This is an optimization exercise on Yosys and OpenROAD, whose aim is small area and a short achievable clock period, not a production implementation.
Where RTL was checked, it was by simulation tests only, not by an equivalence proof against the original.
Some runs may be left out. An edit can pass the tests and still lose a function that they never use.
The RTL of runs 2 to 8 was laid out without a check of its function.
Power figures rest on the tool's default switching activity, not on a simulated workload.

<file path="design/flow/design.v">
module RankerCore (
    input  wire        clk,
    input  wire        rst,
    input  wire        valid,
    input  wire        pos_hi_zero,
    input  wire [9:0]  pos_lo,
    input  wire [31:0] base_score,
    output reg  [31:0] result,
    output reg  [15:0] rank,
    output reg         seen
);
    wire [9:0] bias_lut;
    bias_table lut (.p(pos_lo), .bias_lut(bias_lut));
    wire [9:0] bias = {10{pos_hi_zero}} & bias_lut;
    always @(posedge clk) begin
        if (valid)
            result <= base_score + {22'd0, bias};
    end
    always @(posedge clk or posedge rst) begin
        if (rst) begin
            rank <= 16'd0;
            seen <= 1'b0;
        end else if (valid) begin
            rank <= rank + {15'd0, seen};
            seen <= 1'b1;
        end
    end
endmodule
module bias_table(p, bias_lut);
  input [9:0] p;
  wire [9:0] p;
  output [9:0] bias_lut;
  wire [9:0] bias_lut;
  wire _000_;
  wire _001_;
  wire _002_;
  wire _003_;
  wire _004_;
  wire _005_;
  wire _006_;
  wire _007_;
  wire _008_;
  wire _009_;
  wire _010_;
  wire _011_;
  wire _012_;
  wire _013_;
  wire _014_;
  wire _015_;
  wire _016_;
  wire _017_;
  wire _018_;
  wire _019_;
  wire _020_;
  wire _021_;
  wire _022_;
  wire _023_;
  wire _024_;
  wire _025_;
  wire _026_;
  wire _027_;
  wire _028_;
  wire _029_;
  wire _030_;
  wire _031_;
  wire _032_;
  wire _033_;
  wire _034_;
  wire _035_;
  wire _036_;
  wire _037_;
  wire _038_;
  wire _039_;
  wire _040_;
  wire _041_;
  wire _042_;
  wire _043_;
  wire _044_;
  wire _045_;
  wire _046_;
  wire _047_;
  wire _048_;
  wire _049_;
  wire _050_;
  wire _051_;
  wire _052_;
  wire _053_;
  wire _054_;
  wire _055_;
  wire _056_;
  wire _057_;
  wire _058_;
  wire _059_;
  wire _060_;
  wire _061_;
  wire _062_;
  wire _063_;
  wire _064_;
  wire _065_;
  wire _066_;
  wire _067_;
  wire _068_;
  wire _069_;
  wire _070_;
  wire _071_;
  wire _072_;
  wire _073_;
  wire _074_;
  wire _075_;
  wire _076_;
  wire _077_;
  wire _078_;
  wire _079_;
  wire _080_;
  wire _081_;
  wire _082_;
  wire _083_;
  wire _084_;
  wire _085_;
  wire _086_;
  wire _087_;
  wire _088_;
  wire _089_;
  wire _090_;
  wire _091_;
  wire _092_;
  wire _093_;
  wire _094_;
  wire _095_;
  wire _096_;
  wire _097_;
  wire _098_;
  wire _099_;
  wire _100_;
  wire _101_;
  wire _102_;
  wire _103_;
  wire _104_;
  wire _105_;
  wire _106_;
  wire _107_;
  wire _108_;
  wire _109_;
  wire _110_;
  wire _111_;
  wire _112_;
  wire _113_;
  wire _114_;
  wire _115_;
  wire _116_;
  wire _117_;
  wire _118_;
  wire _119_;
  wire _120_;
  wire _121_;
  wire _122_;
  wire _123_;
  wire _124_;
  wire _125_;
  wire _126_;
  wire _127_;
  wire _128_;
  wire _129_;
  wire _130_;
  wire _131_;
  wire _132_;
  wire _133_;
  wire _134_;
  wire _135_;
  wire _136_;
  wire _137_;
  wire _138_;
  wire _139_;
  wire _140_;
  wire _141_;
  wire _142_;
  wire _143_;
  wire _144_;
  wire _145_;
  wire _146_;
  wire _147_;
  wire _148_;
  wire _149_;
  wire _150_;
  wire _151_;
  wire _152_;
  wire _153_;
  wire _154_;
  wire _155_;
  wire _156_;
  wire _157_;
  wire _158_;
  wire _159_;
  wire _160_;
  wire _161_;
  wire _162_;
  wire _163_;
  wire _164_;
  wire _165_;
  wire _166_;
  wire _167_;
  wire _168_;
  wire _169_;
  wire _170_;
  wire _171_;
  wire _172_;
  wire _173_;
  wire _174_;
  wire _175_;
  wire _176_;
  wire _177_;
  wire _178_;
  wire _179_;
  wire _180_;
  wire _181_;
  wire _182_;
  wire _183_;
  wire _184_;
  wire _185_;
  wire _186_;
  wire _187_;
  wire _188_;
  wire _189_;
  wire _190_;
  wire _191_;
  wire _192_;
  wire _193_;
  wire _194_;
  wire _195_;
  wire _196_;
  wire _197_;
  wire _198_;
  wire _199_;
  wire _200_;
  wire _201_;
  wire _202_;
  wire _203_;
  wire _204_;
  wire _205_;
  wire _206_;
  wire _207_;
  wire _208_;
  wire _209_;
  wire _210_;
  wire _211_;
  wire _212_;
  wire _213_;
  wire _214_;
  wire _215_;
  wire _216_;
  wire _217_;
  wire _218_;
  wire _219_;
  wire _220_;
  wire _221_;
  wire _222_;
  wire _223_;
  wire _224_;
  wire _225_;
  wire _226_;
  wire _227_;
  wire _228_;
  wire _229_;
  wire _230_;
  wire _231_;
  wire _232_;
  wire _233_;
  wire _234_;
  wire _235_;
  wire _236_;
  wire _237_;
  wire _238_;
  wire _239_;
  wire _240_;
  wire _241_;
  wire _242_;
  wire _243_;
  wire _244_;
  wire _245_;
  wire _246_;
  wire _247_;
  wire _248_;
  wire _249_;
  wire _250_;
  wire _251_;
  wire _252_;
  wire _253_;
  wire _254_;
  wire _255_;
  wire _256_;
  wire _257_;
  wire _258_;
  wire _259_;
  wire _260_;
  wire _261_;
  wire _262_;
  wire _263_;
  wire _264_;
  wire _265_;
  wire _266_;
  wire _267_;
  wire _268_;
  wire _269_;
  wire _270_;
  wire _271_;
  wire _272_;
  wire _273_;
  wire _274_;
  wire _275_;
  wire _276_;
  wire _277_;
  wire _278_;
  wire _279_;
  wire _280_;
  wire _281_;
  wire _282_;
  wire _283_;
  wire _284_;
  wire _285_;
  wire _286_;
  wire _287_;
  wire _288_;
  wire _289_;
  wire _290_;
  wire _291_;
  wire _292_;
  wire _293_;
  wire _294_;
  wire _295_;
  wire _296_;
  wire _297_;
  wire _298_;
  wire _299_;
  wire _300_;
  wire _301_;
  wire _302_;
  wire _303_;
  wire _304_;
  wire _305_;
  wire _306_;
  wire _307_;
  wire _308_;
  wire _309_;
  wire _310_;
  wire _311_;
  wire _312_;
  wire _313_;
  wire _314_;
  wire _315_;
  assign _109_ = 4'h1 >> p[9:8];
  assign _120_ = 4'h1 >> p[7:6];
  assign _130_ = 4'h8 >> { _120_, _109_ };
  assign _141_ = 4'h4 >> { _109_, p[7] };
  assign _152_ = 4'h4 >> { _141_, p[6] };
  assign _163_ = 4'h1 >> p[5:4];
  assign _174_ = 4'h4 >> { _163_, p[3] };
  assign _185_ = 4'h1 >> { p[5], p[3] };
  assign _196_ = 4'h4 >> { _185_, p[4] };
  assign _207_ = 4'h8 >> { _217_, _216_ };
  assign _215_ = 4'h2 >> { _185_, p[6] };
  assign _226_ = 4'h8 >> { p[0], p[1] };
  assign _235_ = 4'h1 >> { _226_, p[2] };
  assign _245_ = 4'h4 >> { _235_, _215_ };
  assign bias_lut[8] = 4'h8 >> { _245_, _207_ };
  assign _252_ = 4'h4 >> { p[5], p[3] };
  assign _253_ = 4'h8 >> p[2:1];
  assign _254_ = 4'h1 >> { _253_, p[4] };
  assign _255_ = 4'h8 >> { _254_, _252_ };
  assign _256_ = 4'h2 >> { _255_, p[7] };
  assign _257_ = 4'h8 >> p[5:4];
  assign _258_ = 4'h1 >> p[2:1];
  assign _259_ = 4'h2 >> { _258_, p[3] };
  assign _260_ = 4'h8 >> { p[3], p[1] };
  assign _261_ = 4'h8 >> p[3:2];
  assign _262_ = 4'h1 >> { _261_, _260_ };
  assign _263_ = 4'h2 >> { _218_, _257_ };
  assign _264_ = 4'h1 >> { _254_, p[5] };
  assign _265_ = 4'h1 >> { _264_, p[6] };
  assign _266_ = 4'h1 >> { _265_, _217_ };
  assign _267_ = 4'h4 >> { _266_, _263_ };
  assign _268_ = 4'h1 >> { _263_, _217_ };
  assign _269_ = 4'h4 >> { _268_, _265_ };
  assign _270_ = 4'h2 >> { _219_, _256_ };
  assign _271_ = 4'h2 >> p[7:6];
  assign _272_ = 4'h1 >> { p[0], p[1] };
  assign _273_ = 4'h2 >> { _272_, _261_ };
  assign _274_ = 4'h2 >> { _273_, _257_ };
  assign _275_ = 4'h4 >> p[4:3];
  assign _276_ = 4'h8 >> { _275_, _235_ };
  assign _277_ = 4'h1 >> { _276_, _274_ };
  assign _278_ = 4'h8 >> { _277_, _271_ };
  assign _279_ = 4'h2 >> { _276_, _271_ };
  assign _280_ = 4'h4 >> { _279_, _274_ };
  assign _281_ = 4'h2 >> { p[4], p[1] };
  assign _282_ = 4'h1 >> p[3:2];
  assign _283_ = 4'h1 >> { _282_, _281_ };
  assign _284_ = 4'h8 >> { _261_, _226_ };
  assign _285_ = 4'h1 >> { p[5], p[2] };
  assign _286_ = 4'h2 >> p[3:2];
  assign _287_ = 4'h1 >> { _286_, _260_ };
  assign _288_ = 4'h4 >> { _287_, _285_ };
  assign _289_ = 4'h1 >> { _285_, _260_ };
  assign _290_ = 4'h4 >> { _289_, _286_ };
  assign _291_ = 4'h1 >> { _221_, _284_ };
  assign _292_ = 4'h1 >> { _291_, _283_ };
  assign _293_ = 4'h4 >> p[3:2];
  assign _294_ = 4'h8 >> { _293_, _281_ };
  assign _295_ = 4'h1 >> { _294_, p[5] };
  assign _296_ = 4'h4 >> { _295_, _258_ };
  assign _297_ = 4'h4 >> { _296_, _275_ };
  assign _298_ = 4'h1 >> { _275_, _258_ };
  assign _299_ = 4'h8 >> { _298_, _295_ };
  assign _300_ = 4'h1 >> { _222_, _292_ };
  assign _301_ = 4'h8 >> { _300_, _220_ };
  assign _302_ = 4'h2 >> { _292_, _220_ };
  assign _303_ = 4'h4 >> { _302_, _222_ };
  assign _304_ = 4'h2 >> { _222_, _220_ };
  assign _305_ = 4'h4 >> { _304_, _292_ };
  assign _306_ = 4'h1 >> { _223_, _270_ };
  assign _307_ = 4'h1 >> { _306_, p[8] };
  assign _308_ = 4'h1 >> { p[4], p[0] };
  assign _309_ = 4'h4 >> { _308_, p[5] };
  assign _310_ = 4'h4 >> { _163_, p[0] };
  assign _311_ = 4'h1 >> { _224_, _257_ };
  assign _312_ = 4'h4 >> { p[3], p[1] };
  assign _313_ = 4'h2 >> { p[3], p[1] };
  assign _314_ = 4'h1 >> { _313_, _312_ };
  assign _315_ = 4'h1 >> { _314_, p[6] };
  assign _000_ = 4'h1 >> { p[3], p[1] };
  assign _001_ = 4'h1 >> { _260_, p[6] };
  assign _002_ = 4'h4 >> { _001_, _000_ };
  assign _003_ = 4'h4 >> { _225_, _311_ };
  assign _004_ = 4'h1 >> { _003_, p[2] };
  assign _005_ = 4'h8 >> { _308_, _252_ };
  assign _006_ = 4'h2 >> { _005_, p[2] };
  assign _007_ = 4'h1 >> { _006_, _004_ };
  assign _008_ = 4'h1 >> { _221_, _276_ };
  assign _009_ = 4'h2 >> { _257_, p[0] };
  assign _010_ = 4'h4 >> { _009_, _008_ };
  assign _011_ = 4'h8 >> { _286_, _226_ };
  assign _012_ = 4'h2 >> { p[5], p[2] };
  assign _013_ = 4'h8 >> { _012_, _275_ };
  assign _014_ = 4'h1 >> { _013_, p[8] };
  assign _015_ = 4'h4 >> { _014_, _011_ };
  assign _016_ = 4'h1 >> { _011_, p[8] };
  assign _017_ = 4'h4 >> { _016_, _013_ };
  assign _018_ = 4'h8 >> { _284_, p[4] };
  assign _019_ = 4'h2 >> { _018_, _227_ };
  assign _020_ = 4'h8 >> { _263_, _253_ };
  assign _021_ = 4'h1 >> { _308_, _285_ };
  assign _022_ = 4'h2 >> { _021_, _260_ };
  assign _023_ = 4'h4 >> { _022_, _224_ };
  assign _024_ = 4'h2 >> { _224_, _260_ };
  assign _025_ = 4'h4 >> { _024_, _021_ };
  assign _026_ = 4'h1 >> { _228_, _020_ };
  assign _027_ = 4'h8 >> { _026_, _019_ };
  assign _028_ = 4'h1 >> { _020_, p[8] };
  assign _029_ = 4'h1 >> { _013_, _011_ };
  assign _030_ = 4'h4 >> { _029_, _018_ };
  assign _031_ = 4'h4 >> { _030_, _228_ };
  assign _032_ = 4'h8 >> { _031_, _028_ };
  assign _033_ = 4'h4 >> { _229_, _010_ };
  assign _034_ = 4'h4 >> { _033_, _007_ };
  assign _035_ = 4'h4 >> { _229_, _007_ };
  assign _036_ = 4'h4 >> { _035_, _010_ };
  assign _037_ = 4'h1 >> { p[6], p[2] };
  assign _038_ = 4'h4 >> { _037_, _260_ };
  assign _039_ = 4'h4 >> { _038_, _000_ };
  assign _040_ = 4'h4 >> { _039_, _311_ };
  assign _041_ = 4'h1 >> { _040_, _228_ };
  assign _042_ = 4'h4 >> { _041_, _020_ };
  assign _043_ = 4'h8 >> { _005_, p[2] };
  assign _044_ = 4'h1 >> { _043_, _018_ };
  assign _045_ = 4'h8 >> { _044_, _227_ };
  assign _046_ = 4'h4 >> { _045_, _010_ };
  assign _047_ = 4'h8 >> { _046_, _042_ };
  assign _048_ = 4'h1 >> { _273_, p[4] };
  assign _049_ = 4'h1 >> { p[7], p[5] };
  assign _050_ = 4'h8 >> { _049_, _048_ };
  assign _051_ = 4'h1 >> { _050_, _120_ };
  assign _052_ = 4'h4 >> { _048_, p[5] };
  assign _053_ = 4'h2 >> { _273_, _163_ };
  assign _054_ = 4'h2 >> { _231_, p[6] };
  assign _055_ = 4'h1 >> { _054_, p[7] };
  assign _056_ = 4'h4 >> { _232_, _230_ };
  assign _057_ = 4'h8 >> { p[7], p[5] };
  assign _058_ = 4'h8 >> { _057_, p[6] };
  assign _059_ = 4'h8 >> p[6:5];
  assign _060_ = 4'h8 >> { _059_, p[7] };
  assign _061_ = 4'h8 >> { _233_, p[8] };
  assign _062_ = 4'h2 >> { _282_, p[4] };
  assign _063_ = 4'h8 >> { _062_, _061_ };
  assign _064_ = 4'h1 >> { _063_, p[9] };
  assign _065_ = 4'h4 >> { _064_, _056_ };
  assign _066_ = 4'h4 >> { _065_, _307_ };
  assign bias_lut[7] = 4'h8 >> { _066_, _207_ };
  assign _067_ = 4'h1 >> { _272_, _226_ };
  assign _068_ = 4'h8 >> { _067_, _286_ };
  assign _069_ = 4'h2 >> { _284_, _163_ };
  assign _070_ = 4'h8 >> { _069_, _216_ };
  assign _071_ = 4'h2 >> { _284_, _216_ };
  assign _072_ = 4'h8 >> { _071_, _163_ };
  assign _073_ = 4'h4 >> { _234_, _068_ };
  assign _074_ = 4'h1 >> { _284_, p[6] };
  assign _075_ = 4'h8 >> { _163_, _141_ };
  assign _076_ = 4'h4 >> { _075_, _068_ };
  assign _077_ = 4'h8 >> { _076_, _074_ };
  assign _078_ = 4'h8 >> { _261_, _254_ };
  assign _079_ = 4'h2 >> { _078_, _216_ };
  assign _080_ = 4'h2 >> { _018_, _295_ };
  assign _081_ = 4'h4 >> { _308_, _258_ };
  assign _082_ = 4'h2 >> { _081_, _080_ };
  assign _083_ = 4'h8 >> { _082_, _079_ };
  assign _084_ = 4'h2 >> { _081_, _216_ };
  assign _085_ = 4'h4 >> { _084_, _078_ };
  assign _086_ = 4'h8 >> { _085_, _080_ };
  assign _087_ = 4'h1 >> { _308_, _283_ };
  assign _088_ = 4'h2 >> { _087_, _080_ };
  assign _089_ = 4'h1 >> { _020_, p[6] };
  assign _090_ = 4'h4 >> { _089_, _088_ };
  assign _091_ = 4'h8 >> { _090_, _141_ };
  assign _092_ = 4'h2 >> { _020_, _216_ };
  assign _093_ = 4'h4 >> { _092_, _088_ };
  assign _094_ = 4'h4 >> { _224_, _253_ };
  assign _095_ = 4'h4 >> { _258_, p[0] };
  assign _096_ = 4'h4 >> { _272_, p[2] };
  assign _097_ = 4'h4 >> { _236_, _257_ };
  assign _098_ = 4'h1 >> { _097_, _094_ };
  assign _099_ = 4'h1 >> { _275_, _226_ };
  assign _100_ = 4'h2 >> { _099_, _012_ };
  assign _101_ = 4'h8 >> { _012_, _226_ };
  assign _102_ = 4'h1 >> { _101_, _013_ };
  assign _103_ = 4'h4 >> { _185_, p[1] };
  assign _104_ = 4'h4 >> { _000_, p[5] };
  assign _105_ = 4'h1 >> p[4:3];
  assign _106_ = 4'h4 >> { _105_, _238_ };
  assign _107_ = 4'h2 >> { _106_, _237_ };
  assign _108_ = 4'h8 >> { _107_, _098_ };
  assign _110_ = 4'h8 >> { _237_, _098_ };
  assign _111_ = 4'h4 >> { _110_, _106_ };
  assign _112_ = 4'h4 >> { _237_, _094_ };
  assign _113_ = 4'h1 >> { _106_, _097_ };
  assign _114_ = 4'h8 >> { _113_, _112_ };
  assign _115_ = 4'h8 >> { _257_, p[6] };
  assign _116_ = 4'h8 >> { _115_, _273_ };
  assign _117_ = 4'h8 >> { _273_, _257_ };
  assign _118_ = 4'h8 >> { _117_, p[6] };
  assign _119_ = 4'h1 >> { _240_, _089_ };
  assign _121_ = 4'h2 >> { _119_, _239_ };
  assign _122_ = 4'h4 >> { _020_, p[6] };
  assign _123_ = 4'h2 >> { _117_, p[6] };
  assign _124_ = 4'h2 >> { _123_, _239_ };
  assign _125_ = 4'h4 >> { _124_, _122_ };
  assign bias_lut[3] = 4'h2 >> { _241_, _141_ };
  assign _126_ = 4'h1 >> { _119_, _252_ };
  assign _127_ = 4'h1 >> { _020_, p[7] };
  assign _128_ = 4'h1 >> { _245_, _163_ };
  assign _129_ = 4'h8 >> { _128_, _127_ };
  assign _131_ = 4'h4 >> { _129_, _126_ };
  assign _132_ = 4'h1 >> { _123_, _252_ };
  assign _133_ = 4'h2 >> { _132_, _128_ };
  assign _134_ = 4'h8 >> { _133_, _127_ };
  assign _135_ = 4'h4 >> { _233_, _218_ };
  assign _136_ = 4'h2 >> p[2:1];
  assign _137_ = 4'h2 >> { _312_, p[5] };
  assign _138_ = 4'h4 >> { _137_, _136_ };
  assign _139_ = 4'h1 >> { _000_, _253_ };
  assign _140_ = 4'h2 >> { _139_, p[5] };
  assign _142_ = 4'h2 >> { _243_, _120_ };
  assign _143_ = 4'h4 >> { _142_, _284_ };
  assign _144_ = 4'h2 >> { _284_, _120_ };
  assign _145_ = 4'h4 >> { _074_, p[7] };
  assign _146_ = 4'h4 >> { _244_, _243_ };
  assign _147_ = 4'h1 >> { _246_, _135_ };
  assign _148_ = 4'h1 >> { _282_, p[4] };
  assign _149_ = 4'h2 >> { _148_, _226_ };
  assign _150_ = 4'h2 >> { _285_, p[4] };
  assign _151_ = 4'h4 >> { _150_, _238_ };
  assign _153_ = 4'h8 >> { _105_, _272_ };
  assign _154_ = 4'h8 >> { _000_, _308_ };
  assign _155_ = 4'h8 >> { _260_, _163_ };
  assign _156_ = 4'h1 >> { _155_, _247_ };
  assign _157_ = 4'h4 >> { _236_, _163_ };
  assign _158_ = 4'h2 >> { _157_, _156_ };
  assign _159_ = 4'h4 >> { _158_, _151_ };
  assign _160_ = 4'h4 >> { _159_, _149_ };
  assign _161_ = 4'h4 >> { _156_, _151_ };
  assign _162_ = 4'h1 >> { _157_, _149_ };
  assign _164_ = 4'h8 >> { _162_, _161_ };
  assign _165_ = 4'h1 >> { _248_, _147_ };
  assign _166_ = 4'h2 >> { _165_, _109_ };
  assign _167_ = 4'h4 >> { _166_, _242_ };
  assign _168_ = 4'h2 >> { _242_, _109_ };
  assign _169_ = 4'h4 >> { _168_, _165_ };
  assign _170_ = 4'h1 >> { _252_, _163_ };
  assign _171_ = 4'h2 >> { _170_, _258_ };
  assign _172_ = 4'h4 >> { _067_, _253_ };
  assign _173_ = 4'h4 >> { _264_, _258_ };
  assign _175_ = 4'h8 >> { _173_, _172_ };
  assign _176_ = 4'h1 >> { _258_, _253_ };
  assign _177_ = 4'h8 >> { _176_, _067_ };
  assign _178_ = 4'h8 >> { _177_, _264_ };
  assign _179_ = 4'h1 >> { _249_, _171_ };
  assign _180_ = 4'h1 >> { _179_, _308_ };
  assign _181_ = 4'h8 >> { p[5], p[3] };
  assign _182_ = 4'h4 >> { _181_, _048_ };
  assign _183_ = 4'h1 >> { _182_, _011_ };
  assign _184_ = 4'h4 >> { p[4], p[0] };
  assign _186_ = 4'h1 >> { _184_, _157_ };
  assign _187_ = 4'h1 >> { _293_, _260_ };
  assign _188_ = 4'h1 >> { _187_, _186_ };
  assign _189_ = 4'h4 >> { _094_, _293_ };
  assign _190_ = 4'h8 >> { _005_, p[1] };
  assign _191_ = 4'h1 >> { _190_, _189_ };
  assign _192_ = 4'h4 >> { _191_, _188_ };
  assign _193_ = 4'h8 >> { _192_, _183_ };
  assign _194_ = 4'h1 >> { _190_, _011_ };
  assign _195_ = 4'h4 >> { _194_, _189_ };
  assign _197_ = 4'h4 >> { _195_, _182_ };
  assign _198_ = 4'h4 >> { _197_, _188_ };
  assign _199_ = 4'h4 >> { _250_, _180_ };
  assign _200_ = 4'h2 >> { _199_, _127_ };
  assign _201_ = 4'h8 >> { _256_, p[5] };
  assign _202_ = 4'h1 >> { _201_, p[6] };
  assign _203_ = 4'h4 >> { _202_, _200_ };
  assign _204_ = 4'h2 >> { _087_, _185_ };
  assign _205_ = 4'h2 >> { _204_, _148_ };
  assign _206_ = 4'h1 >> { _135_, _220_ };
  assign _208_ = 4'h1 >> { _206_, _205_ };
  assign _209_ = 4'h1 >> { _208_, p[8] };
  assign _210_ = 4'h4 >> { _209_, _203_ };
  assign bias_lut[1] = 4'h2 >> { _210_, _064_ };
  assign _211_ = 4'h2 >> { _105_, _061_ };
  assign _212_ = 4'h8 >> { _211_, p[9] };
  assign _213_ = 4'h2 >> { _105_, p[9] };
  assign _214_ = 4'h8 >> { _213_, _061_ };
  assign bias_lut[0] = 4'h1 >> { _251_, _066_ };
  assign bias_lut[9] = 4'h8 >> { _272_, bias_lut[8] };
  assign _216_ = 4'he >> { _130_, _152_ };
  assign _217_ = 4'he >> { _174_, _196_ };
  assign _218_ = 4'hb >> { _259_, _262_ };
  assign _219_ = 4'he >> { _267_, _269_ };
  assign _220_ = 4'he >> { _278_, _280_ };
  assign _221_ = 4'he >> { _288_, _290_ };
  assign _222_ = 4'he >> { _297_, _299_ };
  assign _223_ = 8'hfe >> { _301_, _303_, _305_ };
  assign _224_ = 4'he >> { _309_, _310_ };
  assign _225_ = 4'he >> { _315_, _002_ };
  assign _227_ = 4'he >> { _015_, _017_ };
  assign _228_ = 4'he >> { _023_, _025_ };
  assign _229_ = 4'he >> { _027_, _032_ };
  assign _230_ = 8'hfe >> { _034_, _036_, _047_ };
  assign _231_ = 4'he >> { _052_, _053_ };
  assign _232_ = 4'hb >> { _051_, _055_ };
  assign _233_ = 4'he >> { _058_, _060_ };
  assign _234_ = 4'he >> { _070_, _072_ };
  assign bias_lut[6] = 4'he >> { _073_, _077_ };
  assign bias_lut[5] = 4'he >> { _083_, _086_ };
  assign bias_lut[4] = 4'he >> { _091_, _093_ };
  assign _236_ = 4'he >> { _095_, _096_ };
  assign _237_ = 4'hb >> { _100_, _102_ };
  assign _238_ = 4'he >> { _103_, _104_ };
  assign _239_ = 8'hfe >> { _108_, _111_, _114_ };
  assign _240_ = 4'he >> { _116_, _118_ };
  assign _241_ = 4'he >> { _121_, _125_ };
  assign _242_ = 4'he >> { _131_, _134_ };
  assign _243_ = 4'he >> { _138_, _140_ };
  assign _244_ = 4'he >> { _144_, _145_ };
  assign _246_ = 4'he >> { _143_, _146_ };
  assign _247_ = 4'he >> { _153_, _154_ };
  assign _248_ = 4'he >> { _160_, _164_ };
  assign bias_lut[2] = 4'he >> { _167_, _169_ };
  assign _249_ = 4'he >> { _175_, _178_ };
  assign _250_ = 4'he >> { _193_, _198_ };
  assign _251_ = 4'he >> { _212_, _214_ };
endmodule
module top_level (
    input wire clk,
    input wire rst_n,
    input  wire [15:0] axi_awaddr,
    input  wire        axi_awvalid,
    output wire        axi_awready,
    input  wire [2:0]  axi_awprot,
    input  wire [31:0] axi_wdata,
    input  wire [3:0]  axi_wstrb,
    input  wire        axi_wvalid,
    output wire        axi_wready,
    output wire [1:0]  axi_bresp,
    output wire        axi_bvalid,
    input  wire        axi_bready,
    input  wire [15:0] axi_araddr,
    input  wire        axi_arvalid,
    output wire        axi_arready,
    input  wire [2:0]  axi_arprot,
    output wire [31:0] axi_rdata,
    output wire [1:0]  axi_rresp,
    output wire        axi_rvalid,
    input  wire        axi_rready,
    output wire [31:0] mem_addr,
    output wire [15:0] mem_wdata,
    input  wire [15:0] mem_rdata,
    output wire        mem_we,
    output wire        mem_oe,
    output wire        mem_ce,
    input  wire        mem_ready,
    output wire [7:0]  led_status,
    output wire        led_error,
    output wire        irq_out
);
    wire reset = !rst_n;
    reg wr_dat, wr_rsp;
    wire wr_idle = !wr_dat & !wr_rsp;
    always @(posedge clk or posedge reset) begin
        if (reset) begin
            wr_dat <= 1'b0;
            wr_rsp <= 1'b0;
        end else begin
            wr_dat <= wr_idle & axi_awvalid & axi_wvalid;
            wr_rsp <= wr_dat | (wr_rsp & !axi_bready);
        end
    end
    reg rd_dat, rd_rsp;
    wire rd_idle = !rd_dat & !rd_rsp;
    always @(posedge clk or posedge reset) begin
        if (reset) begin
            rd_dat <= 1'b0;
            rd_rsp <= 1'b0;
        end else begin
            rd_dat <= rd_idle & axi_arvalid;
            rd_rsp <= rd_dat | (rd_rsp & !axi_rready);
        end
    end
    assign axi_awready = wr_dat;
    assign axi_wready  = wr_dat;
    assign axi_bvalid  = wr_rsp;
    assign axi_bresp   = 2'b00;
    assign axi_arready = rd_dat;
    assign axi_rvalid  = rd_rsp;
    assign axi_rresp   = 2'b00;
    reg       wa_hit, ra_hit;
    reg [3:0] wa_idx, ra_idx;
    always @(posedge clk) begin
        wa_hit <= (axi_awaddr[15:6] == 10'd0) & (axi_awaddr[1:0] == 2'b00);
        wa_idx <= axi_awaddr[5:2];
        ra_hit <= (axi_araddr[15:6] == 10'd0) & (axi_araddr[1:0] == 2'b00);
        ra_idx <= axi_araddr[5:2];
    end
    wire [15:0] wsel = {16{wr_dat & wa_hit}} & (16'd1 << wa_idx);
    wire [15:0] rsel = {16{ra_hit}} & (16'd1 << ra_idx);
    reg [31:0] ctrl_q, cfg_q, keyl_q, keyh_q, root_q, hashl_q, hashh_q, segl_q, segh_q, posl_q, posh_q;
    reg        ctrl_v, cfg_v, keyl_v, keyh_v, root_v, hashl_v, hashh_v, segl_v, segh_v, posl_v, posh_v;
    reg [31:0] score_q;
    always @(posedge clk) begin
        if (wsel[0])  ctrl_q  <= axi_wdata;
        if (wsel[2])  cfg_q   <= axi_wdata;
        if (wsel[4])  keyl_q  <= axi_wdata;
        if (wsel[5])  keyh_q  <= axi_wdata;
        if (wsel[6])  root_q  <= axi_wdata;
        if (wsel[8])  hashl_q <= axi_wdata;
        if (wsel[9])  hashh_q <= axi_wdata;
        if (wsel[10]) segl_q  <= axi_wdata;
        if (wsel[11]) segh_q  <= axi_wdata;
        if (wsel[12]) posl_q  <= axi_wdata;
        if (wsel[13]) posh_q  <= axi_wdata;
    end
    always @(posedge clk or posedge reset) begin
        if (reset) begin
            ctrl_v <= 1'b0; cfg_v <= 1'b0; keyl_v <= 1'b0; keyh_v <= 1'b0;
            root_v <= 1'b0; hashl_v <= 1'b0; hashh_v <= 1'b0; segl_v <= 1'b0;
            segh_v <= 1'b0; posl_v <= 1'b0; posh_v <= 1'b0;
            score_q <= 32'd0;
        end else begin
            if (wsel[0])  ctrl_v  <= 1'b1;
            if (wsel[2])  cfg_v   <= 1'b1;
            if (wsel[4])  keyl_v  <= 1'b1;
            if (wsel[5])  keyh_v  <= 1'b1;
            if (wsel[6])  root_v  <= 1'b1;
            if (wsel[8])  hashl_v <= 1'b1;
            if (wsel[9])  hashh_v <= 1'b1;
            if (wsel[10]) segl_v  <= 1'b1;
            if (wsel[11]) segh_v  <= 1'b1;
            if (wsel[12]) posl_v  <= 1'b1;
            if (wsel[13]) posh_v  <= 1'b1;
            if (wsel[14]) score_q <= axi_wdata;
        end
    end
    wire ranker_valid = ctrl_v & ctrl_q[1];
    wire [31:0] rnk_res;
    wire [15:0] rnk_rank;
    wire        rnk_seen;
    wire        pos_hi_zero = (!posh_v | (posh_q == 32'd0)) & (!posl_v | (posl_q[31:10] == 22'd0));
    wire [9:0]  pos_lo = {10{posl_v}} & posl_q[9:0];
    RankerCore ranker (
        .clk(clk),
        .rst(reset),
        .valid(ranker_valid),
        .pos_hi_zero(pos_hi_zero),
        .pos_lo(pos_lo),
        .base_score(score_q),
        .result(rnk_res),
        .rank(rnk_rank),
        .seen(rnk_seen)
    );
    wire [31:0] rmux =
          ({32{rsel[0]  & ctrl_v}}  & ctrl_q)
        | ({32{rsel[1]}}            & {rnk_rank, 14'd0, rnk_seen, 1'b0})
        | ({32{rsel[2]  & cfg_v}}   & cfg_q)
        | ({32{rsel[4]  & keyl_v}}  & keyl_q)
        | ({32{rsel[5]  & keyh_v}}  & keyh_q)
        | ({32{rsel[6]  & root_v}}  & root_q)
        | ({32{rsel[8]  & hashl_v}} & hashl_q)
        | ({32{rsel[9]  & hashh_v}} & hashh_q)
        | ({32{rsel[10] & segl_v}}  & segl_q)
        | ({32{rsel[11] & segh_v}}  & segh_q)
        | ({32{rsel[12] & posl_v}}  & posl_q)
        | ({32{rsel[13] & posh_v}}  & posh_q)
        | ({32{rsel[14]}}           & score_q)
        | ({32{rsel[15] & rnk_seen}} & rnk_res)
        | ({32{!ra_hit}}            & 32'hDEADBEEF);
    reg [31:0] rd_data_q;
    always @(posedge clk or posedge reset) begin
        if (reset)
            rd_data_q <= 32'd0;
        else if (rd_dat)
            rd_data_q <= rmux;
    end
    assign axi_rdata = rd_data_q;
    assign mem_addr   = 32'd0;
    assign mem_wdata  = 16'd0;
    assign mem_we     = 1'b0;
    assign mem_oe     = 1'b0;
    assign mem_ce     = 1'b0;
    assign led_status = {1'b0, ranker_valid, 1'b0, mem_ready, 4'b0000};
    assign led_error  = 1'b0;
    assign irq_out    = ranker_valid;
endmodule
</file>
<file path="design/flow/run.sh">
#!/bin/bash
# synth_recipe.tcl (not shown) runs the flow's synth.tcl, then flattens the netlist and writes it again
# the make line also repeats each setting of config.mk as NAME=value (left out here)
make -C /OpenROAD-flow-scripts/flow DESIGN_CONFIG=/design/flow/config.mk WORK_HOME=/design/flow/orfs CLKGATE_MAP_FILE= SYNTH_SCRIPT=/design/flow/synth_recipe.tcl finish
</file>
<file path="design/flow/config.mk">
export PLATFORM = sky130hd
export DESIGN_NAME = top_level
export DESIGN_NICKNAME = top_level
export VERILOG_FILES = /design/flow/design.v
export SDC_FILE = /design/flow/constraint.sdc
export NUM_CORES = 4
export LEC_CHECK = 0
export CAP_MARGIN = 40
export CORE_MARGIN = 2
export CORE_UTILIZATION = 22
export GPL_ROUTABILITY_DRIVEN = 1
export PLACE_DENSITY = 0.32
export SLEW_MARGIN = 40
</file>
<file path="design/flow/constraint.sdc">
create_clock -name core_clock -period 300.0 [get_ports {clk}]
set_input_delay 60.0000 -clock core_clock [delete_from_list [all_inputs] [get_ports {clk}]]
set_output_delay 60.0000 -clock core_clock [all_outputs]
set_load 0.01 [all_outputs]
</file>
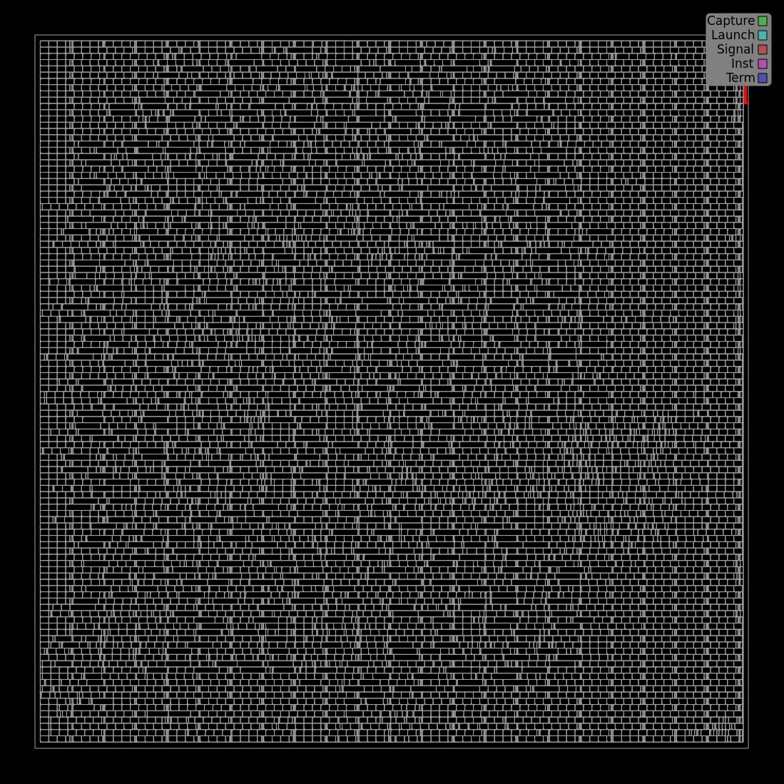
Fig. 1. Critical path on the layout (run 1).
min setup slack post-route: 180.00 ns
Non-Filler Instances: 2857
Final min period: 120.00 ns
setup TNS: 0 ns

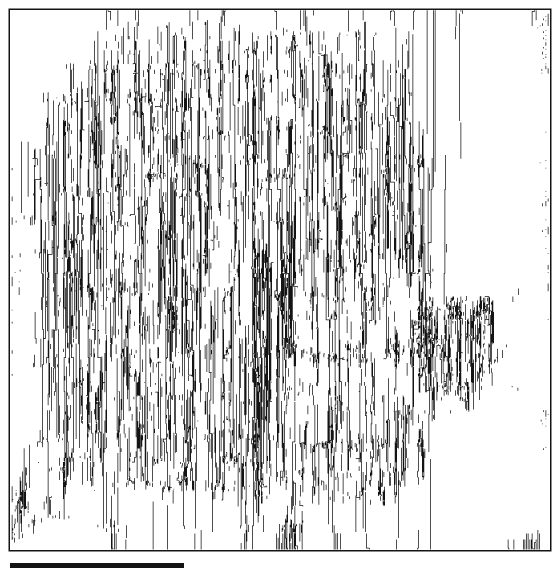
Fig. 2. M2 wires (run 1).
Bar = 100 um.
nets with wire on the layer: 1362
longest straight run: 136 um
main direction: vertical
share of all routed wire: 49%
wire length on this layer: 37.4 mm

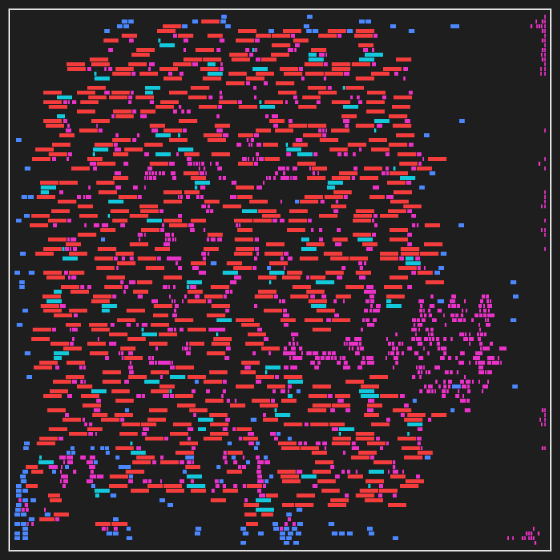
Fig. 3. Placement by cell class (run 1).
| class | color | cells |
|---|---|---|
| clock drivers and dummy loads | cyan | 100 |
| other buffers and delay cells | blue | 148 |
| combinational and other logic | magenta | 865 |
| flops | red | 490 |

==> summary.txt, run 1 <==
Final layout
  • Layout cells sized above 1: 12.8%
  • Most frequent cells in the layout: edfxtp_1, a22oi_1, clkdlybuf4s50_1
  • Largest cell class: flip-flops and latches
  • NumNets Final: 1678
  • Multi-input gate count: 844
  • Clock-cell share of area: 7.29%
  • Logic inverters: 21
  • Data buffer area share: under 10%
  • Fraction of area in registers: between 50% and 60%
  • Final core utilization: a little over a quarter
  • Seq. cell area: 14100 sq um
  • Commonest non-fill, non-tap cell in the layout: edfxtp_1
  • Area growth, synth to finish: 21.1%
  • Non-clock buffer count: between 100 and 150
  • Post-layout instance area: approximately 25000 sq um
  • # clk buffers: 79
  • Number of diodes: 0
  • Fraction of area in multi-input gates: 23.7%
  • Fillers: 9590
  • Multi-input gate area: 5910 sq um
  • Seq cells: 490

Floorplanning
  • # Taps: around 1300
  • Core Footprint: 93000 sq um
  • Ports: 200
  • Die Y-Extent: 310 um
  • Num rows: 112
  • Initial Utilization: ~22%
  • Full die area: 96000 sq um
  • Die W: 310 um

GRT
  • Initial antenna violation count: 1
  • Gr ovfl total: 0
  • First-pass GRT wire length: ~110 mm
  • Overall Global Routing Usage: 16.0%
  • Pin count of the biggest net entering global routing: 65
  • Vias in the first global route: 13644

Yosys
  • Yosys reg bits: just under 500
  • Number of library cell types mapped by synthesis: 76
  • Syn avg cell area: around 14 sq um
  • Post-synth top flop: edfxtp_1
  • Number of synthesized flops with an enable pin: around 380
  • Synth area leader: edfxtp_1
  • Most frequent cell after synthesis: edfxtp_1
  • Synth Cell Area: 20600 sq um
  • Synth Instances: 1449
  • Yosys Warn Count: 2
  • Area contributors post-synth: edfxtp_1, dfrtp_1, a22oi_1, buf_4, mux2_2
  • Synth top area share: 56.0%
  • Fraction of registers with async set/reset: a little under 20%
  • Top cells by count, synth: edfxtp_1, a22oi_1, dfrtp_1
  • Sequential area share after synthesis: 68.7%

Worst setup path
  • Crit path to: led_status[4]
  • Worst-path fanout max: 1
  • Critical Path Sink Type: output pin
  • Register-to-register setup slack: 294.32 ns
  • RR Endpoint: ranker.result[30]
  • Crit path required time: 240.00 ns
  • Worst reg2reg path depth: 15
  • CP startpoint: mem_ready
  • WS Path Type: input pin to output pin
  • Critical Path Source Type: input pin
  • Reg2reg start: posl_q[2]
  • Critical path depth: 0
  • CP arrival: 60.00 ns

Routing
  • Vias: 13295
  • Routed Antenna Nets: 0
  • Routed WL: slightly below 80 mm
  • Routed vias/inst: ~4.7
  • Initial DRC Count: around 1100
  • DRC: 0
  • WL/cell: 27.0 um
  • Initial DRT Pass Iterations: 7

CTS
  • Longest Clk Path Bufs: 3
  • H-tree depth: 2
  • TritonCTS buffer count: 54
  • Clock latency on the worst-skew pair: a little over 0.6 ns
  • Root buf cell: clkbuf_16
  • # clock sinks: 490
  • CTS tree: yes
  • CTS Hold Bufs: 0
  • Reg clk slew, reported paths: about 0.060 ns
  • Setup Buffers After CTS: 0
  • PostCTS Resize Cnt: 0

STA
  • F_max: approximately 0.0083 GHz
  • Hold Fails Final Rpt: 0
  • Setup Skew: 0.0212 ns
  • RSZ-0062 raised after global routing: false
  • Max-slew headroom at the worst pin: 43.4%
  • Slew Viols, Final: 0
  • Period Utilization, post-route: 40.0%
  • Worst-Margin Slew: 0.841 ns
  • Setup violators final: 0
  • Hold_ws: 0.454 ns

Outcome
  • Outcome: no timing/DRC/antenna violations

Run
  • Max cap viols: 0

Place
  • DP Area: 23100 sq um
  • Placer Congestion: roughly 0.8
  • Placed insts: 2756
  • Post-DP HPWL: between 40 and 50 mm
  • Port-buffer cells: between 100 and 150
  • Place WS: 180.00 ns

Power and ir drop
  • Leakage: 8.55 nW
  • Max IR drop VDD: 0.00339 mV
  • Power density over cell area: about 6 nW/um^2
  • Total Power: 148 uW

Hold path
  • Hold crit path type: flop to flop
run 1: metal layers:
metal	routed length [um]	global-route usage (%)	vias up
met5	13	0	-
met4	1220	3.11	2
met3	3400	2.52	80
met2	37400	26.9	390
met1	34900	21.8	6976
li1	-	-	5847
run 1: worst min path at each step:
stage / startpoint / endpoint / slack, ns / cells past startpoint
after detailed placement: segh_v / segh_v / 0.44 / 1
final: rd_rsp / rd_dat / 0.45 / 1
after floorplan: cfg_v / cfg_v / 0.43 / 1
after CTS: rd_rsp / rd_dat / 0.46 / 1
after global routing: segh_v / segh_v / 0.47 / 1
after global placement: segh_v / segh_v / 0.44 / 1
run 1: logic make-up (layout without fill, tap and decap cells):
group | after synthesis | in the layout | synth area share (%)
simple gates | 315 | 315 | 8.30
fa+ha+maj | 21 | 21 | 1.31
mux | 34 | 34 | 1.84
compound gates | 369 | 369 | 13.6
buf+inv | 176 | 269 | 4.47
xor+xnor | 43 | 43 | 1.83
other cells | 1 | 62 | 0.0182
flops | 490 | 490 | 68.7
run 1: power by group:
part | leakage, nW | switching (mW) | internal (mW)
sequential | 4.69 | 0.000558 | 0.0738
clock | 0.890 | 0.0282 | 0.0407
combinational | 2.97 | 0.00284 | 0.00210
Fig. 4: run 1, layout detail
Window x 142 to 167, y 142 to 167 um. Cells in gray, sequential cells in the stronger gray; small squares are vias.
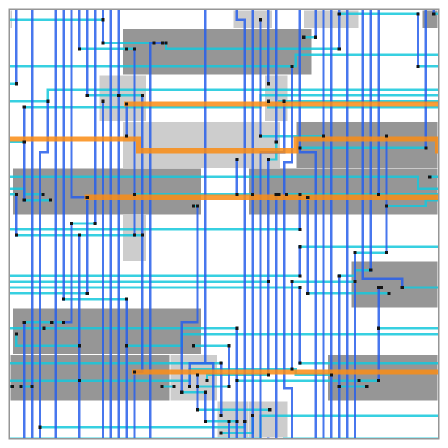

## Run 2: what changed since run 1
--- a/design/flow/design.v
+++ b/design/flow/design.v
@@ -20,9 +20,9 @@
         if (rst) begin
             rank <= 16'd0;
             seen <= 1'b0;
-        end else if (valid) begin
-            rank <= rank + {15'd0, seen};
-            seen <= 1'b1;
+        end else begin
+            rank <= rank + {15'd0, valid & seen};
+            seen <= seen | valid;
         end
     end
 endmodule
@@ -821,8 +821,8 @@
     always @(posedge clk or posedge reset) begin
         if (reset)
             rd_data_q <= 32'd0;
-        else if (rd_dat)
-            rd_data_q <= rmux;
+        else
+            rd_data_q <= ({32{rd_dat}} & rmux) | ({32{!rd_dat}} & rd_data_q);
     end
     assign axi_rdata = rd_data_q;
     assign mem_addr   = 32'd0;
==> design/flow/config.mk (replaced) <==
export PLATFORM = sky130hd
export DESIGN_NAME = top_level
export DESIGN_NICKNAME = top_level
export VERILOG_FILES = /design/flow/design.v
export SDC_FILE = /design/flow/constraint.sdc
export NUM_CORES = 4
export LEC_CHECK = 0
export CAP_MARGIN = 10
export CORE_MARGIN = 2
export CORE_UTILIZATION = 45
export CTS_BUF_LIST = sky130_fd_sc_hd__clkbuf_8
export CTS_CLUSTER_DIAMETER = 50
export CTS_CLUSTER_SIZE = 16
export GPL_ROUTABILITY_DRIVEN = 1
export PLACE_DENSITY = 0.6
export SLEW_MARGIN = 10
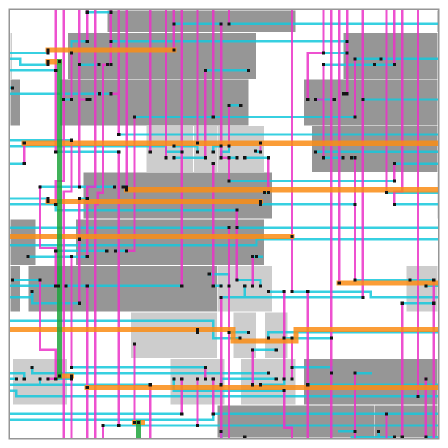
Fig. 5. Layout detail (run 2).
Window x 96 to 121, y 96 to 121 um. Cells in gray, sequential cells in the stronger gray; small squares are vias.
| layer | color |
|---|---|
| metal 4 | green |
| metal 1 | cyan |
| metal 2 | magenta |
| metal 3 | orange |
sequential cells in the window: 10
cells with their middle in the window: 21
netlist names of flops here include: `hashl_q` (2), `root_q` (2)
most frequent: edfxtp_1 (8), a221oi_1 (3)

==> summary.txt, run 2 <==
STA
  • Worst-Margin Slew: between 0.9 and 1 ns
  • RSZ-0062 raised after global routing: false
  • Setup Skew: 0.0425 ns
  • Setup violators final: 0
  • Hold Fails Final Rpt: 0
  • Slew Viols, Final: 0
  • Setup TNS: 0 ns
  • F_max: about 0.0083 GHz
  • Final min period: 120.00 ns
  • Hold_ws: about 0.47 ns
  • Min setup slack post-route: between 150 and 200 ns

Final layout
  • Seq cells: 490
  • Fillers: 3729
  • Fraction of area in multi-input gates: 24.6%
  • Multi-input gate area: 5650 sq um
  • Fraction of area in registers: between 60 and 70%
  • Post-layout instance area: 22900 sq um
  • Logic inverters: 21
  • Area growth, synth to finish: 12.6%
  • Clock-cell share of area: between 4 and 5%
  • NumNets Final: between 1500 and 2000
  • Largest cell class: flip-flops and latches
  • Non-clock buffer count: 144
  • Commonest non-fill, non-tap cell in the layout: edfxtp_1
  • # clk buffers: 49
  • Multi-input gate count: 813
  • Layout cells sized above 1: around 11%
  • Number of diodes: 0

Floorplanning
  • Die W: 217 um
  • Full die area: 47000 sq um
  • Ports: 200
  • Initial Utilization: 45.8%
  • Die Y-Extent: 217 um

Yosys
  • Number of synthesized flops with an enable pin: 384
  • Most frequent cell after synthesis: edfxtp_1
  • Syn avg cell area: around 14 sq um
  • Fraction of registers with async set/reset: 19.6%
  • Yosys reg bits: 490
  • Number of library cell types mapped by synthesis: 80
  • Sequential area share after synthesis: 69.4%
  • Synth Cell Area: 20400 sq um
  • Yosys Warn Count: 2
  • Synth top area share: 56.6%
  • Synth area leader: edfxtp_1

Power and ir drop
  • Clock group: 43.4 uW
  • Net Sw Frac: 22.8%
  • Power density over cell area: between 5 and 6 nW/um^2
  • Switch Pwr: about 28 uW
  • Pwr top: registers
  • Comb. pwr: between 4 and 5 uW
  • Max IR drop VDD: 0.00280 mV
  • Power share of the sequential group: 60.7%
  • Pint: 94.4 uW
  • Sequential power: 74.2 uW

GRT
  • Pin count of the biggest net entering global routing: 60
  • Gr ovfl total: 0
  • Overall Global Routing Usage: 25.6%

CTS
  • Setup Buffers After CTS: 0
  • Longest Clk Path Bufs: 3
  • PostCTS Resize Cnt: 0
  • Reg clk slew, reported paths: ~0.09 ns
  • TritonCTS buffer count: 45
  • Root buf cell: clkbuf_8

Worst setup path
  • Worst-path fanout max: 1
  • Crit path required time: ~240 ns
  • Register-to-register setup slack: 294.45 ns
  • RR Endpoint: ranker.result[31]
  • Reg2reg start: posl_q[3]
  • CP arrival: 60.00 ns

Routing
  • Routed Antenna Nets: 0
  • Vias: ~13000
  • Initial DRT Pass Iterations: 6
  • Routed vias/inst: between 6 and 7

Place
  • Port-buffer cells: 109
  • Place WS: approximately 180 ns

Hold path
  • Min-delay src: rd_rsp
  • WHS Path Cells: 1

Outcome
  • Outcome: no timing/DRC/antenna violations

Run
  • Max cap viols: 0
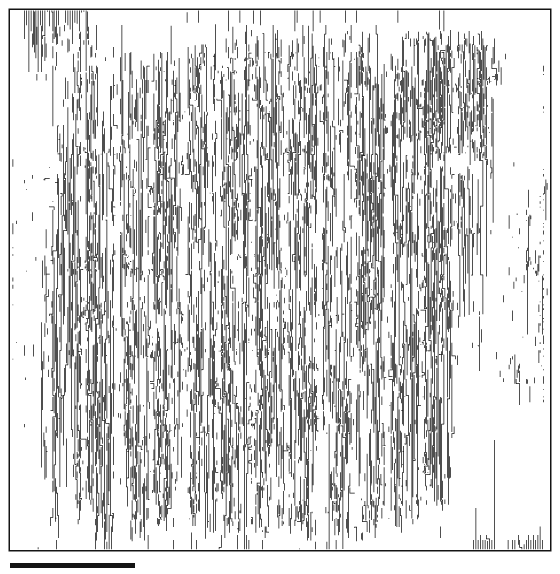
Fig. 6. M2 wires (run 2).
Bar = 50 um.
share of all routed wire: 48%
nets with wire on the layer: 1335

run 2: cell types whose count changed after synthesis, sizes merged, moves of 5 or more:
cell,previous run,this run
a221oi,26,54
a22o,25,35
a22oi,123,92
and3,32,17
buf,79,91
clkbuf,76,59
nand2,58,63
nor4,23,31
o21ai,22,16
run 2: per-layer routing:
layer  global-route usage [%]  vias up  part of all wire [%]
li1                         -     5663                     -
met1                     37.0     6863                    42
met2                     41.3      677                    48
met3                     3.07       94                   8.4
met4                     6.94        0                   1.9
met5                        0        -                     0
run 2: worst max-delay path by stage:
stage | startpoint | to | slack (ns) | depth (start not counted)
floorplan | mem_ready | led_status[4] | 179.88 | 1
global placement | mem_ready | led_status[4] | 180.00 | 0
detailed placement | mem_ready | led_status[4] | 180.00 | 0
CTS | mem_ready | led_status[4] | 180.00 | 0
global route | mem_ready | led_status[4] | 180.00 | 0
finish | mem_ready | led_status[4] | 180.00 | 0
run 2: cells by family after synthesis:
family,after synthesis,share of synthesized area [%]
and+or+nand+nor,308,7.91
AOI/OAI and AO/OA,346,13.1
other,1,0.0184
adders and majority gates,21,1.33
buffers and inverters,171,4.53
muxes,32,1.76
DFF,490,69.4
xor gates and xnor gates,44,1.89
Fig. 7: run 2, placement by cell class
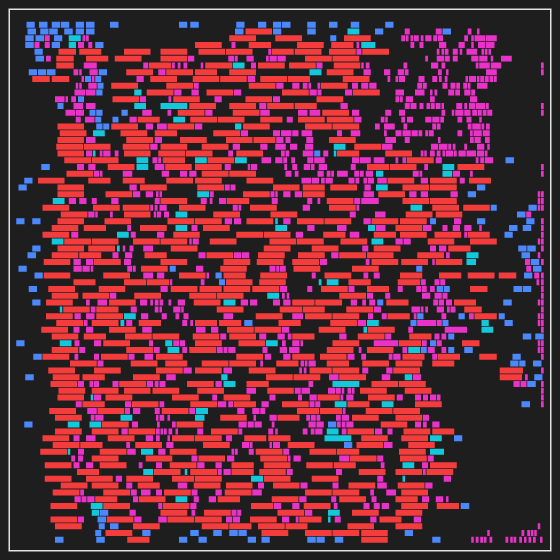

## Run 3: what changed since run 2
--- a/design/flow/config.mk
+++ b/design/flow/config.mk
@@ -8,9 +8,9 @@
 export CAP_MARGIN = 10
 export CORE_MARGIN = 2
 export CORE_UTILIZATION = 45
-export CTS_BUF_LIST = sky130_fd_sc_hd__clkbuf_8
-export CTS_CLUSTER_DIAMETER = 50
-export CTS_CLUSTER_SIZE = 16
+export CTS_BUF_LIST = sky130_fd_sc_hd__clkbuf_16
+export CTS_CLUSTER_DIAMETER = 70
+export CTS_CLUSTER_SIZE = 32
 export GPL_ROUTABILITY_DRIVEN = 1
 export PLACE_DENSITY = 0.6
 export SLEW_MARGIN = 10
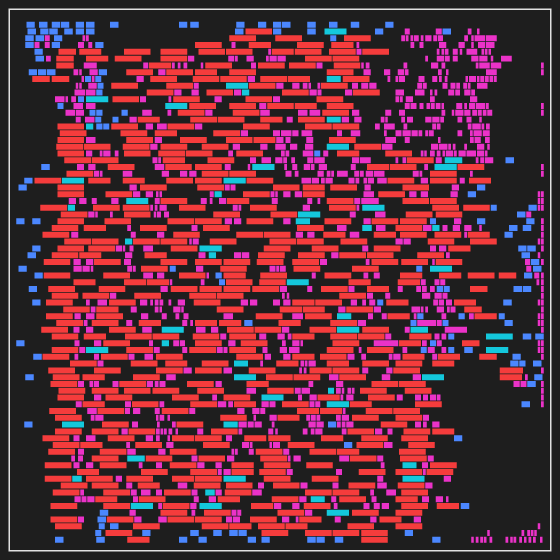
Fig. 8. Placement by cell class (run 3).
| class | color | cells |
|---|---|---|
| clock drivers and dummy loads | cyan | 53 |
| flops | red | 490 |
| other buffers and delay cells | blue | 144 |
| combinational and other logic | magenta | 834 |

==> summary.txt, run 3 <==
Worst setup path
  • CP arrival: 60.00 ns
  • Crit path required time: between 200 and 250 ns
  • WS Path Type: input pin to output pin
  • Reg2reg start: posl_q[3]
  • CP startpoint: mem_ready
  • Worst-path fanout max: 1
  • Critical Path Source Type: input pin
  • Critical Path Sink Type: output pin

Yosys
  • Yosys Warn Count: 2
  • Syn avg cell area: around 14 sq um
  • Post-synth top flop: edfxtp_1
  • Area contributors post-synth: edfxtp_1, dfrtp_1, a22oi_1, buf_4, a221oi_1
  • Most frequent cell after synthesis: edfxtp_1
  • Fraction of registers with async set/reset: about a fifth
  • Number of synthesized flops with an enable pin: 384
  • Top cells by count, synth: edfxtp_1, dfrtp_1, a22oi_1
  • Sequential area share after synthesis: 69.4%
  • Number of library cell types mapped by synthesis: 80
  • Synth top area share: between 50% and 60%
  • Synth Cell Area: approximately 20000 sq um
  • Yosys reg bits: 490
  • Synth area leader: edfxtp_1
  • Synth Instances: 1413

Power and ir drop
  • Pwr top: registers
  • Comb pwr share: 3.7%
  • Clock group: 45.8 uW
  • Total Power: 125 uW
  • Sequential power: 74.2 uW
  • Leakage: 7.99 nW
  • Switch Pwr: a little under 30 uW
  • Comb. pwr: 4.65 uW
  • Net Sw Frac: roughly a quarter
  • Power share of the sequential group: roughly three fifths
  • Pint: 95.5 uW
  • Clock Power Share: a little under two fifths
  • Power density over cell area: approximately 5.4 nW/um^2
  • Max IR drop VDD: 0.00404 mV

STA
  • Worst-Margin Slew: between 0.9 and 1 ns
  • RSZ-0062 raised after global routing: false
  • Max-slew headroom at the worst pin: roughly 36%
  • Hold Fails Final Rpt: 0
  • Period Utilization, post-route: 40.0%
  • Setup Skew: 0.0269 ns
  • Final min period: 120.00 ns
  • F_max: 0.00833 GHz
  • Slew Viols, Final: 0
  • Setup violators final: 0
  • Setup TNS: 0 ns
  • Min setup slack post-route: 180.00 ns
  • Hold_ws: 0.467 ns

CTS
  • PostCTS Resize Cnt: 0
  • CTS tree: yes
  • # clock sinks: 490
  • Longest Clk Path Bufs: 3
  • TritonCTS buffer count: 29
  • Setup Buffers After CTS: 0
  • Root buf cell: clkbuf_16
  • H-tree depth: 1
  • Clock latency on the worst-skew pair: 0.61 ns
  • CTS Hold Bufs: 0
  • Reg clk slew, reported paths: 0.08 ns

Hold path
  • Hold crit path type: flop to flop
  • Min-delay src: rd_rsp

Routing
  • Initial DRT Pass Iterations: 6
  • Initial DRC Count: 1498
  • Vias: 13253
  • DRC: 0
  • Routed Antenna Nets: 0
  • WL/cell: 28.2 um
  • Routed vias/inst: 6.27
  • Routed WL: 59.6 mm

Final layout
  • Post-layout instance area: 23000 sq um
  • Area growth, synth to finish: 13.0%
  • NumNets Final: approximately 1600
  • Commonest non-fill, non-tap cell in the layout: edfxtp_1
  • Most frequent cells in the layout: edfxtp_1, clkdlybuf4s50_1, dfrtp_1
  • Layout cells sized above 1: 10.5%
  • Number of diodes: 0

Place
  • DP Area: 22000 sq um
  • Placer Congestion: 0.838
  • Placed insts: 2060
  • Place WS: 180.00 ns
  • Port-buffer cells: 109
  • Post-DP HPWL: 33.4 mm

Floorplanning
  • Num rows: 77
  • Full die area: 47000 sq um
  • Die W: 217 um
  • Initial Utilization: between 40% and 50%
  • Core Footprint: 44400 sq um
  • Die Y-Extent: approximately 220 um
  • Ports: 200

GRT
  • Vias in the first global route: 12605
  • Pin count of the biggest net entering global routing: 60
  • Overall Global Routing Usage: 25.2%
  • Initial antenna violation count: 0
  • Gr ovfl total: 0
  • First-pass GRT wire length: 86.6 mm

Outcome
  • Outcome: no timing/DRC/antenna violations

Run
  • Max cap viols: 0
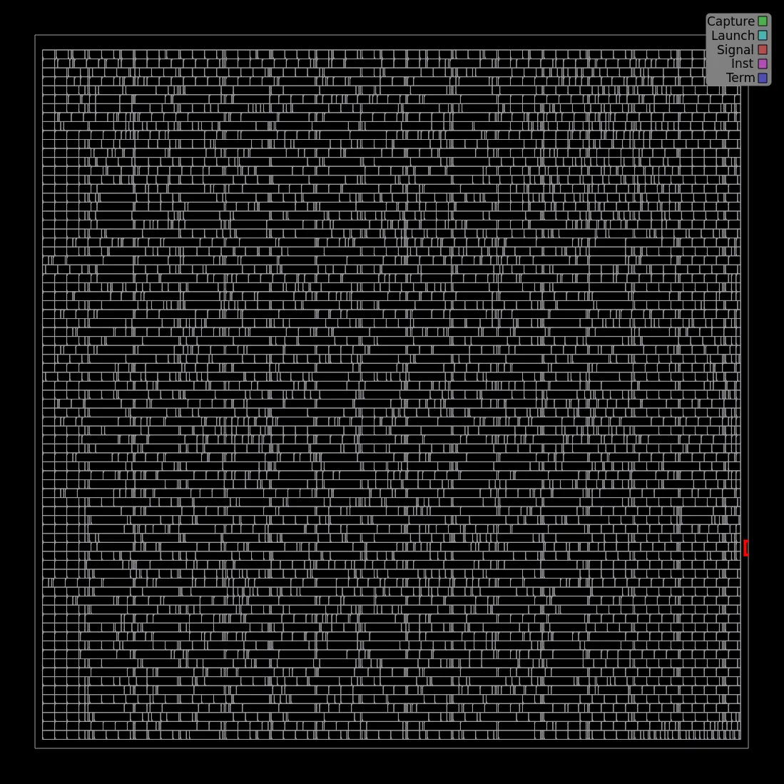
Fig. 9. Critical path on the layout (run 3).
Non-Filler Instances: 2113
final core utilization: 51.8%

-- run 3: cells by family (layout without fill, tap and decap cells) --
logic type	count (synthesis)	in the layout	share of synthesized area, %
buffers and inverters	171	218	4.53
adder cells (fa/ha/maj)	21	21	1.33
other	1	62	0.0184
flip-flops	490	490	69.4
XOR/XNOR	44	44	1.89
AND/OR/NAND/NOR	308	308	7.91
AO/OA/AOI/OAI	346	346	13.1
multiplexers	32	32	1.76
-- run 3: final cells by class --
cell class	instances	area (sq um)
Fill cell	3716	21400
Sequential cell	490	14100
Multi-Input combinational cell	813	5650
Timing Repair Buffer	144	1350
Tap cell	592	741
Clock buffer	29	726
Clock inverter	24	332
Inverter	21	78.8
-- run 3: final timing paths --
check	end	slack, ns	cells past startpoint
max in group asynchronous	rd_dat	239.20	2
worst max-delay path	led_status[4]	180.00	0
worst max register to register	ranker.result[31]	294.47	16
min in group asynchronous	score_q[28]	59.39	1
worst min register to register	rd_dat	0.47	1
worst min-delay path	rd_dat	0.47	1
-- run 3: metal layers --
layer  track usage, %  wire [um]
met1             36.7      25300
met2             41.1      28400
met3             2.69       4870
met4             5.71       1110
met5                0          0
Fig. 10: run 3, layout detail
Window x 96 to 121, y 96 to 121 um. Cells in gray, sequential cells in the stronger gray; small squares are vias.
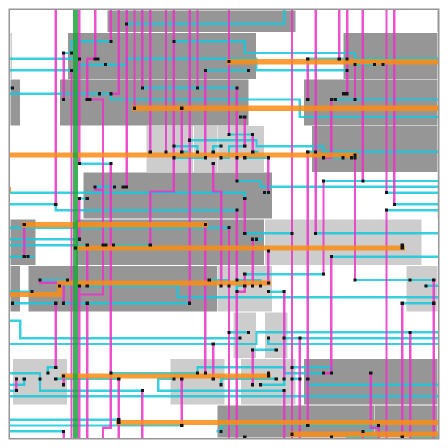

## Run 4: what changed since run 3
--- a/design/flow/config.mk
+++ b/design/flow/config.mk
@@ -9,8 +9,8 @@
 export CORE_MARGIN = 2
 export CORE_UTILIZATION = 45
 export CTS_BUF_LIST = sky130_fd_sc_hd__clkbuf_16
-export CTS_CLUSTER_DIAMETER = 70
-export CTS_CLUSTER_SIZE = 32
+export CTS_CLUSTER_DIAMETER = 55
+export CTS_CLUSTER_SIZE = 45
 export GPL_ROUTABILITY_DRIVEN = 1
 export PLACE_DENSITY = 0.6
 export SLEW_MARGIN = 10
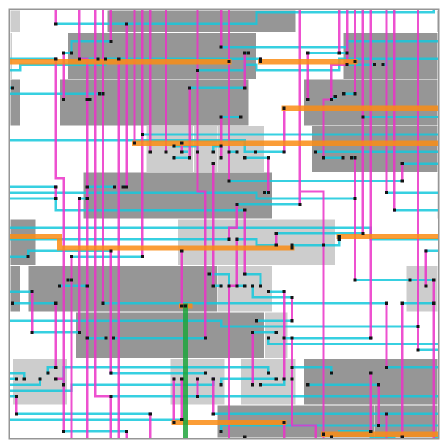
Fig. 11. Layout detail (run 4).
Window x 96 to 121, y 96 to 121 um. Cells in gray, sequential cells in the stronger gray; small squares are vias.
| layer | color |
|---|---|
| metal 1 | cyan |
| metal 4 | green |
| metal 3 | orange |
| metal 2 | magenta |
cells with their middle in the window: 20
sequential cells in the window: 10
netlist names of flops here include: `hashl_q` (2), `root_q` (2)
most frequent: edfxtp_1 (8), a221oi_1 (3)

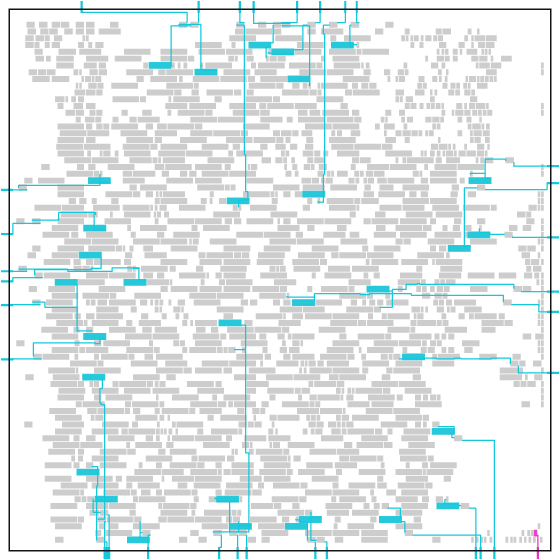
Fig. 12. Port wiring (run 4).
| port | color | bits | direction | end cells | buffers | wire |
|---|---|---|---|---|---|---|
| `axi_rdata` | cyan | 32 | output | 32 | 32 | 1620 um |
| `mem_ce` | magenta | 1 | output | 1 | 0 | 6.10 um |

==> summary.txt, run 4 <==
Outcome
  • Outcome: no timing/DRC/antenna violations

CTS
  • Root buf cell: clkbuf_16
  • # clock sinks: 490
  • CTS tree: yes
  • Clock latency on the worst-skew pair: 0.57 ns
  • Setup Buffers After CTS: 0
  • TritonCTS buffer count: 35
  • H-tree depth: 2
  • Longest Clk Path Bufs: 3
  • CTS Hold Bufs: 0
  • PostCTS Resize Cnt: 0
  • Reg clk slew, reported paths: 0.07 ns

Worst setup path
  • Reg2reg start: posl_q[3]
  • CP arrival: 60.00 ns
  • Crit path required time: about 240 ns
  • Worst-path fanout max: 1
  • Critical Path Sink Type: output pin
  • Critical Path Source Type: input pin
  • WS Path Type: input pin to output pin
  • Register-to-register setup slack: 294.51 ns
  • Worst reg2reg path depth: 16
  • RR Endpoint: ranker.result[31]

Hold path
  • Sink of the worst hold path: rd_dat
  • WHS Path Cells: 1
  • Hold crit path type: flop to flop
  • Min-delay src: rd_rsp

STA
  • Slew Viols, Final: 0
  • Hold Fails Final Rpt: 0
  • Worst-Margin Slew: 0.967 ns
  • Min setup slack post-route: 180.00 ns
  • Max-slew headroom at the worst pin: 35.3%
  • Setup violators final: 0
  • Hold_ws: 0.465 ns
  • Setup Skew: 0.0279 ns
  • Final min period: 120.00 ns
  • Setup TNS: 0 ns
  • Period Utilization, post-route: approximately 40%
  • RSZ-0062 raised after global routing: false
  • F_max: ~0.0083 GHz

GRT
  • Overall Global Routing Usage: 25.5%
  • First-pass GRT wire length: roughly 87 mm
  • Vias in the first global route: 12667
  • Initial antenna violation count: 0
  • Pin count of the biggest net entering global routing: 60
  • Gr ovfl total: 0

Floorplanning
  • Initial Utilization: 45.8%
  • Core Footprint: around 44000 sq um
  • Num rows: 77
  • Full die area: 47000 sq um
  • Ports: 200
  • Die Y-Extent: between 200 and 250 um
  • Die W: around 220 um

Yosys
  • Synth Cell Area: 20400 sq um
  • Fraction of registers with async set/reset: between 10% and 20%
  • Synth area leader: edfxtp_1
  • Number of synthesized flops with an enable pin: 384
  • Sequential area share after synthesis: ~70%
  • Synth Area in Simple Gates: slightly below 8%
  • Most frequent cell after synthesis: edfxtp_1
  • Synth Instances: 1413
  • Top cells by count, synth: edfxtp_1, dfrtp_1, a22oi_1
  • Area contributors post-synth: edfxtp_1, dfrtp_1, a22oi_1, buf_4, a221oi_1
  • Synth top area share: 56.6%
  • Multiplexer share of the synthesized area: 1.76%
  • Yosys reg bits: 490
  • Yosys Warn Count: 2
  • Post-Synth Adder-Cell Area: 1.33%
  • XOR/XNOR Fraction of Synth Area: under 10%
  • Number of library cell types mapped by synthesis: 80
  • Complex-gate fraction of the synthesized area: 13.1%
  • Post-synth top flop: edfxtp_1
  • Syn avg cell area: 14.4 sq um
  • Largest family of logic cells by synthesized area: compound AO/OA/AOI/OAI gates

Routing
  • Routed WL: 59.9 mm
  • Vias: 13181
  • Routed Antenna Nets: 0
  • Routed vias/inst: just over 6
  • Initial DRC Count: ~1200
  • WL/cell: 28.2 um
  • DRC: 0
  • Initial DRT Pass Iterations: 8

Power and ir drop
  • Max IR drop VDD: 0.00342 mV
  • Leakage: 8.08 nW
  • Power density over cell area: 5.59 nW/um^2
  • Total Power: 130 uW

Final layout
  • Commonest non-fill, non-tap cell in the layout: edfxtp_1
  • Fillers: 3691
  • Final core utilization: between 50% and 60%
  • Post-layout instance area: roughly 23000 sq um
  • NumNets Final: 1624
  • Non-Filler Instances: 2123
  • Number of diodes: 0
  • Layout cells sized above 1: 10.8%
  • Most frequent cells in the layout: edfxtp_1, clkdlybuf4s50_1, dfrtp_1
  • Area growth, synth to finish: 13.8%

Run
  • Max cap viols: 0

Place
  • Port-buffer cells: roughly 110
  • Post-DP HPWL: 33.4 mm
  • Placed insts: 2060
  • Placer Congestion: approximately 0.84
  • Place WS: 180.00 ns
  • DP Area: 22000 sq um
## run 4: layer usage
layer  GRT usage, %  share of wire (%)  up-vias
met3           3.59                8.5       88
met5              0                  0        -
met2           40.9                 47      670
met1           36.7                 42     6783
met4           6.89                2.0        0
li1               -                  -     5640
## run 4: area by class of cell
type,count,area (sq um),area share (%)
Clock inverter,27,303,1.31
Inverter,21,78.8,0.340
Clock buffer,36,901,3.89
Timing Repair Buffer,144,1350,5.83
Tap cell,592,741,3.20
Sequential cell,490,14100,61.0
Multi-Input combinational cell,813,5650,24.4
## run 4: where the power goes
group	internal (mW)	switching [mW]	total, mW	leakage, nW
combinational	0.00201	0.00262	0.00463	2.79
clock	0.0261	0.0245	0.0507	0.606
sequential	0.0736	0.000574	0.0742	4.69
## run 4: worst max-delay path by stage
stage          depth (start not counted)       from             to
2_1_floorplan                          1  mem_ready  led_status[4]
3_3_place_gp                           0  mem_ready  led_status[4]
3_5_place_dp                           0  mem_ready  led_status[4]
4_1_cts                                0  mem_ready  led_status[4]
5_1_grt                                0  mem_ready  led_status[4]
6_report                               0  mem_ready  led_status[4]
Fig. 13: run 4, M2 wires
Bar = 50 um.
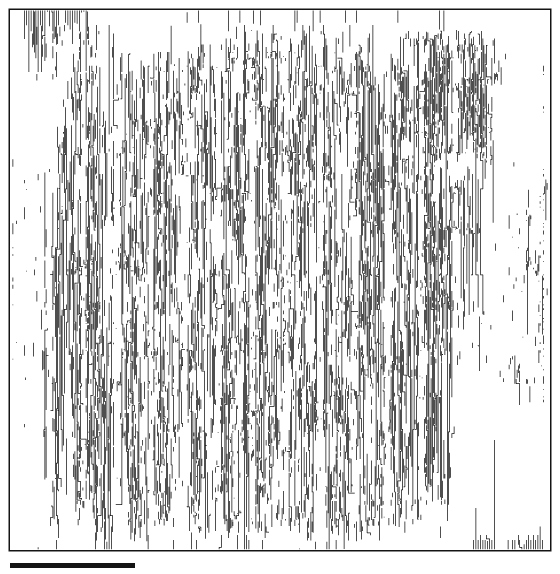

## Run 5: what changed since run 4
==> design/flow/flow/run.sh (new file) <==
#!/bin/bash
# Own layout flow: the standard ORFS flow, with small port buffers
# (buf_1 instead of the default pick) and CTS without dummy loads.
set -euo pipefail
cd "$(dirname "$0")/.."
{
  echo 'export BUFFER_PORTS_ARGS = -buffer_cell sky130_fd_sc_hd__buf_1'
} >> config.mk
bash standard.sh > standard_flow.log 2>&1
==> design/flow/standard.sh (new file) <==
#!/bin/bash
# synth_recipe.tcl (not shown) runs the flow's synth.tcl, then flattens the netlist and writes it again
# the make line also repeats each setting of config.mk as NAME=value (left out here)
make -C /OpenROAD-flow-scripts/flow DESIGN_CONFIG=/design/flow/config.mk WORK_HOME=/design/flow/orfs CLKGATE_MAP_FILE= SYNTH_SCRIPT=/design/flow/synth_recipe.tcl "${@:-finish}"
--- a/design/flow/config.mk
+++ b/design/flow/config.mk
@@ -9,8 +9,9 @@
 export CORE_MARGIN = 2
 export CORE_UTILIZATION = 45
 export CTS_BUF_LIST = sky130_fd_sc_hd__clkbuf_16
-export CTS_CLUSTER_DIAMETER = 55
-export CTS_CLUSTER_SIZE = 45
+export CTS_CLUSTER_DIAMETER = 70
+export CTS_CLUSTER_SIZE = 32
 export GPL_ROUTABILITY_DRIVEN = 1
 export PLACE_DENSITY = 0.6
 export SLEW_MARGIN = 10
+export BUFFER_PORTS_ARGS = -buffer_cell sky130_fd_sc_hd__buf_1
removed: design/flow/run.sh
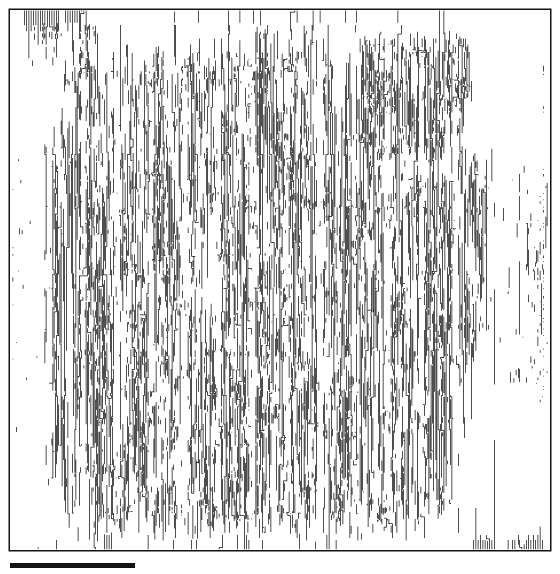
Fig. 14. M2 wires (run 5).
Bar = 50 um.
main direction: vertical
wire length on this layer: 27.9 mm
nets with wire on the layer: 1311
longest straight run: 89.2 um

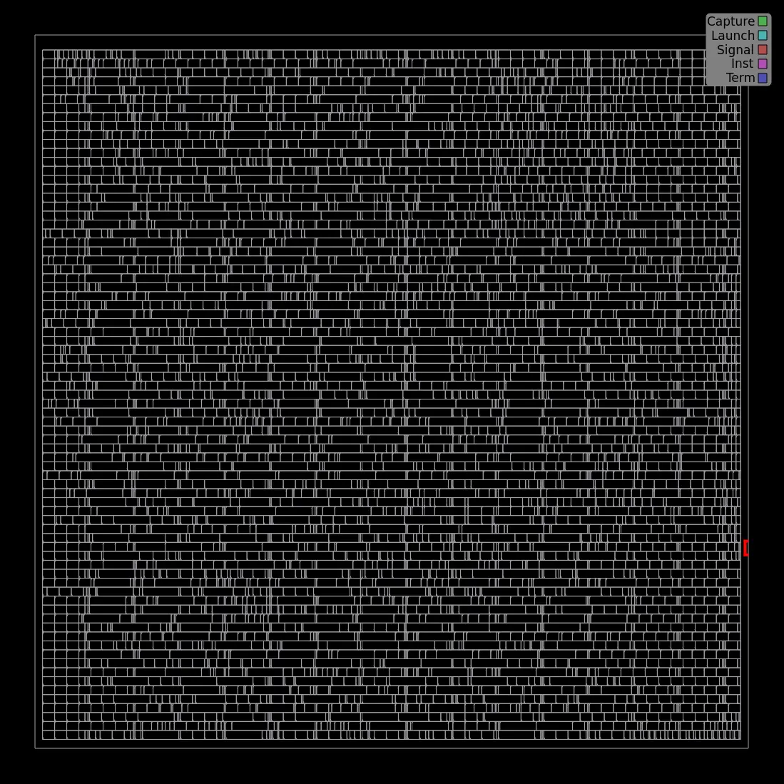
Fig. 15. Critical path on the layout (run 5).
final core utilization: 50.3%

==> summary.txt, run 5 <==
Outcome
  • Outcome: no timing/DRC/antenna violations

CTS
  • Root buf cell: clkbuf_16
  • Longest Clk Path Bufs: 3
  • TritonCTS buffer count: 28
  • CTS tree: yes
  • Clock latency on the worst-skew pair: 0.60 ns
  • CTS Hold Bufs: 0
  • Reg clk slew, reported paths: 0.09 ns
  • Setup Buffers After CTS: 0

Worst setup path
  • Register-to-register setup slack: 294.36 ns
  • RR Endpoint: ranker.result[31]
  • WS Path Type: input pin to output pin
  • Critical Path Source Type: input pin
  • Worst-path fanout max: 1
  • Crit path required time: 240.00 ns
  • Reg2reg start: posl_v

Yosys
  • Most frequent cell after synthesis: edfxtp_1
  • Number of synthesized flops with an enable pin: 384
  • Top cells by count, synth: edfxtp_1, dfrtp_1, a22oi_1
  • Synth Cell Area: 20400 sq um
  • Area contributors post-synth: edfxtp_1, dfrtp_1, a22oi_1, buf_4, a221oi_1
  • Sequential area share after synthesis: 69.4%
  • Post-synth top flop: edfxtp_1
  • Synth Instances: 1413

STA
  • Setup Skew: 0.0241 ns
  • Final min period: 120.00 ns
  • Max-slew headroom at the worst pin: a little under a third
  • Setup violators final: 0
  • Worst-Margin Slew: 1.05 ns

GRT
  • Met2 GRT Util: 39.8%
  • Vias in the first global route: 12462
  • Overall Global Routing Usage: approximately a quarter
  • First-pass GRT wire length: 85.3 mm
  • Initial antenna violation count: 0
  • Most crowded layer after global routing: met2
  • GR Util met1: 36.4%
  • Met3 Use GR: 3.30%
  • Pin count of the biggest net entering global routing: 53

Routing
  • Met2 WL: 27.9 mm
  • Met1 wire length: 24.7 mm
  • Initial DRC Count: 1715
  • DRC: 0
  • Routed vias/inst: 6.18
  • Routed Antenna Nets: 0
  • Initial DRT Pass Iterations: 6
  • Routed length on met3: 5.26 mm

Hold path
  • Min-delay src: hashl_v
  • Sink of the worst hold path: hashl_v
  • Hold crit path type: flop to flop

Power and ir drop
  • Clock Power Share: 37.0%
  • Comb. pwr: 3.44 uW
  • Sequential power: 74.2 uW
  • Pwr top: registers
  • Max IR drop VDD: 0.00493 mV
  • Switch Pwr: 27.9 uW
  • Net Sw Frac: between 20% and 30%
  • Comb pwr share: 2.8%

Place
  • Place WS: 180.00 ns
  • Placer Congestion: 0.884
  • Post-DP HPWL: 33.2 mm

Final layout
  • Post-layout instance area: 22300 sq um
  • NumNets Final: 1618
  • Most frequent cells in the layout: edfxtp_1, buf_1, dfrtp_1
  • Number of diodes: 0
  • Area growth, synth to finish: 9.67%
  • Commonest non-fill, non-tap cell in the layout: edfxtp_1

Floorplanning
  • Die Y-Extent: 217 um
  • Ports: 200
  • Num rows: 77
  • Die W: ~220 um
-- run 5: through the flow --
step	std cells	total power, mW
after floorplan	1474	0.0775
after global placement	2061	0.0791
after detailed placement	2061	0.0792
after CTS	2113	0.124
after global routing	2113	0.127
final	2113	0.123
-- run 5: logic make-up after synthesis --
logic type	share of synthesized area, %
multiplexers	1.76
other	0.0184
AND/OR/NAND/NOR	7.91
XOR/XNOR	1.89
AO/OA/AOI/OAI	13.1
buffers and inverters	4.53
flip-flops	69.4
adder cells (fa/ha/maj)	1.33
-- run 5: layout make-up --
cell class	instances	area, sq um	area share, %
Clock inverter	23	315	1.41
Inverter	21	78.8	0.353
Timing Repair Buffer	145	683	3.06
Clock buffer	29	726	3.25
Multi-Input combinational cell	813	5650	25.3
Sequential cell	490	14100	63.3
Tap cell	592	741	3.32
-- run 5: how the worst max path moves through the flow --
stage                         start       endpoint  slack (ns)  cells after the start
after floorplan           mem_ready  led_status[4]      179.88                      1
after global placement    mem_ready  led_status[4]      180.00                      0
after detailed placement  mem_ready  led_status[4]      180.00                      0
after CTS                 mem_ready  led_status[4]      180.00                      0
after global routing      mem_ready  led_status[4]      180.00                      0
final                     mem_ready  led_status[4]      180.00                      0
Fig. 16: run 5, placement by cell class
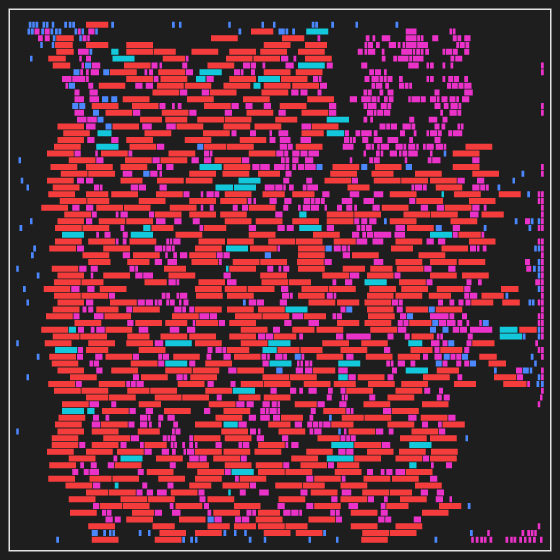

## Run 6: what changed since run 5
==> design/flow/flow/run.sh (replaced) <==
#!/bin/bash
# Own layout flow: the standard ORFS flow (standard.sh), with buf_1 as
# the port buffer cell and CTS without dummy loads.
set -euo pipefail
cd "$(dirname "$0")/.."
{
  echo 'export BUFFER_PORTS_ARGS = -buffer_cell sky130_fd_sc_hd__buf_1'
  echo 'export CTS_ARGS = -sink_clustering_enable -repair_clock_nets -dont_use_dummy_load -buf_list sky130_fd_sc_hd__clkbuf_16 -sink_clustering_size 32 -sink_clustering_max_diameter 70'
} >> config.mk
bash standard.sh > standard_flow.log 2>&1
--- a/design/flow/config.mk
+++ b/design/flow/config.mk
@@ -8,10 +8,8 @@
 export CAP_MARGIN = 10
 export CORE_MARGIN = 2
 export CORE_UTILIZATION = 45
-export CTS_BUF_LIST = sky130_fd_sc_hd__clkbuf_16
-export CTS_CLUSTER_DIAMETER = 70
-export CTS_CLUSTER_SIZE = 32
 export GPL_ROUTABILITY_DRIVEN = 1
 export PLACE_DENSITY = 0.6
 export SLEW_MARGIN = 10
 export BUFFER_PORTS_ARGS = -buffer_cell sky130_fd_sc_hd__buf_1
+export CTS_ARGS = -sink_clustering_enable -repair_clock_nets -dont_use_dummy_load -buf_list sky130_fd_sc_hd__clkbuf_16 -sink_clustering_size 32 -sink_clustering_max_diameter 70
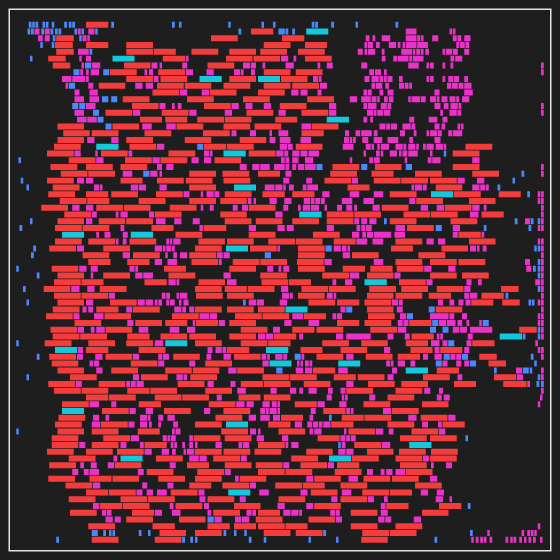
Fig. 17. Placement by cell class (run 6).
| class | color | cells |
|---|---|---|
| clock drivers | cyan | 28 |
| other buffers and delay cells | blue | 145 |
| combinational and other logic | magenta | 834 |
| flops | red | 490 |

==> summary.txt, run 6 <==
Worst setup path
  • CP arrival: 60.00 ns
  • Worst-path fanout max: 1
  • Crit path required time: 240.00 ns
  • Reg2reg start: posl_v
  • Critical Path Source Type: input pin
  • Critical Path Sink Type: output pin
  • CP startpoint: mem_ready

CTS
  • Setup Buffers After CTS: 0
  • Reg clk slew, reported paths: 0.07 ns
  • # clock sinks: 490
  • TritonCTS buffer count: 28
  • CTS tree: yes
  • Root buf cell: clkbuf_16

Yosys
  • XOR/XNOR Fraction of Synth Area: 1.89%
  • Multiplexer share of the synthesized area: between 1.5 and 2%
  • Complex-gate fraction of the synthesized area: 13.1%
  • Fraction of registers with async set/reset: roughly a fifth
  • Synth Cell Area: 20400 sq um
  • Synth Instances: between 1000 and 1500
  • Largest family of logic cells by synthesized area: compound AO/OA/AOI/OAI gates
  • Area contributors post-synth: edfxtp_1, dfrtp_1, a22oi_1, buf_4, a221oi_1
  • Sequential area share after synthesis: a little over two thirds
  • Yosys reg bits: 490
  • Post-synth top flop: edfxtp_1
  • Post-Synth Adder-Cell Area: 1.33%
  • Number of synthesized flops with an enable pin: 384
  • Yosys Warn Count: 2

Final layout
  • Final core utilization: 49.5%
  • Commonest non-fill, non-tap cell in the layout: edfxtp_1
  • Area growth, synth to finish: 8.00%
  • Layout cells sized above 1: 9.08%
  • NumNets Final: approximately 1600
  • Number of diodes: 0
  • Non-Filler Instances: 2089

Place
  • Placed insts: 2061
  • Placer Congestion: a little under 0.9
  • Port-buffer cells: 109
  • Place WS: around 180 ns
  • Post-DP HPWL: between 30 and 40 mm
  • DP Area: around 21000 sq um

STA
  • F_max: ~0.0083 GHz
  • Worst-Margin Slew: 1.04 ns
  • Final min period: 120.00 ns
  • Setup violators final: 0
  • Setup Skew: 0.0768 ns
  • Slew Viols, Final: 0
  • Hold_ws: approximately 0.46 ns
  • Period Utilization, post-route: between 40% and 50%
  • Hold Fails Final Rpt: 0

GRT
  • Pin count of the biggest net entering global routing: 53
  • Overall Global Routing Usage: 24.8%
  • Vias in the first global route: 12373
  • First-pass GRT wire length: ~85 mm

Hold path
  • Hold crit path type: flop to flop
  • Min-delay src: hashl_v

Floorplanning
  • Core Footprint: 44400 sq um
  • Ports: 200
  • Full die area: 47000 sq um
  • Num rows: 77
  • Die Y-Extent: 217 um
  • Die W: 217 um

Routing
  • Vias: 12963
  • Routed Antenna Nets: 0
  • Initial DRT Pass Iterations: 8
  • Routed WL: 59.0 mm
  • WL/cell: 28.2 um
  • Initial DRC Count: 1738
  • DRC: 0

Power and ir drop
  • Pwr top: registers
  • Leakage: about 7.5 nW
  • Total Power: between 100 and 150 uW
  • Comb pwr share: 3.0%
  • Power share of the sequential group: 64.9%
  • Net Sw Frac: between 20% and 30%
  • Clock Power Share: 32.1%
  • Max IR drop VDD: 0.00386 mV
  • Sequential power: 74.2 uW
  • Comb. pwr: around 3.4 uW
  • Clock group: roughly 37 uW

Run
  • Max cap viols: 0

Outcome
  • Outcome: no timing/DRC/antenna violations
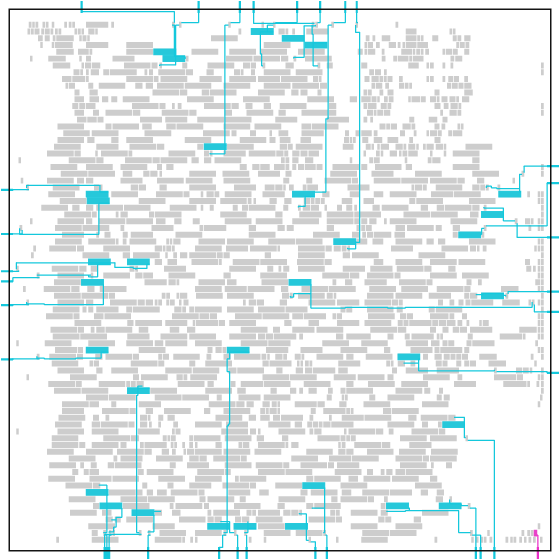
Fig. 18. Port wiring (run 6).
| port | color | bits | direction | end cells | buffers | wire |
|---|---|---|---|---|---|---|
| `axi_rdata` | cyan | 32 | output | 32 | 32 | 1600 um |
| `mem_ce` | magenta | 1 | output | 1 | 0 | 6.10 um |

## run 6: cell types whose count changed in the layout (fill, tap and decap cells not counted)
cell / change
clkinv_4: -3
inv_16: -3
bufinv_16: -2
clkinv_1: -1
inv_1: -2
inv_6: -4
inv_8: -2
inv_12: -2
clkinv_16: -1
clkinv_8: -2
clkinv_2: -1
clkbuf_16: -1
## run 6: layer usage
metal  wire length (um)  part of all wire (%)  up-vias  track usage, %
met4               1190                   2.0        0            5.57
met3               4730                   8.0       76            3.24
met5                  0                     0        -               0
li1                   -                     -     5599               -
met1              25300                    43     6624            36.5
met2              27800                    47      664            39.6
## run 6: final timing paths
kind / end / slack [ns] / cells past startpoint
worst min register to register: hashl_v / 0.46 / 1
worst max register to register: ranker.result[31] / 294.35 / 17
worst max-delay path: led_status[4] / 180.00 / 0
max in group asynchronous: rd_dat / 239.08 / 2
worst min-delay path: hashl_v / 0.46 / 1
min in group asynchronous: asynchronous set/reset pin / 59.51 / 1
## run 6: final cells by class
type | instances | area share [%]
repair buffers | 145 | 3.11
well taps | 592 | 3.37
flip-flops and latches | 490 | 64.3
inverters | 21 | 0.358
multi-input cells | 813 | 25.7
clock buffers | 28 | 3.19
Fig. 19: run 6, critical path on the layout
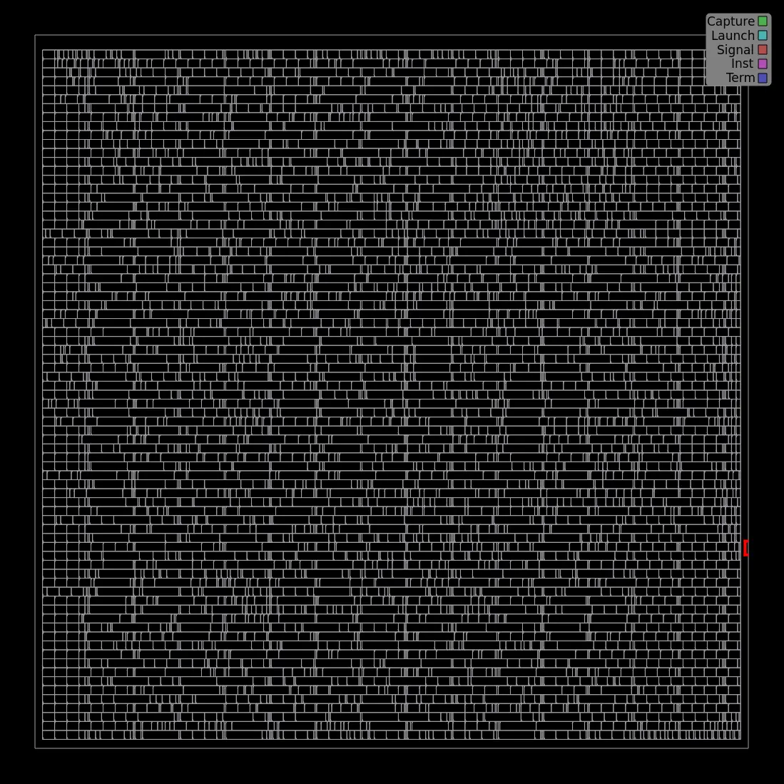

## Run 7: what changed since run 6
==> design/flow/flow/run.sh (replaced) <==
#!/bin/bash
# Own layout flow: the standard ORFS flow (standard.sh), with buf_1 as
# the port buffer cell and CTS without dummy loads.
set -euo pipefail
cd "$(dirname "$0")/.."
{
  echo 'export BUFFER_PORTS_ARGS = -buffer_cell sky130_fd_sc_hd__buf_1'
  echo 'export CTS_ARGS = -sink_clustering_enable -repair_clock_nets -dont_use_dummy_load -buf_list sky130_fd_sc_hd__clkbuf_16 -sink_clustering_size 40 -sink_clustering_max_diameter 50'
} >> config.mk
bash standard.sh > standard_flow.log 2>&1
==> design/flow/config.mk (replaced) <==
export PLATFORM = sky130hd
export DESIGN_NAME = top_level
export DESIGN_NICKNAME = top_level
export VERILOG_FILES = /design/flow/design.v
export SDC_FILE = /design/flow/constraint.sdc
export NUM_CORES = 4
export LEC_CHECK = 0
export CAP_MARGIN = 10
export CORE_MARGIN = 2
export CORE_UTILIZATION = 70
export GPL_ROUTABILITY_DRIVEN = 1
export PLACE_DENSITY = 0.8
export SLEW_MARGIN = 10
export BUFFER_PORTS_ARGS = -buffer_cell sky130_fd_sc_hd__buf_1
export CTS_ARGS = -sink_clustering_enable -repair_clock_nets -dont_use_dummy_load -buf_list sky130_fd_sc_hd__clkbuf_16 -sink_clustering_size 40 -sink_clustering_max_diameter 50
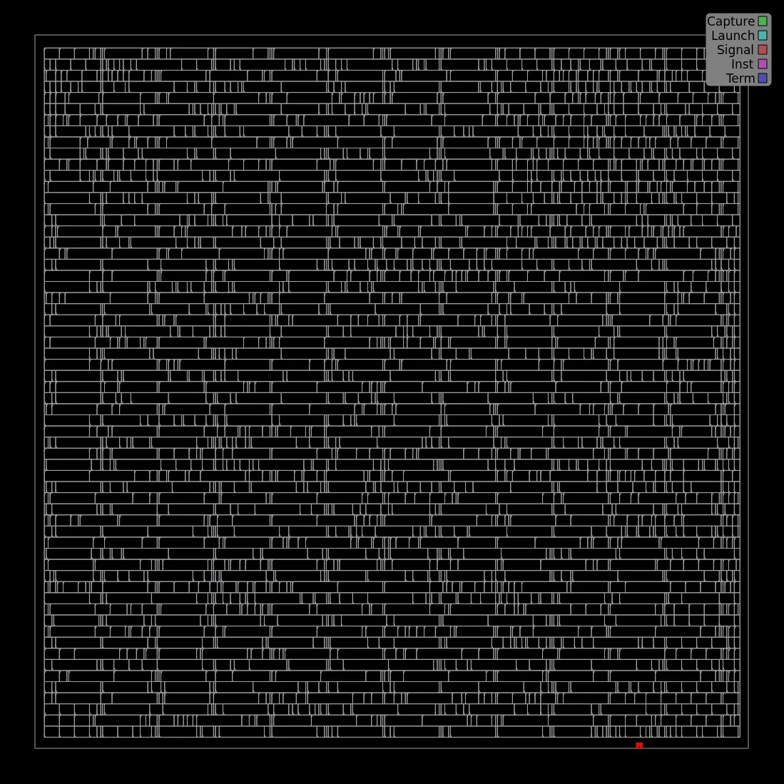
Fig. 20. Critical path on the layout (run 7).
Non-Filler Instances: 1890
final core utilization: 76.4%

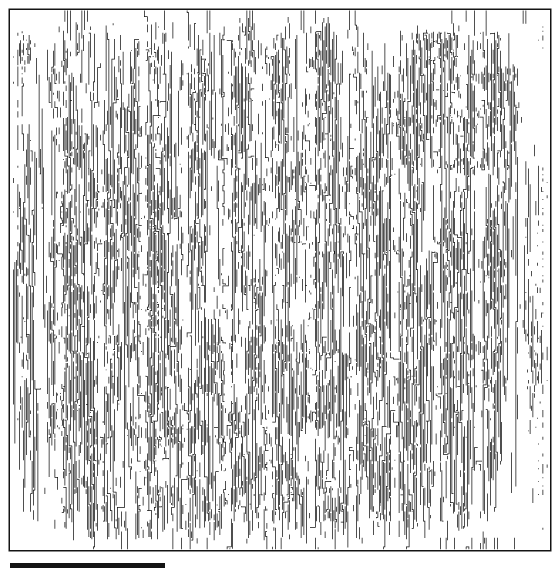
Fig. 21. M2 wires (run 7).
Bar = 50 um.
main direction: vertical
wire length on this layer: 25.3 mm
longest straight run: 77.5 um
nets with wire on the layer: 1360

==> summary.txt, run 7 <==
CTS
  • CTS Hold Bufs: 0
  • H-tree depth: 2
  • Clock latency on the worst-skew pair: 0.54 ns
  • CTS tree: yes
  • Root buf cell: clkbuf_16
  • TritonCTS buffer count: 36
  • PostCTS Resize Cnt: 0
  • # clock sinks: 490
  • Longest Clk Path Bufs: 3
  • Setup Buffers After CTS: 0
  • Reg clk slew, reported paths: 0.05 ns

Worst setup path
  • WS Path Type: input pin to output pin
  • Crit path to: led_status[4]
  • Crit path required time: between 200 and 250 ns
  • Worst-path fanout max: 1
  • Critical path depth: 0
  • Worst reg2reg path depth: 16
  • RR Endpoint: ranker.result[31]
  • Critical Path Sink Type: output pin
  • Register-to-register setup slack: 294.61 ns
  • CP arrival: 60.00 ns
  • CP startpoint: mem_ready
  • Critical Path Source Type: input pin
  • Reg2reg start: posl_q[3]

Outcome
  • Outcome: no timing/DRC/antenna violations

STA
  • Setup TNS: 0 ns
  • Hold_ws: 0.455 ns
  • F_max: 0.00833 GHz
  • Slew Viols, Final: 0
  • Final min period: 120.00 ns
  • Setup violators final: 0
  • Min setup slack post-route: 180.00 ns
  • RSZ-0062 raised after global routing: false
  • Worst-Margin Slew: 1.23 ns
  • Period Utilization, post-route: 40.0%
  • Max-slew headroom at the worst pin: 18.0%
  • Hold Fails Final Rpt: 0
  • Setup Skew: 0.0631 ns

Final layout
  • Most frequent cells in the layout: edfxtp_1, buf_1, dfrtp_1
  • Clock-cell share of area: under 10%
  • Number of diodes: 2
  • Fraction of area in registers: 64.5%
  • # clk buffers: 36
  • Area growth, synth to finish: 7.68%
  • Seq. cell area: between 10000 and 15000 sq um
  • Largest cell class: flip-flops and latches
  • Commonest non-fill, non-tap cell in the layout: edfxtp_1
  • Fraction of area in multi-input gates: 25.8%
  • Multi-input gate area: 5650 sq um
  • NumNets Final: ~1600
  • Data buffer area share: 3.08%
  • Post-layout instance area: around 22000 sq um
  • Fillers: 1722
  • Multi-input gate count: 813
  • Non-clock buffer count: 144
  • Layout cells sized above 1: 9.44%
  • Seq cells: 490
  • Logic inverters: 21

Run
  • Max cap viols: 0

Routing
  • Routed Antenna Nets: 0
  • WL/cell: 29.0 um
  • Routed WL: 54.8 mm
  • Routed vias/inst: 7.21
  • DRC: 0
  • Vias: 13623
  • Initial DRT Pass Iterations: 6
  • Initial DRC Count: 2300

GRT
  • GR Util met1: a little over half
  • Most crowded layer after global routing: met2
  • First-pass GRT wire length: 81.9 mm
  • Vias in the first global route: 13274
  • Overall Global Routing Usage: 36.6%
  • Initial antenna violation count: 4
  • Pin count of the biggest net entering global routing: 52
  • Gr ovfl total: 0
  • Met2 GRT Util: 56.3%
  • Met3 Use GR: 7.24%

Yosys
  • Most frequent cell after synthesis: edfxtp_1
  • Fraction of registers with async set/reset: 19.6%
  • Number of library cell types mapped by synthesis: 80
  • Post-synth top flop: edfxtp_1
  • Number of synthesized flops with an enable pin: around 380
  • Sequential area share after synthesis: 69.4%
  • Synth Instances: 1413
  • Yosys reg bits: just under 500
  • Synth area leader: edfxtp_1
  • Syn avg cell area: 14.4 sq um
  • Synth top area share: 56.6%
  • Yosys Warn Count: 2
  • Area contributors post-synth: edfxtp_1, dfrtp_1, a22oi_1, buf_4, a221oi_1
  • Synth Cell Area: roughly 20000 sq um
  • Top cells by count, synth: edfxtp_1, dfrtp_1, a22oi_1

Place
  • Placed insts: 1852
  • Post-DP HPWL: 30.9 mm
  • Port-buffer cells: 109
  • Placer Congestion: 0.898
  • Place WS: 180.00 ns
  • DP Area: 21000 sq um

Power and ir drop
  • Leakage: 7.61 nW
  • Comb pwr share: between 2 and 3%
  • Max IR drop VDD: 0.00504 mV
  • Pint: 95.7 uW
  • Power density over cell area: 5.45 nW/um^2
  • Total Power: 119 uW
  • Switch Pwr: 23.7 uW
  • Clock Power Share: between 30% and 40%
  • Power share of the sequential group: between 60% and 70%
  • Net Sw Frac: 19.9%

Floorplanning
  • Initial Utilization: 70.9%
  • Die Y-Extent: 175 um
  • Ports: 200
  • Full die area: 30500 sq um
  • Num rows: 62
  • Core Footprint: 28700 sq um
  • Die W: 175 um
  • # Taps: 384

Hold path
  • WHS Path Cells: 1
  • Hold crit path type: flop to flop
  • Min-delay src: wr_rsp
  • Sink of the worst hold path: wr_dat
[run 7: cells by family (layout without fill, tap and decap cells)]
family                     after synthesis  count (layout)  share of synthesized area (%)
DFF                                    490             490                           69.4
AOI/OAI and AO/OA                      346             346                           13.1
and+or+nand+nor                        308             308                           7.91
buffers and inverters                  171             201                           4.53
xor gates and xnor gates                44              44                           1.89
muxes                                   32              32                           1.76
adders and majority gates               21              21                           1.33
other                                    1              64                         0.0184
[run 7: power by group through the flow]
stage	clock (mW)	combinational (mW)	sequential [mW]
2_1_floorplan	0	0.00174	0.0757
5_1_grt	0.0445	0.00376	0.0743
4_1_cts	0.0420	0.00342	0.0742
3_3_place_gp	0	0.00324	0.0757
6_report	0.0418	0.00341	0.0743
3_5_place_dp	0	0.00338	0.0757
[run 7: metal layers]
layer / wire [um] / part of all wire [%] / vias up
met5: 13 / 0.024 / -
met4: 2240 / 4.1 / 2
met3: 7500 / 14 / 177
met2: 25300 / 46 / 1169
met1: 19800 / 36 / 6661
li1: - / - / 5614
Fig. 22: run 7, port wiring
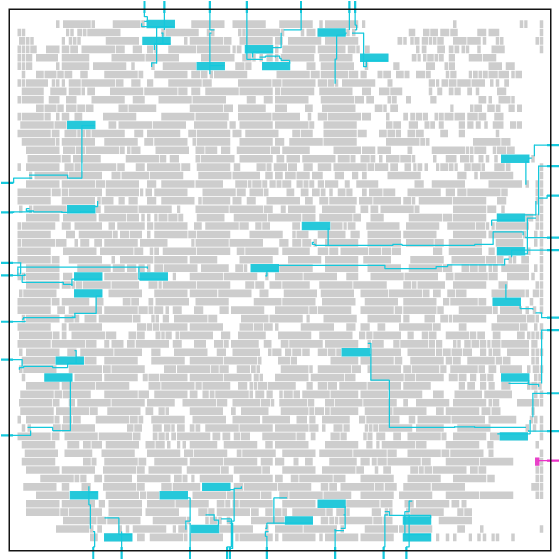

## Run 8: what changed since run 7
==> design/flow/flow/run.sh (replaced) <==
#!/bin/bash
# Own layout flow: the standard ORFS flow (standard.sh), with buf_1 as
# the port buffer cell and CTS without dummy loads.
set -euo pipefail
cd "$(dirname "$0")/.."
{
  echo 'export BUFFER_PORTS_ARGS = -buffer_cell sky130_fd_sc_hd__buf_1'
  echo 'export CTS_ARGS = -sink_clustering_enable -repair_clock_nets -dont_use_dummy_load -buf_list sky130_fd_sc_hd__clkbuf_16 -sink_clustering_size 30 -sink_clustering_max_diameter 100'
} >> config.mk
bash standard.sh > standard_flow.log 2>&1
==> design/flow/config.mk (replaced) <==
export PLATFORM = sky130hd
export DESIGN_NAME = top_level
export DESIGN_NICKNAME = top_level
export VERILOG_FILES = /design/flow/design.v
export SDC_FILE = /design/flow/constraint.sdc
export NUM_CORES = 4
export LEC_CHECK = 0
export CAP_MARGIN = 10
export CORE_MARGIN = 2
export CORE_UTILIZATION = 45
export GPL_ROUTABILITY_DRIVEN = 1
export PLACE_DENSITY = 0.6
export SLEW_MARGIN = 10
export BUFFER_PORTS_ARGS = -buffer_cell sky130_fd_sc_hd__buf_1
export CTS_ARGS = -sink_clustering_enable -repair_clock_nets -dont_use_dummy_load -buf_list sky130_fd_sc_hd__clkbuf_16 -sink_clustering_size 30 -sink_clustering_max_diameter 100
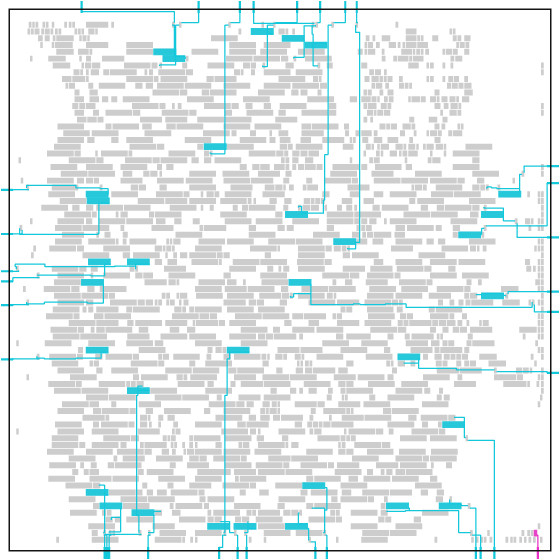
Fig. 23. Port wiring (run 8).
| port | color | bits | direction | end cells | buffers | wire |
|---|---|---|---|---|---|---|
| `axi_rdata` | cyan | 32 | output | 32 | 32 | 1600 um |
| `mem_ce` | magenta | 1 | output | 1 | 0 | 6.10 um |

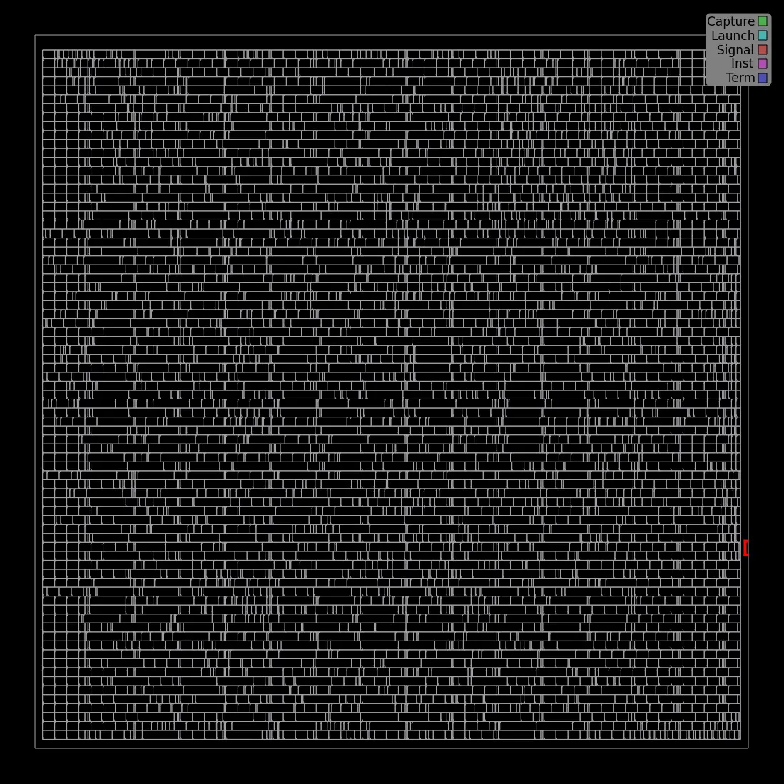
Fig. 24. Critical path on the layout (run 8).
Non-Filler Instances: 2081
final core utilization: 49.1%

==> summary.txt, run 8 <==
Hold path
  • Hold crit path type: flop to flop
  • Min-delay src: hashl_v

GRT
  • First-pass GRT wire length: 85.0 mm
  • Overall Global Routing Usage: 24.8%
  • GR Util met1: 36.7%
  • Initial antenna violation count: 0
  • Most crowded layer after global routing: met2
  • Gr ovfl total: 0
  • Vias in the first global route: around 12000
  • Met3 Use GR: 2.89%
  • Met2 GRT Util: 39.5%
  • Pin count of the biggest net entering global routing: 53

STA
  • Min setup slack post-route: 180.00 ns
  • Final min period: 120.00 ns
  • Hold Fails Final Rpt: 0
  • Hold_ws: 0.470 ns
  • Max-slew headroom at the worst pin: 29.6%
  • Slew Viols, Final: 0
  • RSZ-0062 raised after global routing: false
  • Period Utilization, post-route: 40.0%
  • F_max: roughly 0.0083 GHz
  • Setup violators final: 0
  • Setup Skew: 0.0682 ns
  • Worst-Margin Slew: 1.06 ns
  • Setup TNS: 0 ns

Worst setup path
  • Critical Path Source Type: input pin
  • CP startpoint: mem_ready
  • Critical Path Sink Type: output pin
  • CP arrival: 60.00 ns
  • Worst-path fanout max: 1
  • Register-to-register setup slack: 294.37 ns
  • Reg2reg start: posl_v
  • Crit path required time: 240.00 ns
  • WS Path Type: input pin to output pin

Yosys
  • Complex-gate fraction of the synthesized area: between 10% and 20%
  • Post-synth top flop: edfxtp_1
  • XOR/XNOR Fraction of Synth Area: ~1.9%
  • Sequential area share after synthesis: between 60% and 70%
  • Post-Synth Adder-Cell Area: 1.33%
  • Multiplexer share of the synthesized area: under 10%
  • Yosys Warn Count: 2
  • Largest family of logic cells by synthesized area: compound AO/OA/AOI/OAI gates
  • Syn avg cell area: 14.4 sq um
  • Most frequent cell after synthesis: edfxtp_1
  • Synth Instances: between 1000 and 1500
  • Number of library cell types mapped by synthesis: 80
  • Fraction of registers with async set/reset: between 10% and 20%
  • Area contributors post-synth: edfxtp_1, dfrtp_1, a22oi_1, buf_4, a221oi_1
  • Synth top area share: 56.6%
  • Synth Area in Simple Gates: just under 8%
  • Yosys reg bits: 490
  • Synth Cell Area: 20400 sq um
  • Synth area leader: edfxtp_1
  • Top cells by count, synth: edfxtp_1, dfrtp_1, a22oi_1
  • Number of synthesized flops with an enable pin: 384

Routing
  • Routed length on met3: 4.94 mm
  • Initial DRT Pass Iterations: 8
  • Top sig layer: met4
  • DRC: 0
  • Vias: 13046
  • Met1 wire length: 25.1 mm
  • Routed WL: approximately 59 mm
  • Initial DRC Count: between 1500 and 2000
  • Routed vias/inst: 6.27
  • WL/cell: 28.3 um
  • Routed Antenna Nets: 0
  • Met2 WL: roughly 28 mm

CTS
  • Setup Buffers After CTS: 0
  • TritonCTS buffer count: 20
  • CTS Hold Bufs: 0
  • CTS tree: yes
  • H-tree depth: 1
  • Longest Clk Path Bufs: 3
  • # clock sinks: 490
  • Reg clk slew, reported paths: 0.10 ns
  • Root buf cell: clkbuf_16
  • PostCTS Resize Cnt: 0
  • Clock latency on the worst-skew pair: 0.58 ns

Place
  • Place WS: 180.00 ns
  • DP Area: about 21000 sq um
  • Post-DP HPWL: 33.2 mm
  • Port-buffer cells: 109
  • Placer Congestion: 0.884
  • Placed insts: between 2000 and 2500

Final layout
  • NumNets Final: 1610
  • Fillers: 3808
  • Area growth, synth to finish: 7.02%
  • Number of diodes: 0
  • Post-layout instance area: between 20000 and 25000 sq um
  • Commonest non-fill, non-tap cell in the layout: edfxtp_1
  • Most frequent cells in the layout: edfxtp_1, buf_1, dfrtp_1
  • Layout cells sized above 1: 8.60%

Floorplanning
  • Num rows: between 70 and 80
  • Die Y-Extent: 217 um
  • Die W: 217 um
  • Core Footprint: 44400 sq um
  • Full die area: 47000 sq um
  • Initial Utilization: a little under half
  • Ports: 200

Power and ir drop
  • Total Power: 109 uW
  • Power density over cell area: around 5 nW/um^2
  • Max IR drop VDD: 0.00448 mV
  • Leakage: 7.42 nW

Run
  • Max cap viols: 0

Outcome
  • Outcome: no timing/DRC/antenna violations
## run 8: cell counts after synthesis
No cell type changed its count.
## run 8: cells by family (layout without fill, tap and decap cells)
kind of cell             after synthesis  count (layout)
AND/OR/NAND/NOR                      308             308
AO/OA/AOI/OAI                        346             346
multiplexers                          32              32
buffers and inverters                171             186
XOR/XNOR                              44              44
adder cells (fa/ha/maj)               21              21
other                                  1              62
flip-flops                           490             490
## run 8: final cells by class
cell class / count / area, sq um / area share [%]
multi-input cells: 813 / 5650 / 25.9
flip-flops and latches: 490 / 14100 / 64.9
clock buffers: 20 / 500 / 2.30
well taps: 592 / 741 / 3.40
repair buffers: 145 / 683 / 3.14
inverters: 21 / 78.8 / 0.362
## run 8: final timing paths
check	to	depth (start not counted)
max reg2reg	ranker.result[31]	17
max	led_status[4]	0
min in group asynchronous	ranker.rank[12]	1
max in group asynchronous	score_q[3]	2
min	hashl_v	1
min reg2reg	hashl_v	1
## run 8: power breakdown
part	leakage (nW)	switching, mW	internal [mW]
sequential	4.69	0.000560	0.0736
clock	0.246	0.0194	0.0121
combinational	2.49	0.00265	0.000800
Fig. 25: run 8, M2 wires
Bar = 50 um.
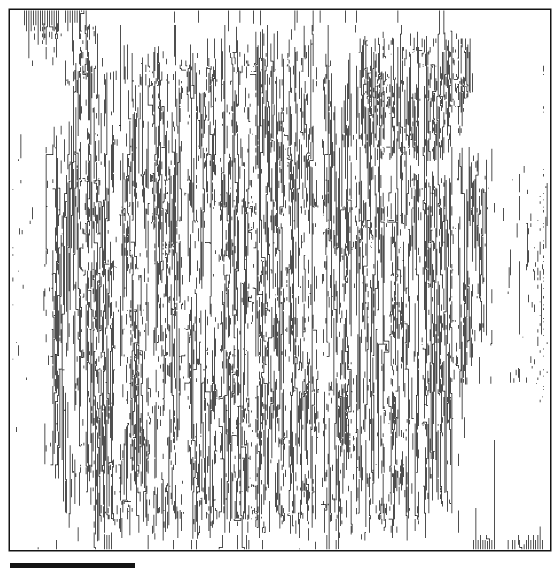

## Run 9: what changed since run 8
--- a/design/flow/design.v
+++ b/design/flow/design.v
@@ -5,17 +5,25 @@
     input  wire        pos_hi_zero,
     input  wire [9:0]  pos_lo,
     input  wire [31:0] base_score,
-    output reg  [31:0] result,
+    input  wire        base_valid,
+    output wire [31:0] result,
     output reg  [15:0] rank,
     output reg         seen
 );
     wire [9:0] bias_lut;
     bias_table lut (.p(pos_lo), .bias_lut(bias_lut));
     wire [9:0] bias = {10{pos_hi_zero}} & bias_lut;
+    wire [10:0] lo_sum = {1'b0, {10{base_valid}} & base_score[9:0]} + {1'b0, bias};
+    wire [21:0] hi_sum = base_score[31:10] + {21'd0, lo_sum[10]};
+    reg  [31:0] res_q;
+    reg         hi_valid;
     always @(posedge clk) begin
-        if (valid)
-            result <= base_score + {22'd0, bias};
+        if (valid) begin
+            res_q    <= {hi_sum, lo_sum[9:0]};
+            hi_valid <= base_valid;
+        end
     end
+    assign result = {{22{hi_valid}} & res_q[31:10], res_q[9:0]};
     always @(posedge clk or posedge rst) begin
         if (rst) begin
             rank <= 16'd0;
@@ -747,9 +755,8 @@
     end
     wire [15:0] wsel = {16{wr_dat & wa_hit}} & (16'd1 << wa_idx);
     wire [15:0] rsel = {16{ra_hit}} & (16'd1 << ra_idx);
-    reg [31:0] ctrl_q, cfg_q, keyl_q, keyh_q, root_q, hashl_q, hashh_q, segl_q, segh_q, posl_q, posh_q;
-    reg        ctrl_v, cfg_v, keyl_v, keyh_v, root_v, hashl_v, hashh_v, segl_v, segh_v, posl_v, posh_v;
-    reg [31:0] score_q;
+    reg [31:0] score_q, ctrl_q, cfg_q, keyl_q, keyh_q, root_q, hashl_q, hashh_q, segl_q, segh_q, posl_q, posh_q;
+    reg        score_v, ctrl_v, cfg_v, keyl_v, keyh_v, root_v, hashl_v, hashh_v, segl_v, segh_v, posl_v, posh_v;
     always @(posedge clk) begin
         if (wsel[0])  ctrl_q  <= axi_wdata;
         if (wsel[2])  cfg_q   <= axi_wdata;
@@ -762,13 +769,14 @@
         if (wsel[11]) segh_q  <= axi_wdata;
         if (wsel[12]) posl_q  <= axi_wdata;
         if (wsel[13]) posh_q  <= axi_wdata;
+        if (wsel[14]) score_q <= axi_wdata;
     end
     always @(posedge clk or posedge reset) begin
         if (reset) begin
             ctrl_v <= 1'b0; cfg_v <= 1'b0; keyl_v <= 1'b0; keyh_v <= 1'b0;
             root_v <= 1'b0; hashl_v <= 1'b0; hashh_v <= 1'b0; segl_v <= 1'b0;
             segh_v <= 1'b0; posl_v <= 1'b0; posh_v <= 1'b0;
-            score_q <= 32'd0;
+            score_v <= 1'b0;
         end else begin
             if (wsel[0])  ctrl_v  <= 1'b1;
             if (wsel[2])  cfg_v   <= 1'b1;
@@ -781,7 +789,7 @@
             if (wsel[11]) segh_v  <= 1'b1;
             if (wsel[12]) posl_v  <= 1'b1;
             if (wsel[13]) posh_v  <= 1'b1;
-            if (wsel[14]) score_q <= axi_wdata;
+            if (wsel[14]) score_v <= 1'b1;
         end
     end
     wire ranker_valid = ctrl_v & ctrl_q[1];
@@ -797,6 +805,7 @@
         .pos_hi_zero(pos_hi_zero),
         .pos_lo(pos_lo),
         .base_score(score_q),
+        .base_valid(score_v),
         .result(rnk_res),
         .rank(rnk_rank),
         .seen(rnk_seen)
@@ -814,7 +823,7 @@
         | ({32{rsel[11] & segh_v}}  & segh_q)
         | ({32{rsel[12] & posl_v}}  & posl_q)
         | ({32{rsel[13] & posh_v}}  & posh_q)
-        | ({32{rsel[14]}}           & score_q)
+        | ({32{rsel[14] & score_v}} & score_q)
         | ({32{rsel[15] & rnk_seen}} & rnk_res)
         | ({32{!ra_hit}}            & 32'hDEADBEEF);
     reg [31:0] rd_data_q;
--- a/design/flow/config.mk
+++ b/design/flow/config.mk
@@ -5,11 +5,11 @@
 export SDC_FILE = /design/flow/constraint.sdc
 export NUM_CORES = 4
 export LEC_CHECK = 0
-export CAP_MARGIN = 10
+export CAP_MARGIN = 0
 export CORE_MARGIN = 2
 export CORE_UTILIZATION = 45
 export GPL_ROUTABILITY_DRIVEN = 1
 export PLACE_DENSITY = 0.6
-export SLEW_MARGIN = 10
+export SLEW_MARGIN = 0
 export BUFFER_PORTS_ARGS = -buffer_cell sky130_fd_sc_hd__buf_1
 export CTS_ARGS = -sink_clustering_enable -repair_clock_nets -dont_use_dummy_load -buf_list sky130_fd_sc_hd__clkbuf_16 -sink_clustering_size 30 -sink_clustering_max_diameter 100
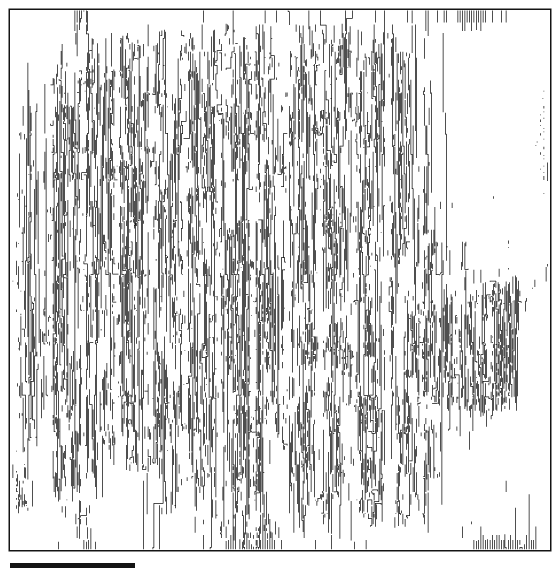
Fig. 26. M2 wires (run 9).
Bar = 50 um.
nets with wire on the layer: 1310
share of all routed wire: 48%

==> summary.txt, run 9 <==
STA
  • Max-slew headroom at the worst pin: 27.1%
  • Setup Skew: 0.0593 ns
  • Hold_ws: about 0.46 ns
  • Period Utilization, post-route: 40.0%
  • Setup TNS: 0 ns
  • Slew Viols, Final: 0
  • Hold Fails Final Rpt: 0
  • F_max: 0.00833 GHz
  • RSZ-0062 raised after global routing: false
  • Worst-Margin Slew: 1.09 ns

Worst setup path
  • CP arrival: 60.00 ns
  • CP startpoint: mem_ready
  • Crit path to: led_status[4]
  • Crit path required time: 240.00 ns
  • WS Path Type: input pin to output pin
  • Worst-path fanout max: 1
  • Register-to-register setup slack: 293.67 ns

GRT
  • Most crowded layer after global routing: met2
  • Gr ovfl total: 0
  • Met2 GRT Util: 39.2%
  • GR Util met1: a little over a third
  • Initial antenna violation count: 2
  • Met3 Use GR: roughly 2.4%
  • Vias in the first global route: 12463

Floorplanning
  • Num rows: between 70 and 80
  • Initial Utilization: 45.8%
  • Die Y-Extent: 217 um
  • Ports: 200
  • Die W: about 220 um
  • Core Footprint: between 40000 and 50000 sq um

Routing
  • DRC: 0
  • Routed WL: 57.0 mm
  • Routed vias/inst: ~6.2
  • Routed Antenna Nets: 0
  • WL/cell: 27.8 um
  • Initial DRT Pass Iterations: 6

Final layout
  • Final core utilization: 48.9%
  • Number of diodes: 0
  • Layout cells sized above 1: under 10%
  • Most frequent cells in the layout: edfxtp_1, a22oi_1, buf_1
  • Area growth, synth to finish: 6.76%
  • Post-layout instance area: 21700 sq um

Yosys
  • Number of synthesized flops with an enable pin: 417
  • Number of library cell types mapped by synthesis: 78
  • Synth Cell Area: about 20000 sq um
  • Yosys Warn Count: 2
  • Area contributors post-synth: edfxtp_1, dfrtp_1, a22oi_1, buf_4, ha_1
  • Sequential area share after synthesis: a little over two thirds
  • Yosys reg bits: 492
  • Synth top area share: 61.6%
  • Synth Instances: around 1400

Outcome
  • Outcome: no timing/DRC/antenna violations

Place
  • Placer Congestion: 0.853
  • Port-buffer cells: 109
  • DP Area: 21200 sq um
  • Post-DP HPWL: 33.2 mm
  • Placed insts: 2035

Power and ir drop
  • Pint: slightly below 90 uW
  • Total Power: 110 uW
  • Power share of the sequential group: between 60% and 70%
  • Switch Pwr: 22.4 uW
  • Clock Power Share: 28.6%
  • Clock group: 31.4 uW
  • Max IR drop VDD: ~0.0047 mV
  • Power density over cell area: a little over 5 nW/um^2
  • Net Sw Frac: 20.4%
  • Pwr top: registers

CTS
  • Clock latency on the worst-skew pair: about 0.56 ns
  • Reg clk slew, reported paths: 0.11 ns
  • PostCTS Resize Cnt: 0
  • CTS tree: yes
  • Root buf cell: clkbuf_16
  • TritonCTS buffer count: 20
  • H-tree depth: 1
  • Longest Clk Path Bufs: 3

Hold path
  • Hold crit path type: flop to flop
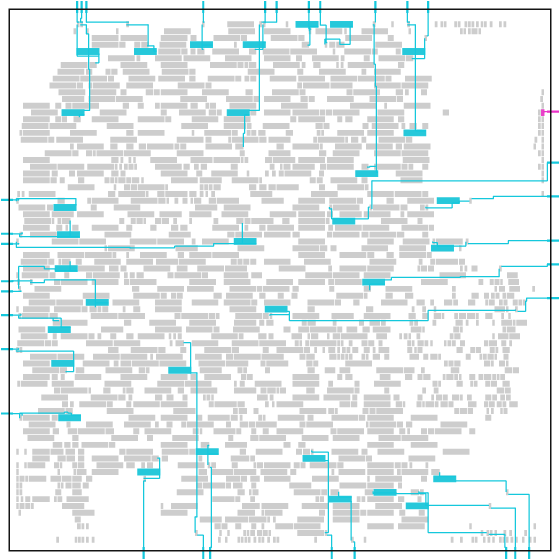
Fig. 27. Port wiring (run 9).
| port | color | bits | direction | end cells | buffers | wire |
|---|---|---|---|---|---|---|
| `axi_rdata` | cyan | 32 | output | 32 | 32 | 1690 um |
| `mem_ce` | magenta | 1 | output | 1 | 0 | 2.20 um |

run 9: layout make-up:
type	count	area, sq um	area share [%]
multi-input combinational	790	5380	24.8
tap	592	741	3.41
inverter	19	72.6	0.334
timing repair buffer	142	661	3.04
sequential	492	14400	66.1
clock buffer	20	500	2.31
run 9: worst min-delay path by stage:
stage          startpoint      end  slack [ns]  cells past startpoint
2_1_floorplan     hashh_v  hashh_v        0.43                      1
3_3_place_gp       rd_rsp   rd_dat        0.44                      1
3_5_place_dp       rd_rsp   rd_dat        0.44                      1
4_1_cts            wr_rsp   wr_dat        0.46                      1
5_1_grt            rd_rsp   rd_dat        0.47                      1
6_report           rd_rsp   rd_dat        0.46                      1
run 9: cell families (layout without fill, tap and decap cells):
family	count (synthesis)	count (layout)	synth area share, %
compound gates	332	332	12.6
xor+xnor	41	41	1.77
fa+ha+maj	23	23	1.45
buf+inv	165	181	4.65
flops	492	492	70.6
mux	3	3	0.148
other cells	1	62	0.0184
simple gates	329	329	8.81
run 9: per-layer routing:
layer / share of wire [%] / wire (um) / vias to the layer above
met1: 43 / 24500 / 6583
met3: 7.3 / 4150 / 78
met5: 0.047 / 27 / -
met2: 48 / 27200 / 608
met4: 2.1 / 1210 / 4
li1: - / - / 5493

==> layout pictures side by side <==
Port wiring.
(a)
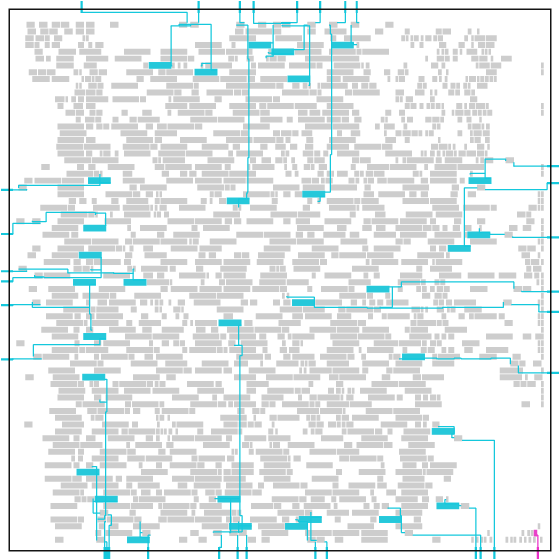
(b)
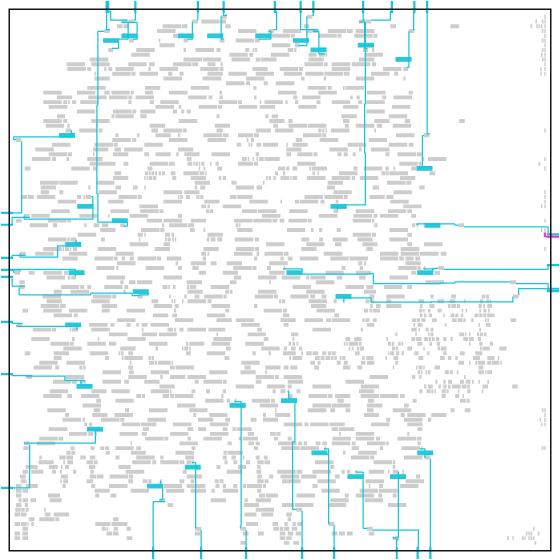
Of these, most cells: (b)
| from | picture |
|---|---|
| run 3 | (a) |
| run 1 | (b) |

Key to (a):
| port | color | bits | direction | end cells | buffers | wire |
|---|---|---|---|---|---|---|
| `axi_rdata` | cyan | 32 | output | 32 | 32 | 1630 um |
| `mem_ce` | magenta | 1 | output | 1 | 0 | 6.10 um |


## Gallery

Placement by cell class.
picture 1
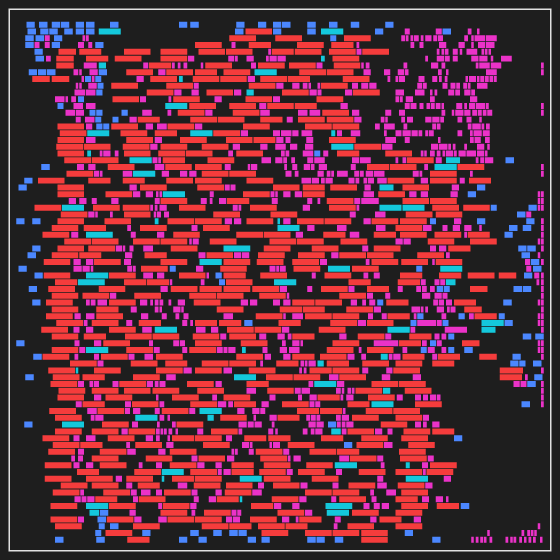
picture 2
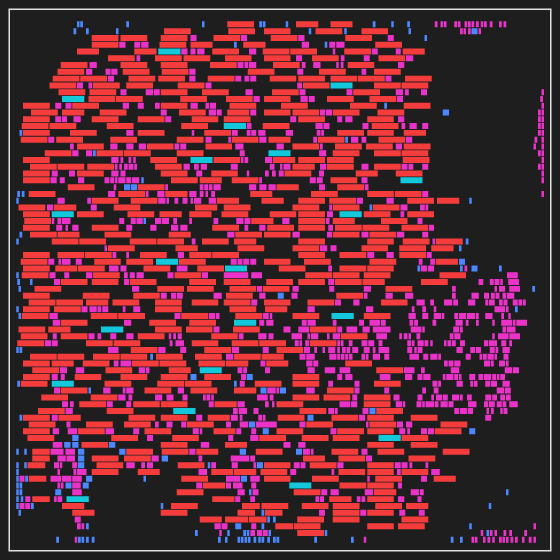
picture 3
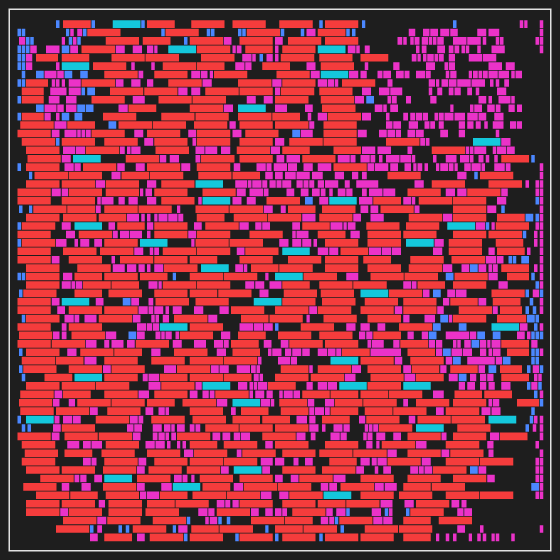
For run 9, see picture 2.
For run 4, see picture 1.
For run 7, see picture 3.
- highest utilization: picture 3

==> static timing again, ports no longer ideal <==
No port has a modelled driver above. Below, the same layouts with a new extraction and two added sets of constraints.
Step 1, drivers: a clkbuf_16 drives clk and a buf_2 each remaining input, both assumed.
Step 2 moves the port delays by t, midway between the first and last clock arrival at a register: inputs arrive t later, outputs are due t later. That takes back most of the time a late clock gives input paths.
Slacks: ideal ports / drivers / drivers and shift; pairs: ideal ports / drivers.
| run | t (ns) | setup slack, ns | worst hold slack (ns) | clock arrival spread, ns |
|---|---|---|---|---|
| run 1 | 0.667 | 180.000 / 179.954 / 179.954 | 0.454 / 0.454 / 0.454 | 0.021 / 0.021 |
| run 2 | 0.684 | 180.000 / 179.957 / 179.957 | 0.467 / 0.467 / 0.467 | 0.047 / 0.047 |
| run 3 | 0.647 | 180.000 / 179.957 / 179.957 | 0.467 / 0.467 / 0.467 | 0.027 / 0.028 |
| run 4 | 0.608 | 180.000 / 179.957 / 179.957 | 0.465 / 0.465 / 0.465 | 0.028 / 0.028 |
| run 5 | 0.643 | 180.000 / 179.957 / 179.957 | 0.467 / 0.467 / 0.467 | 0.028 / 0.029 |
| run 6 | 0.615 | 180.000 / 179.957 / 179.957 | 0.462 / 0.462 / 0.462 | 0.077 / 0.077 |
| run 7 | 0.556 | 180.000 / 179.959 / 179.959 | 0.455 / 0.455 / 0.455 | 0.070 / 0.070 |
| run 8 | 0.595 | 180.000 / 179.957 / 179.957 | 0.470 / 0.470 / 0.470 | 0.068 / 0.068 |
| run 9 | 0.584 | 180.000 / 179.959 / 179.959 | 0.457 / 0.457 / 0.457 | 0.060 / 0.060 |
After both steps every run listed still meets setup and hold. The setup slack of run 1, which loses most, moves by -0.046 ns with the drivers and by -0.046 ns with both steps.
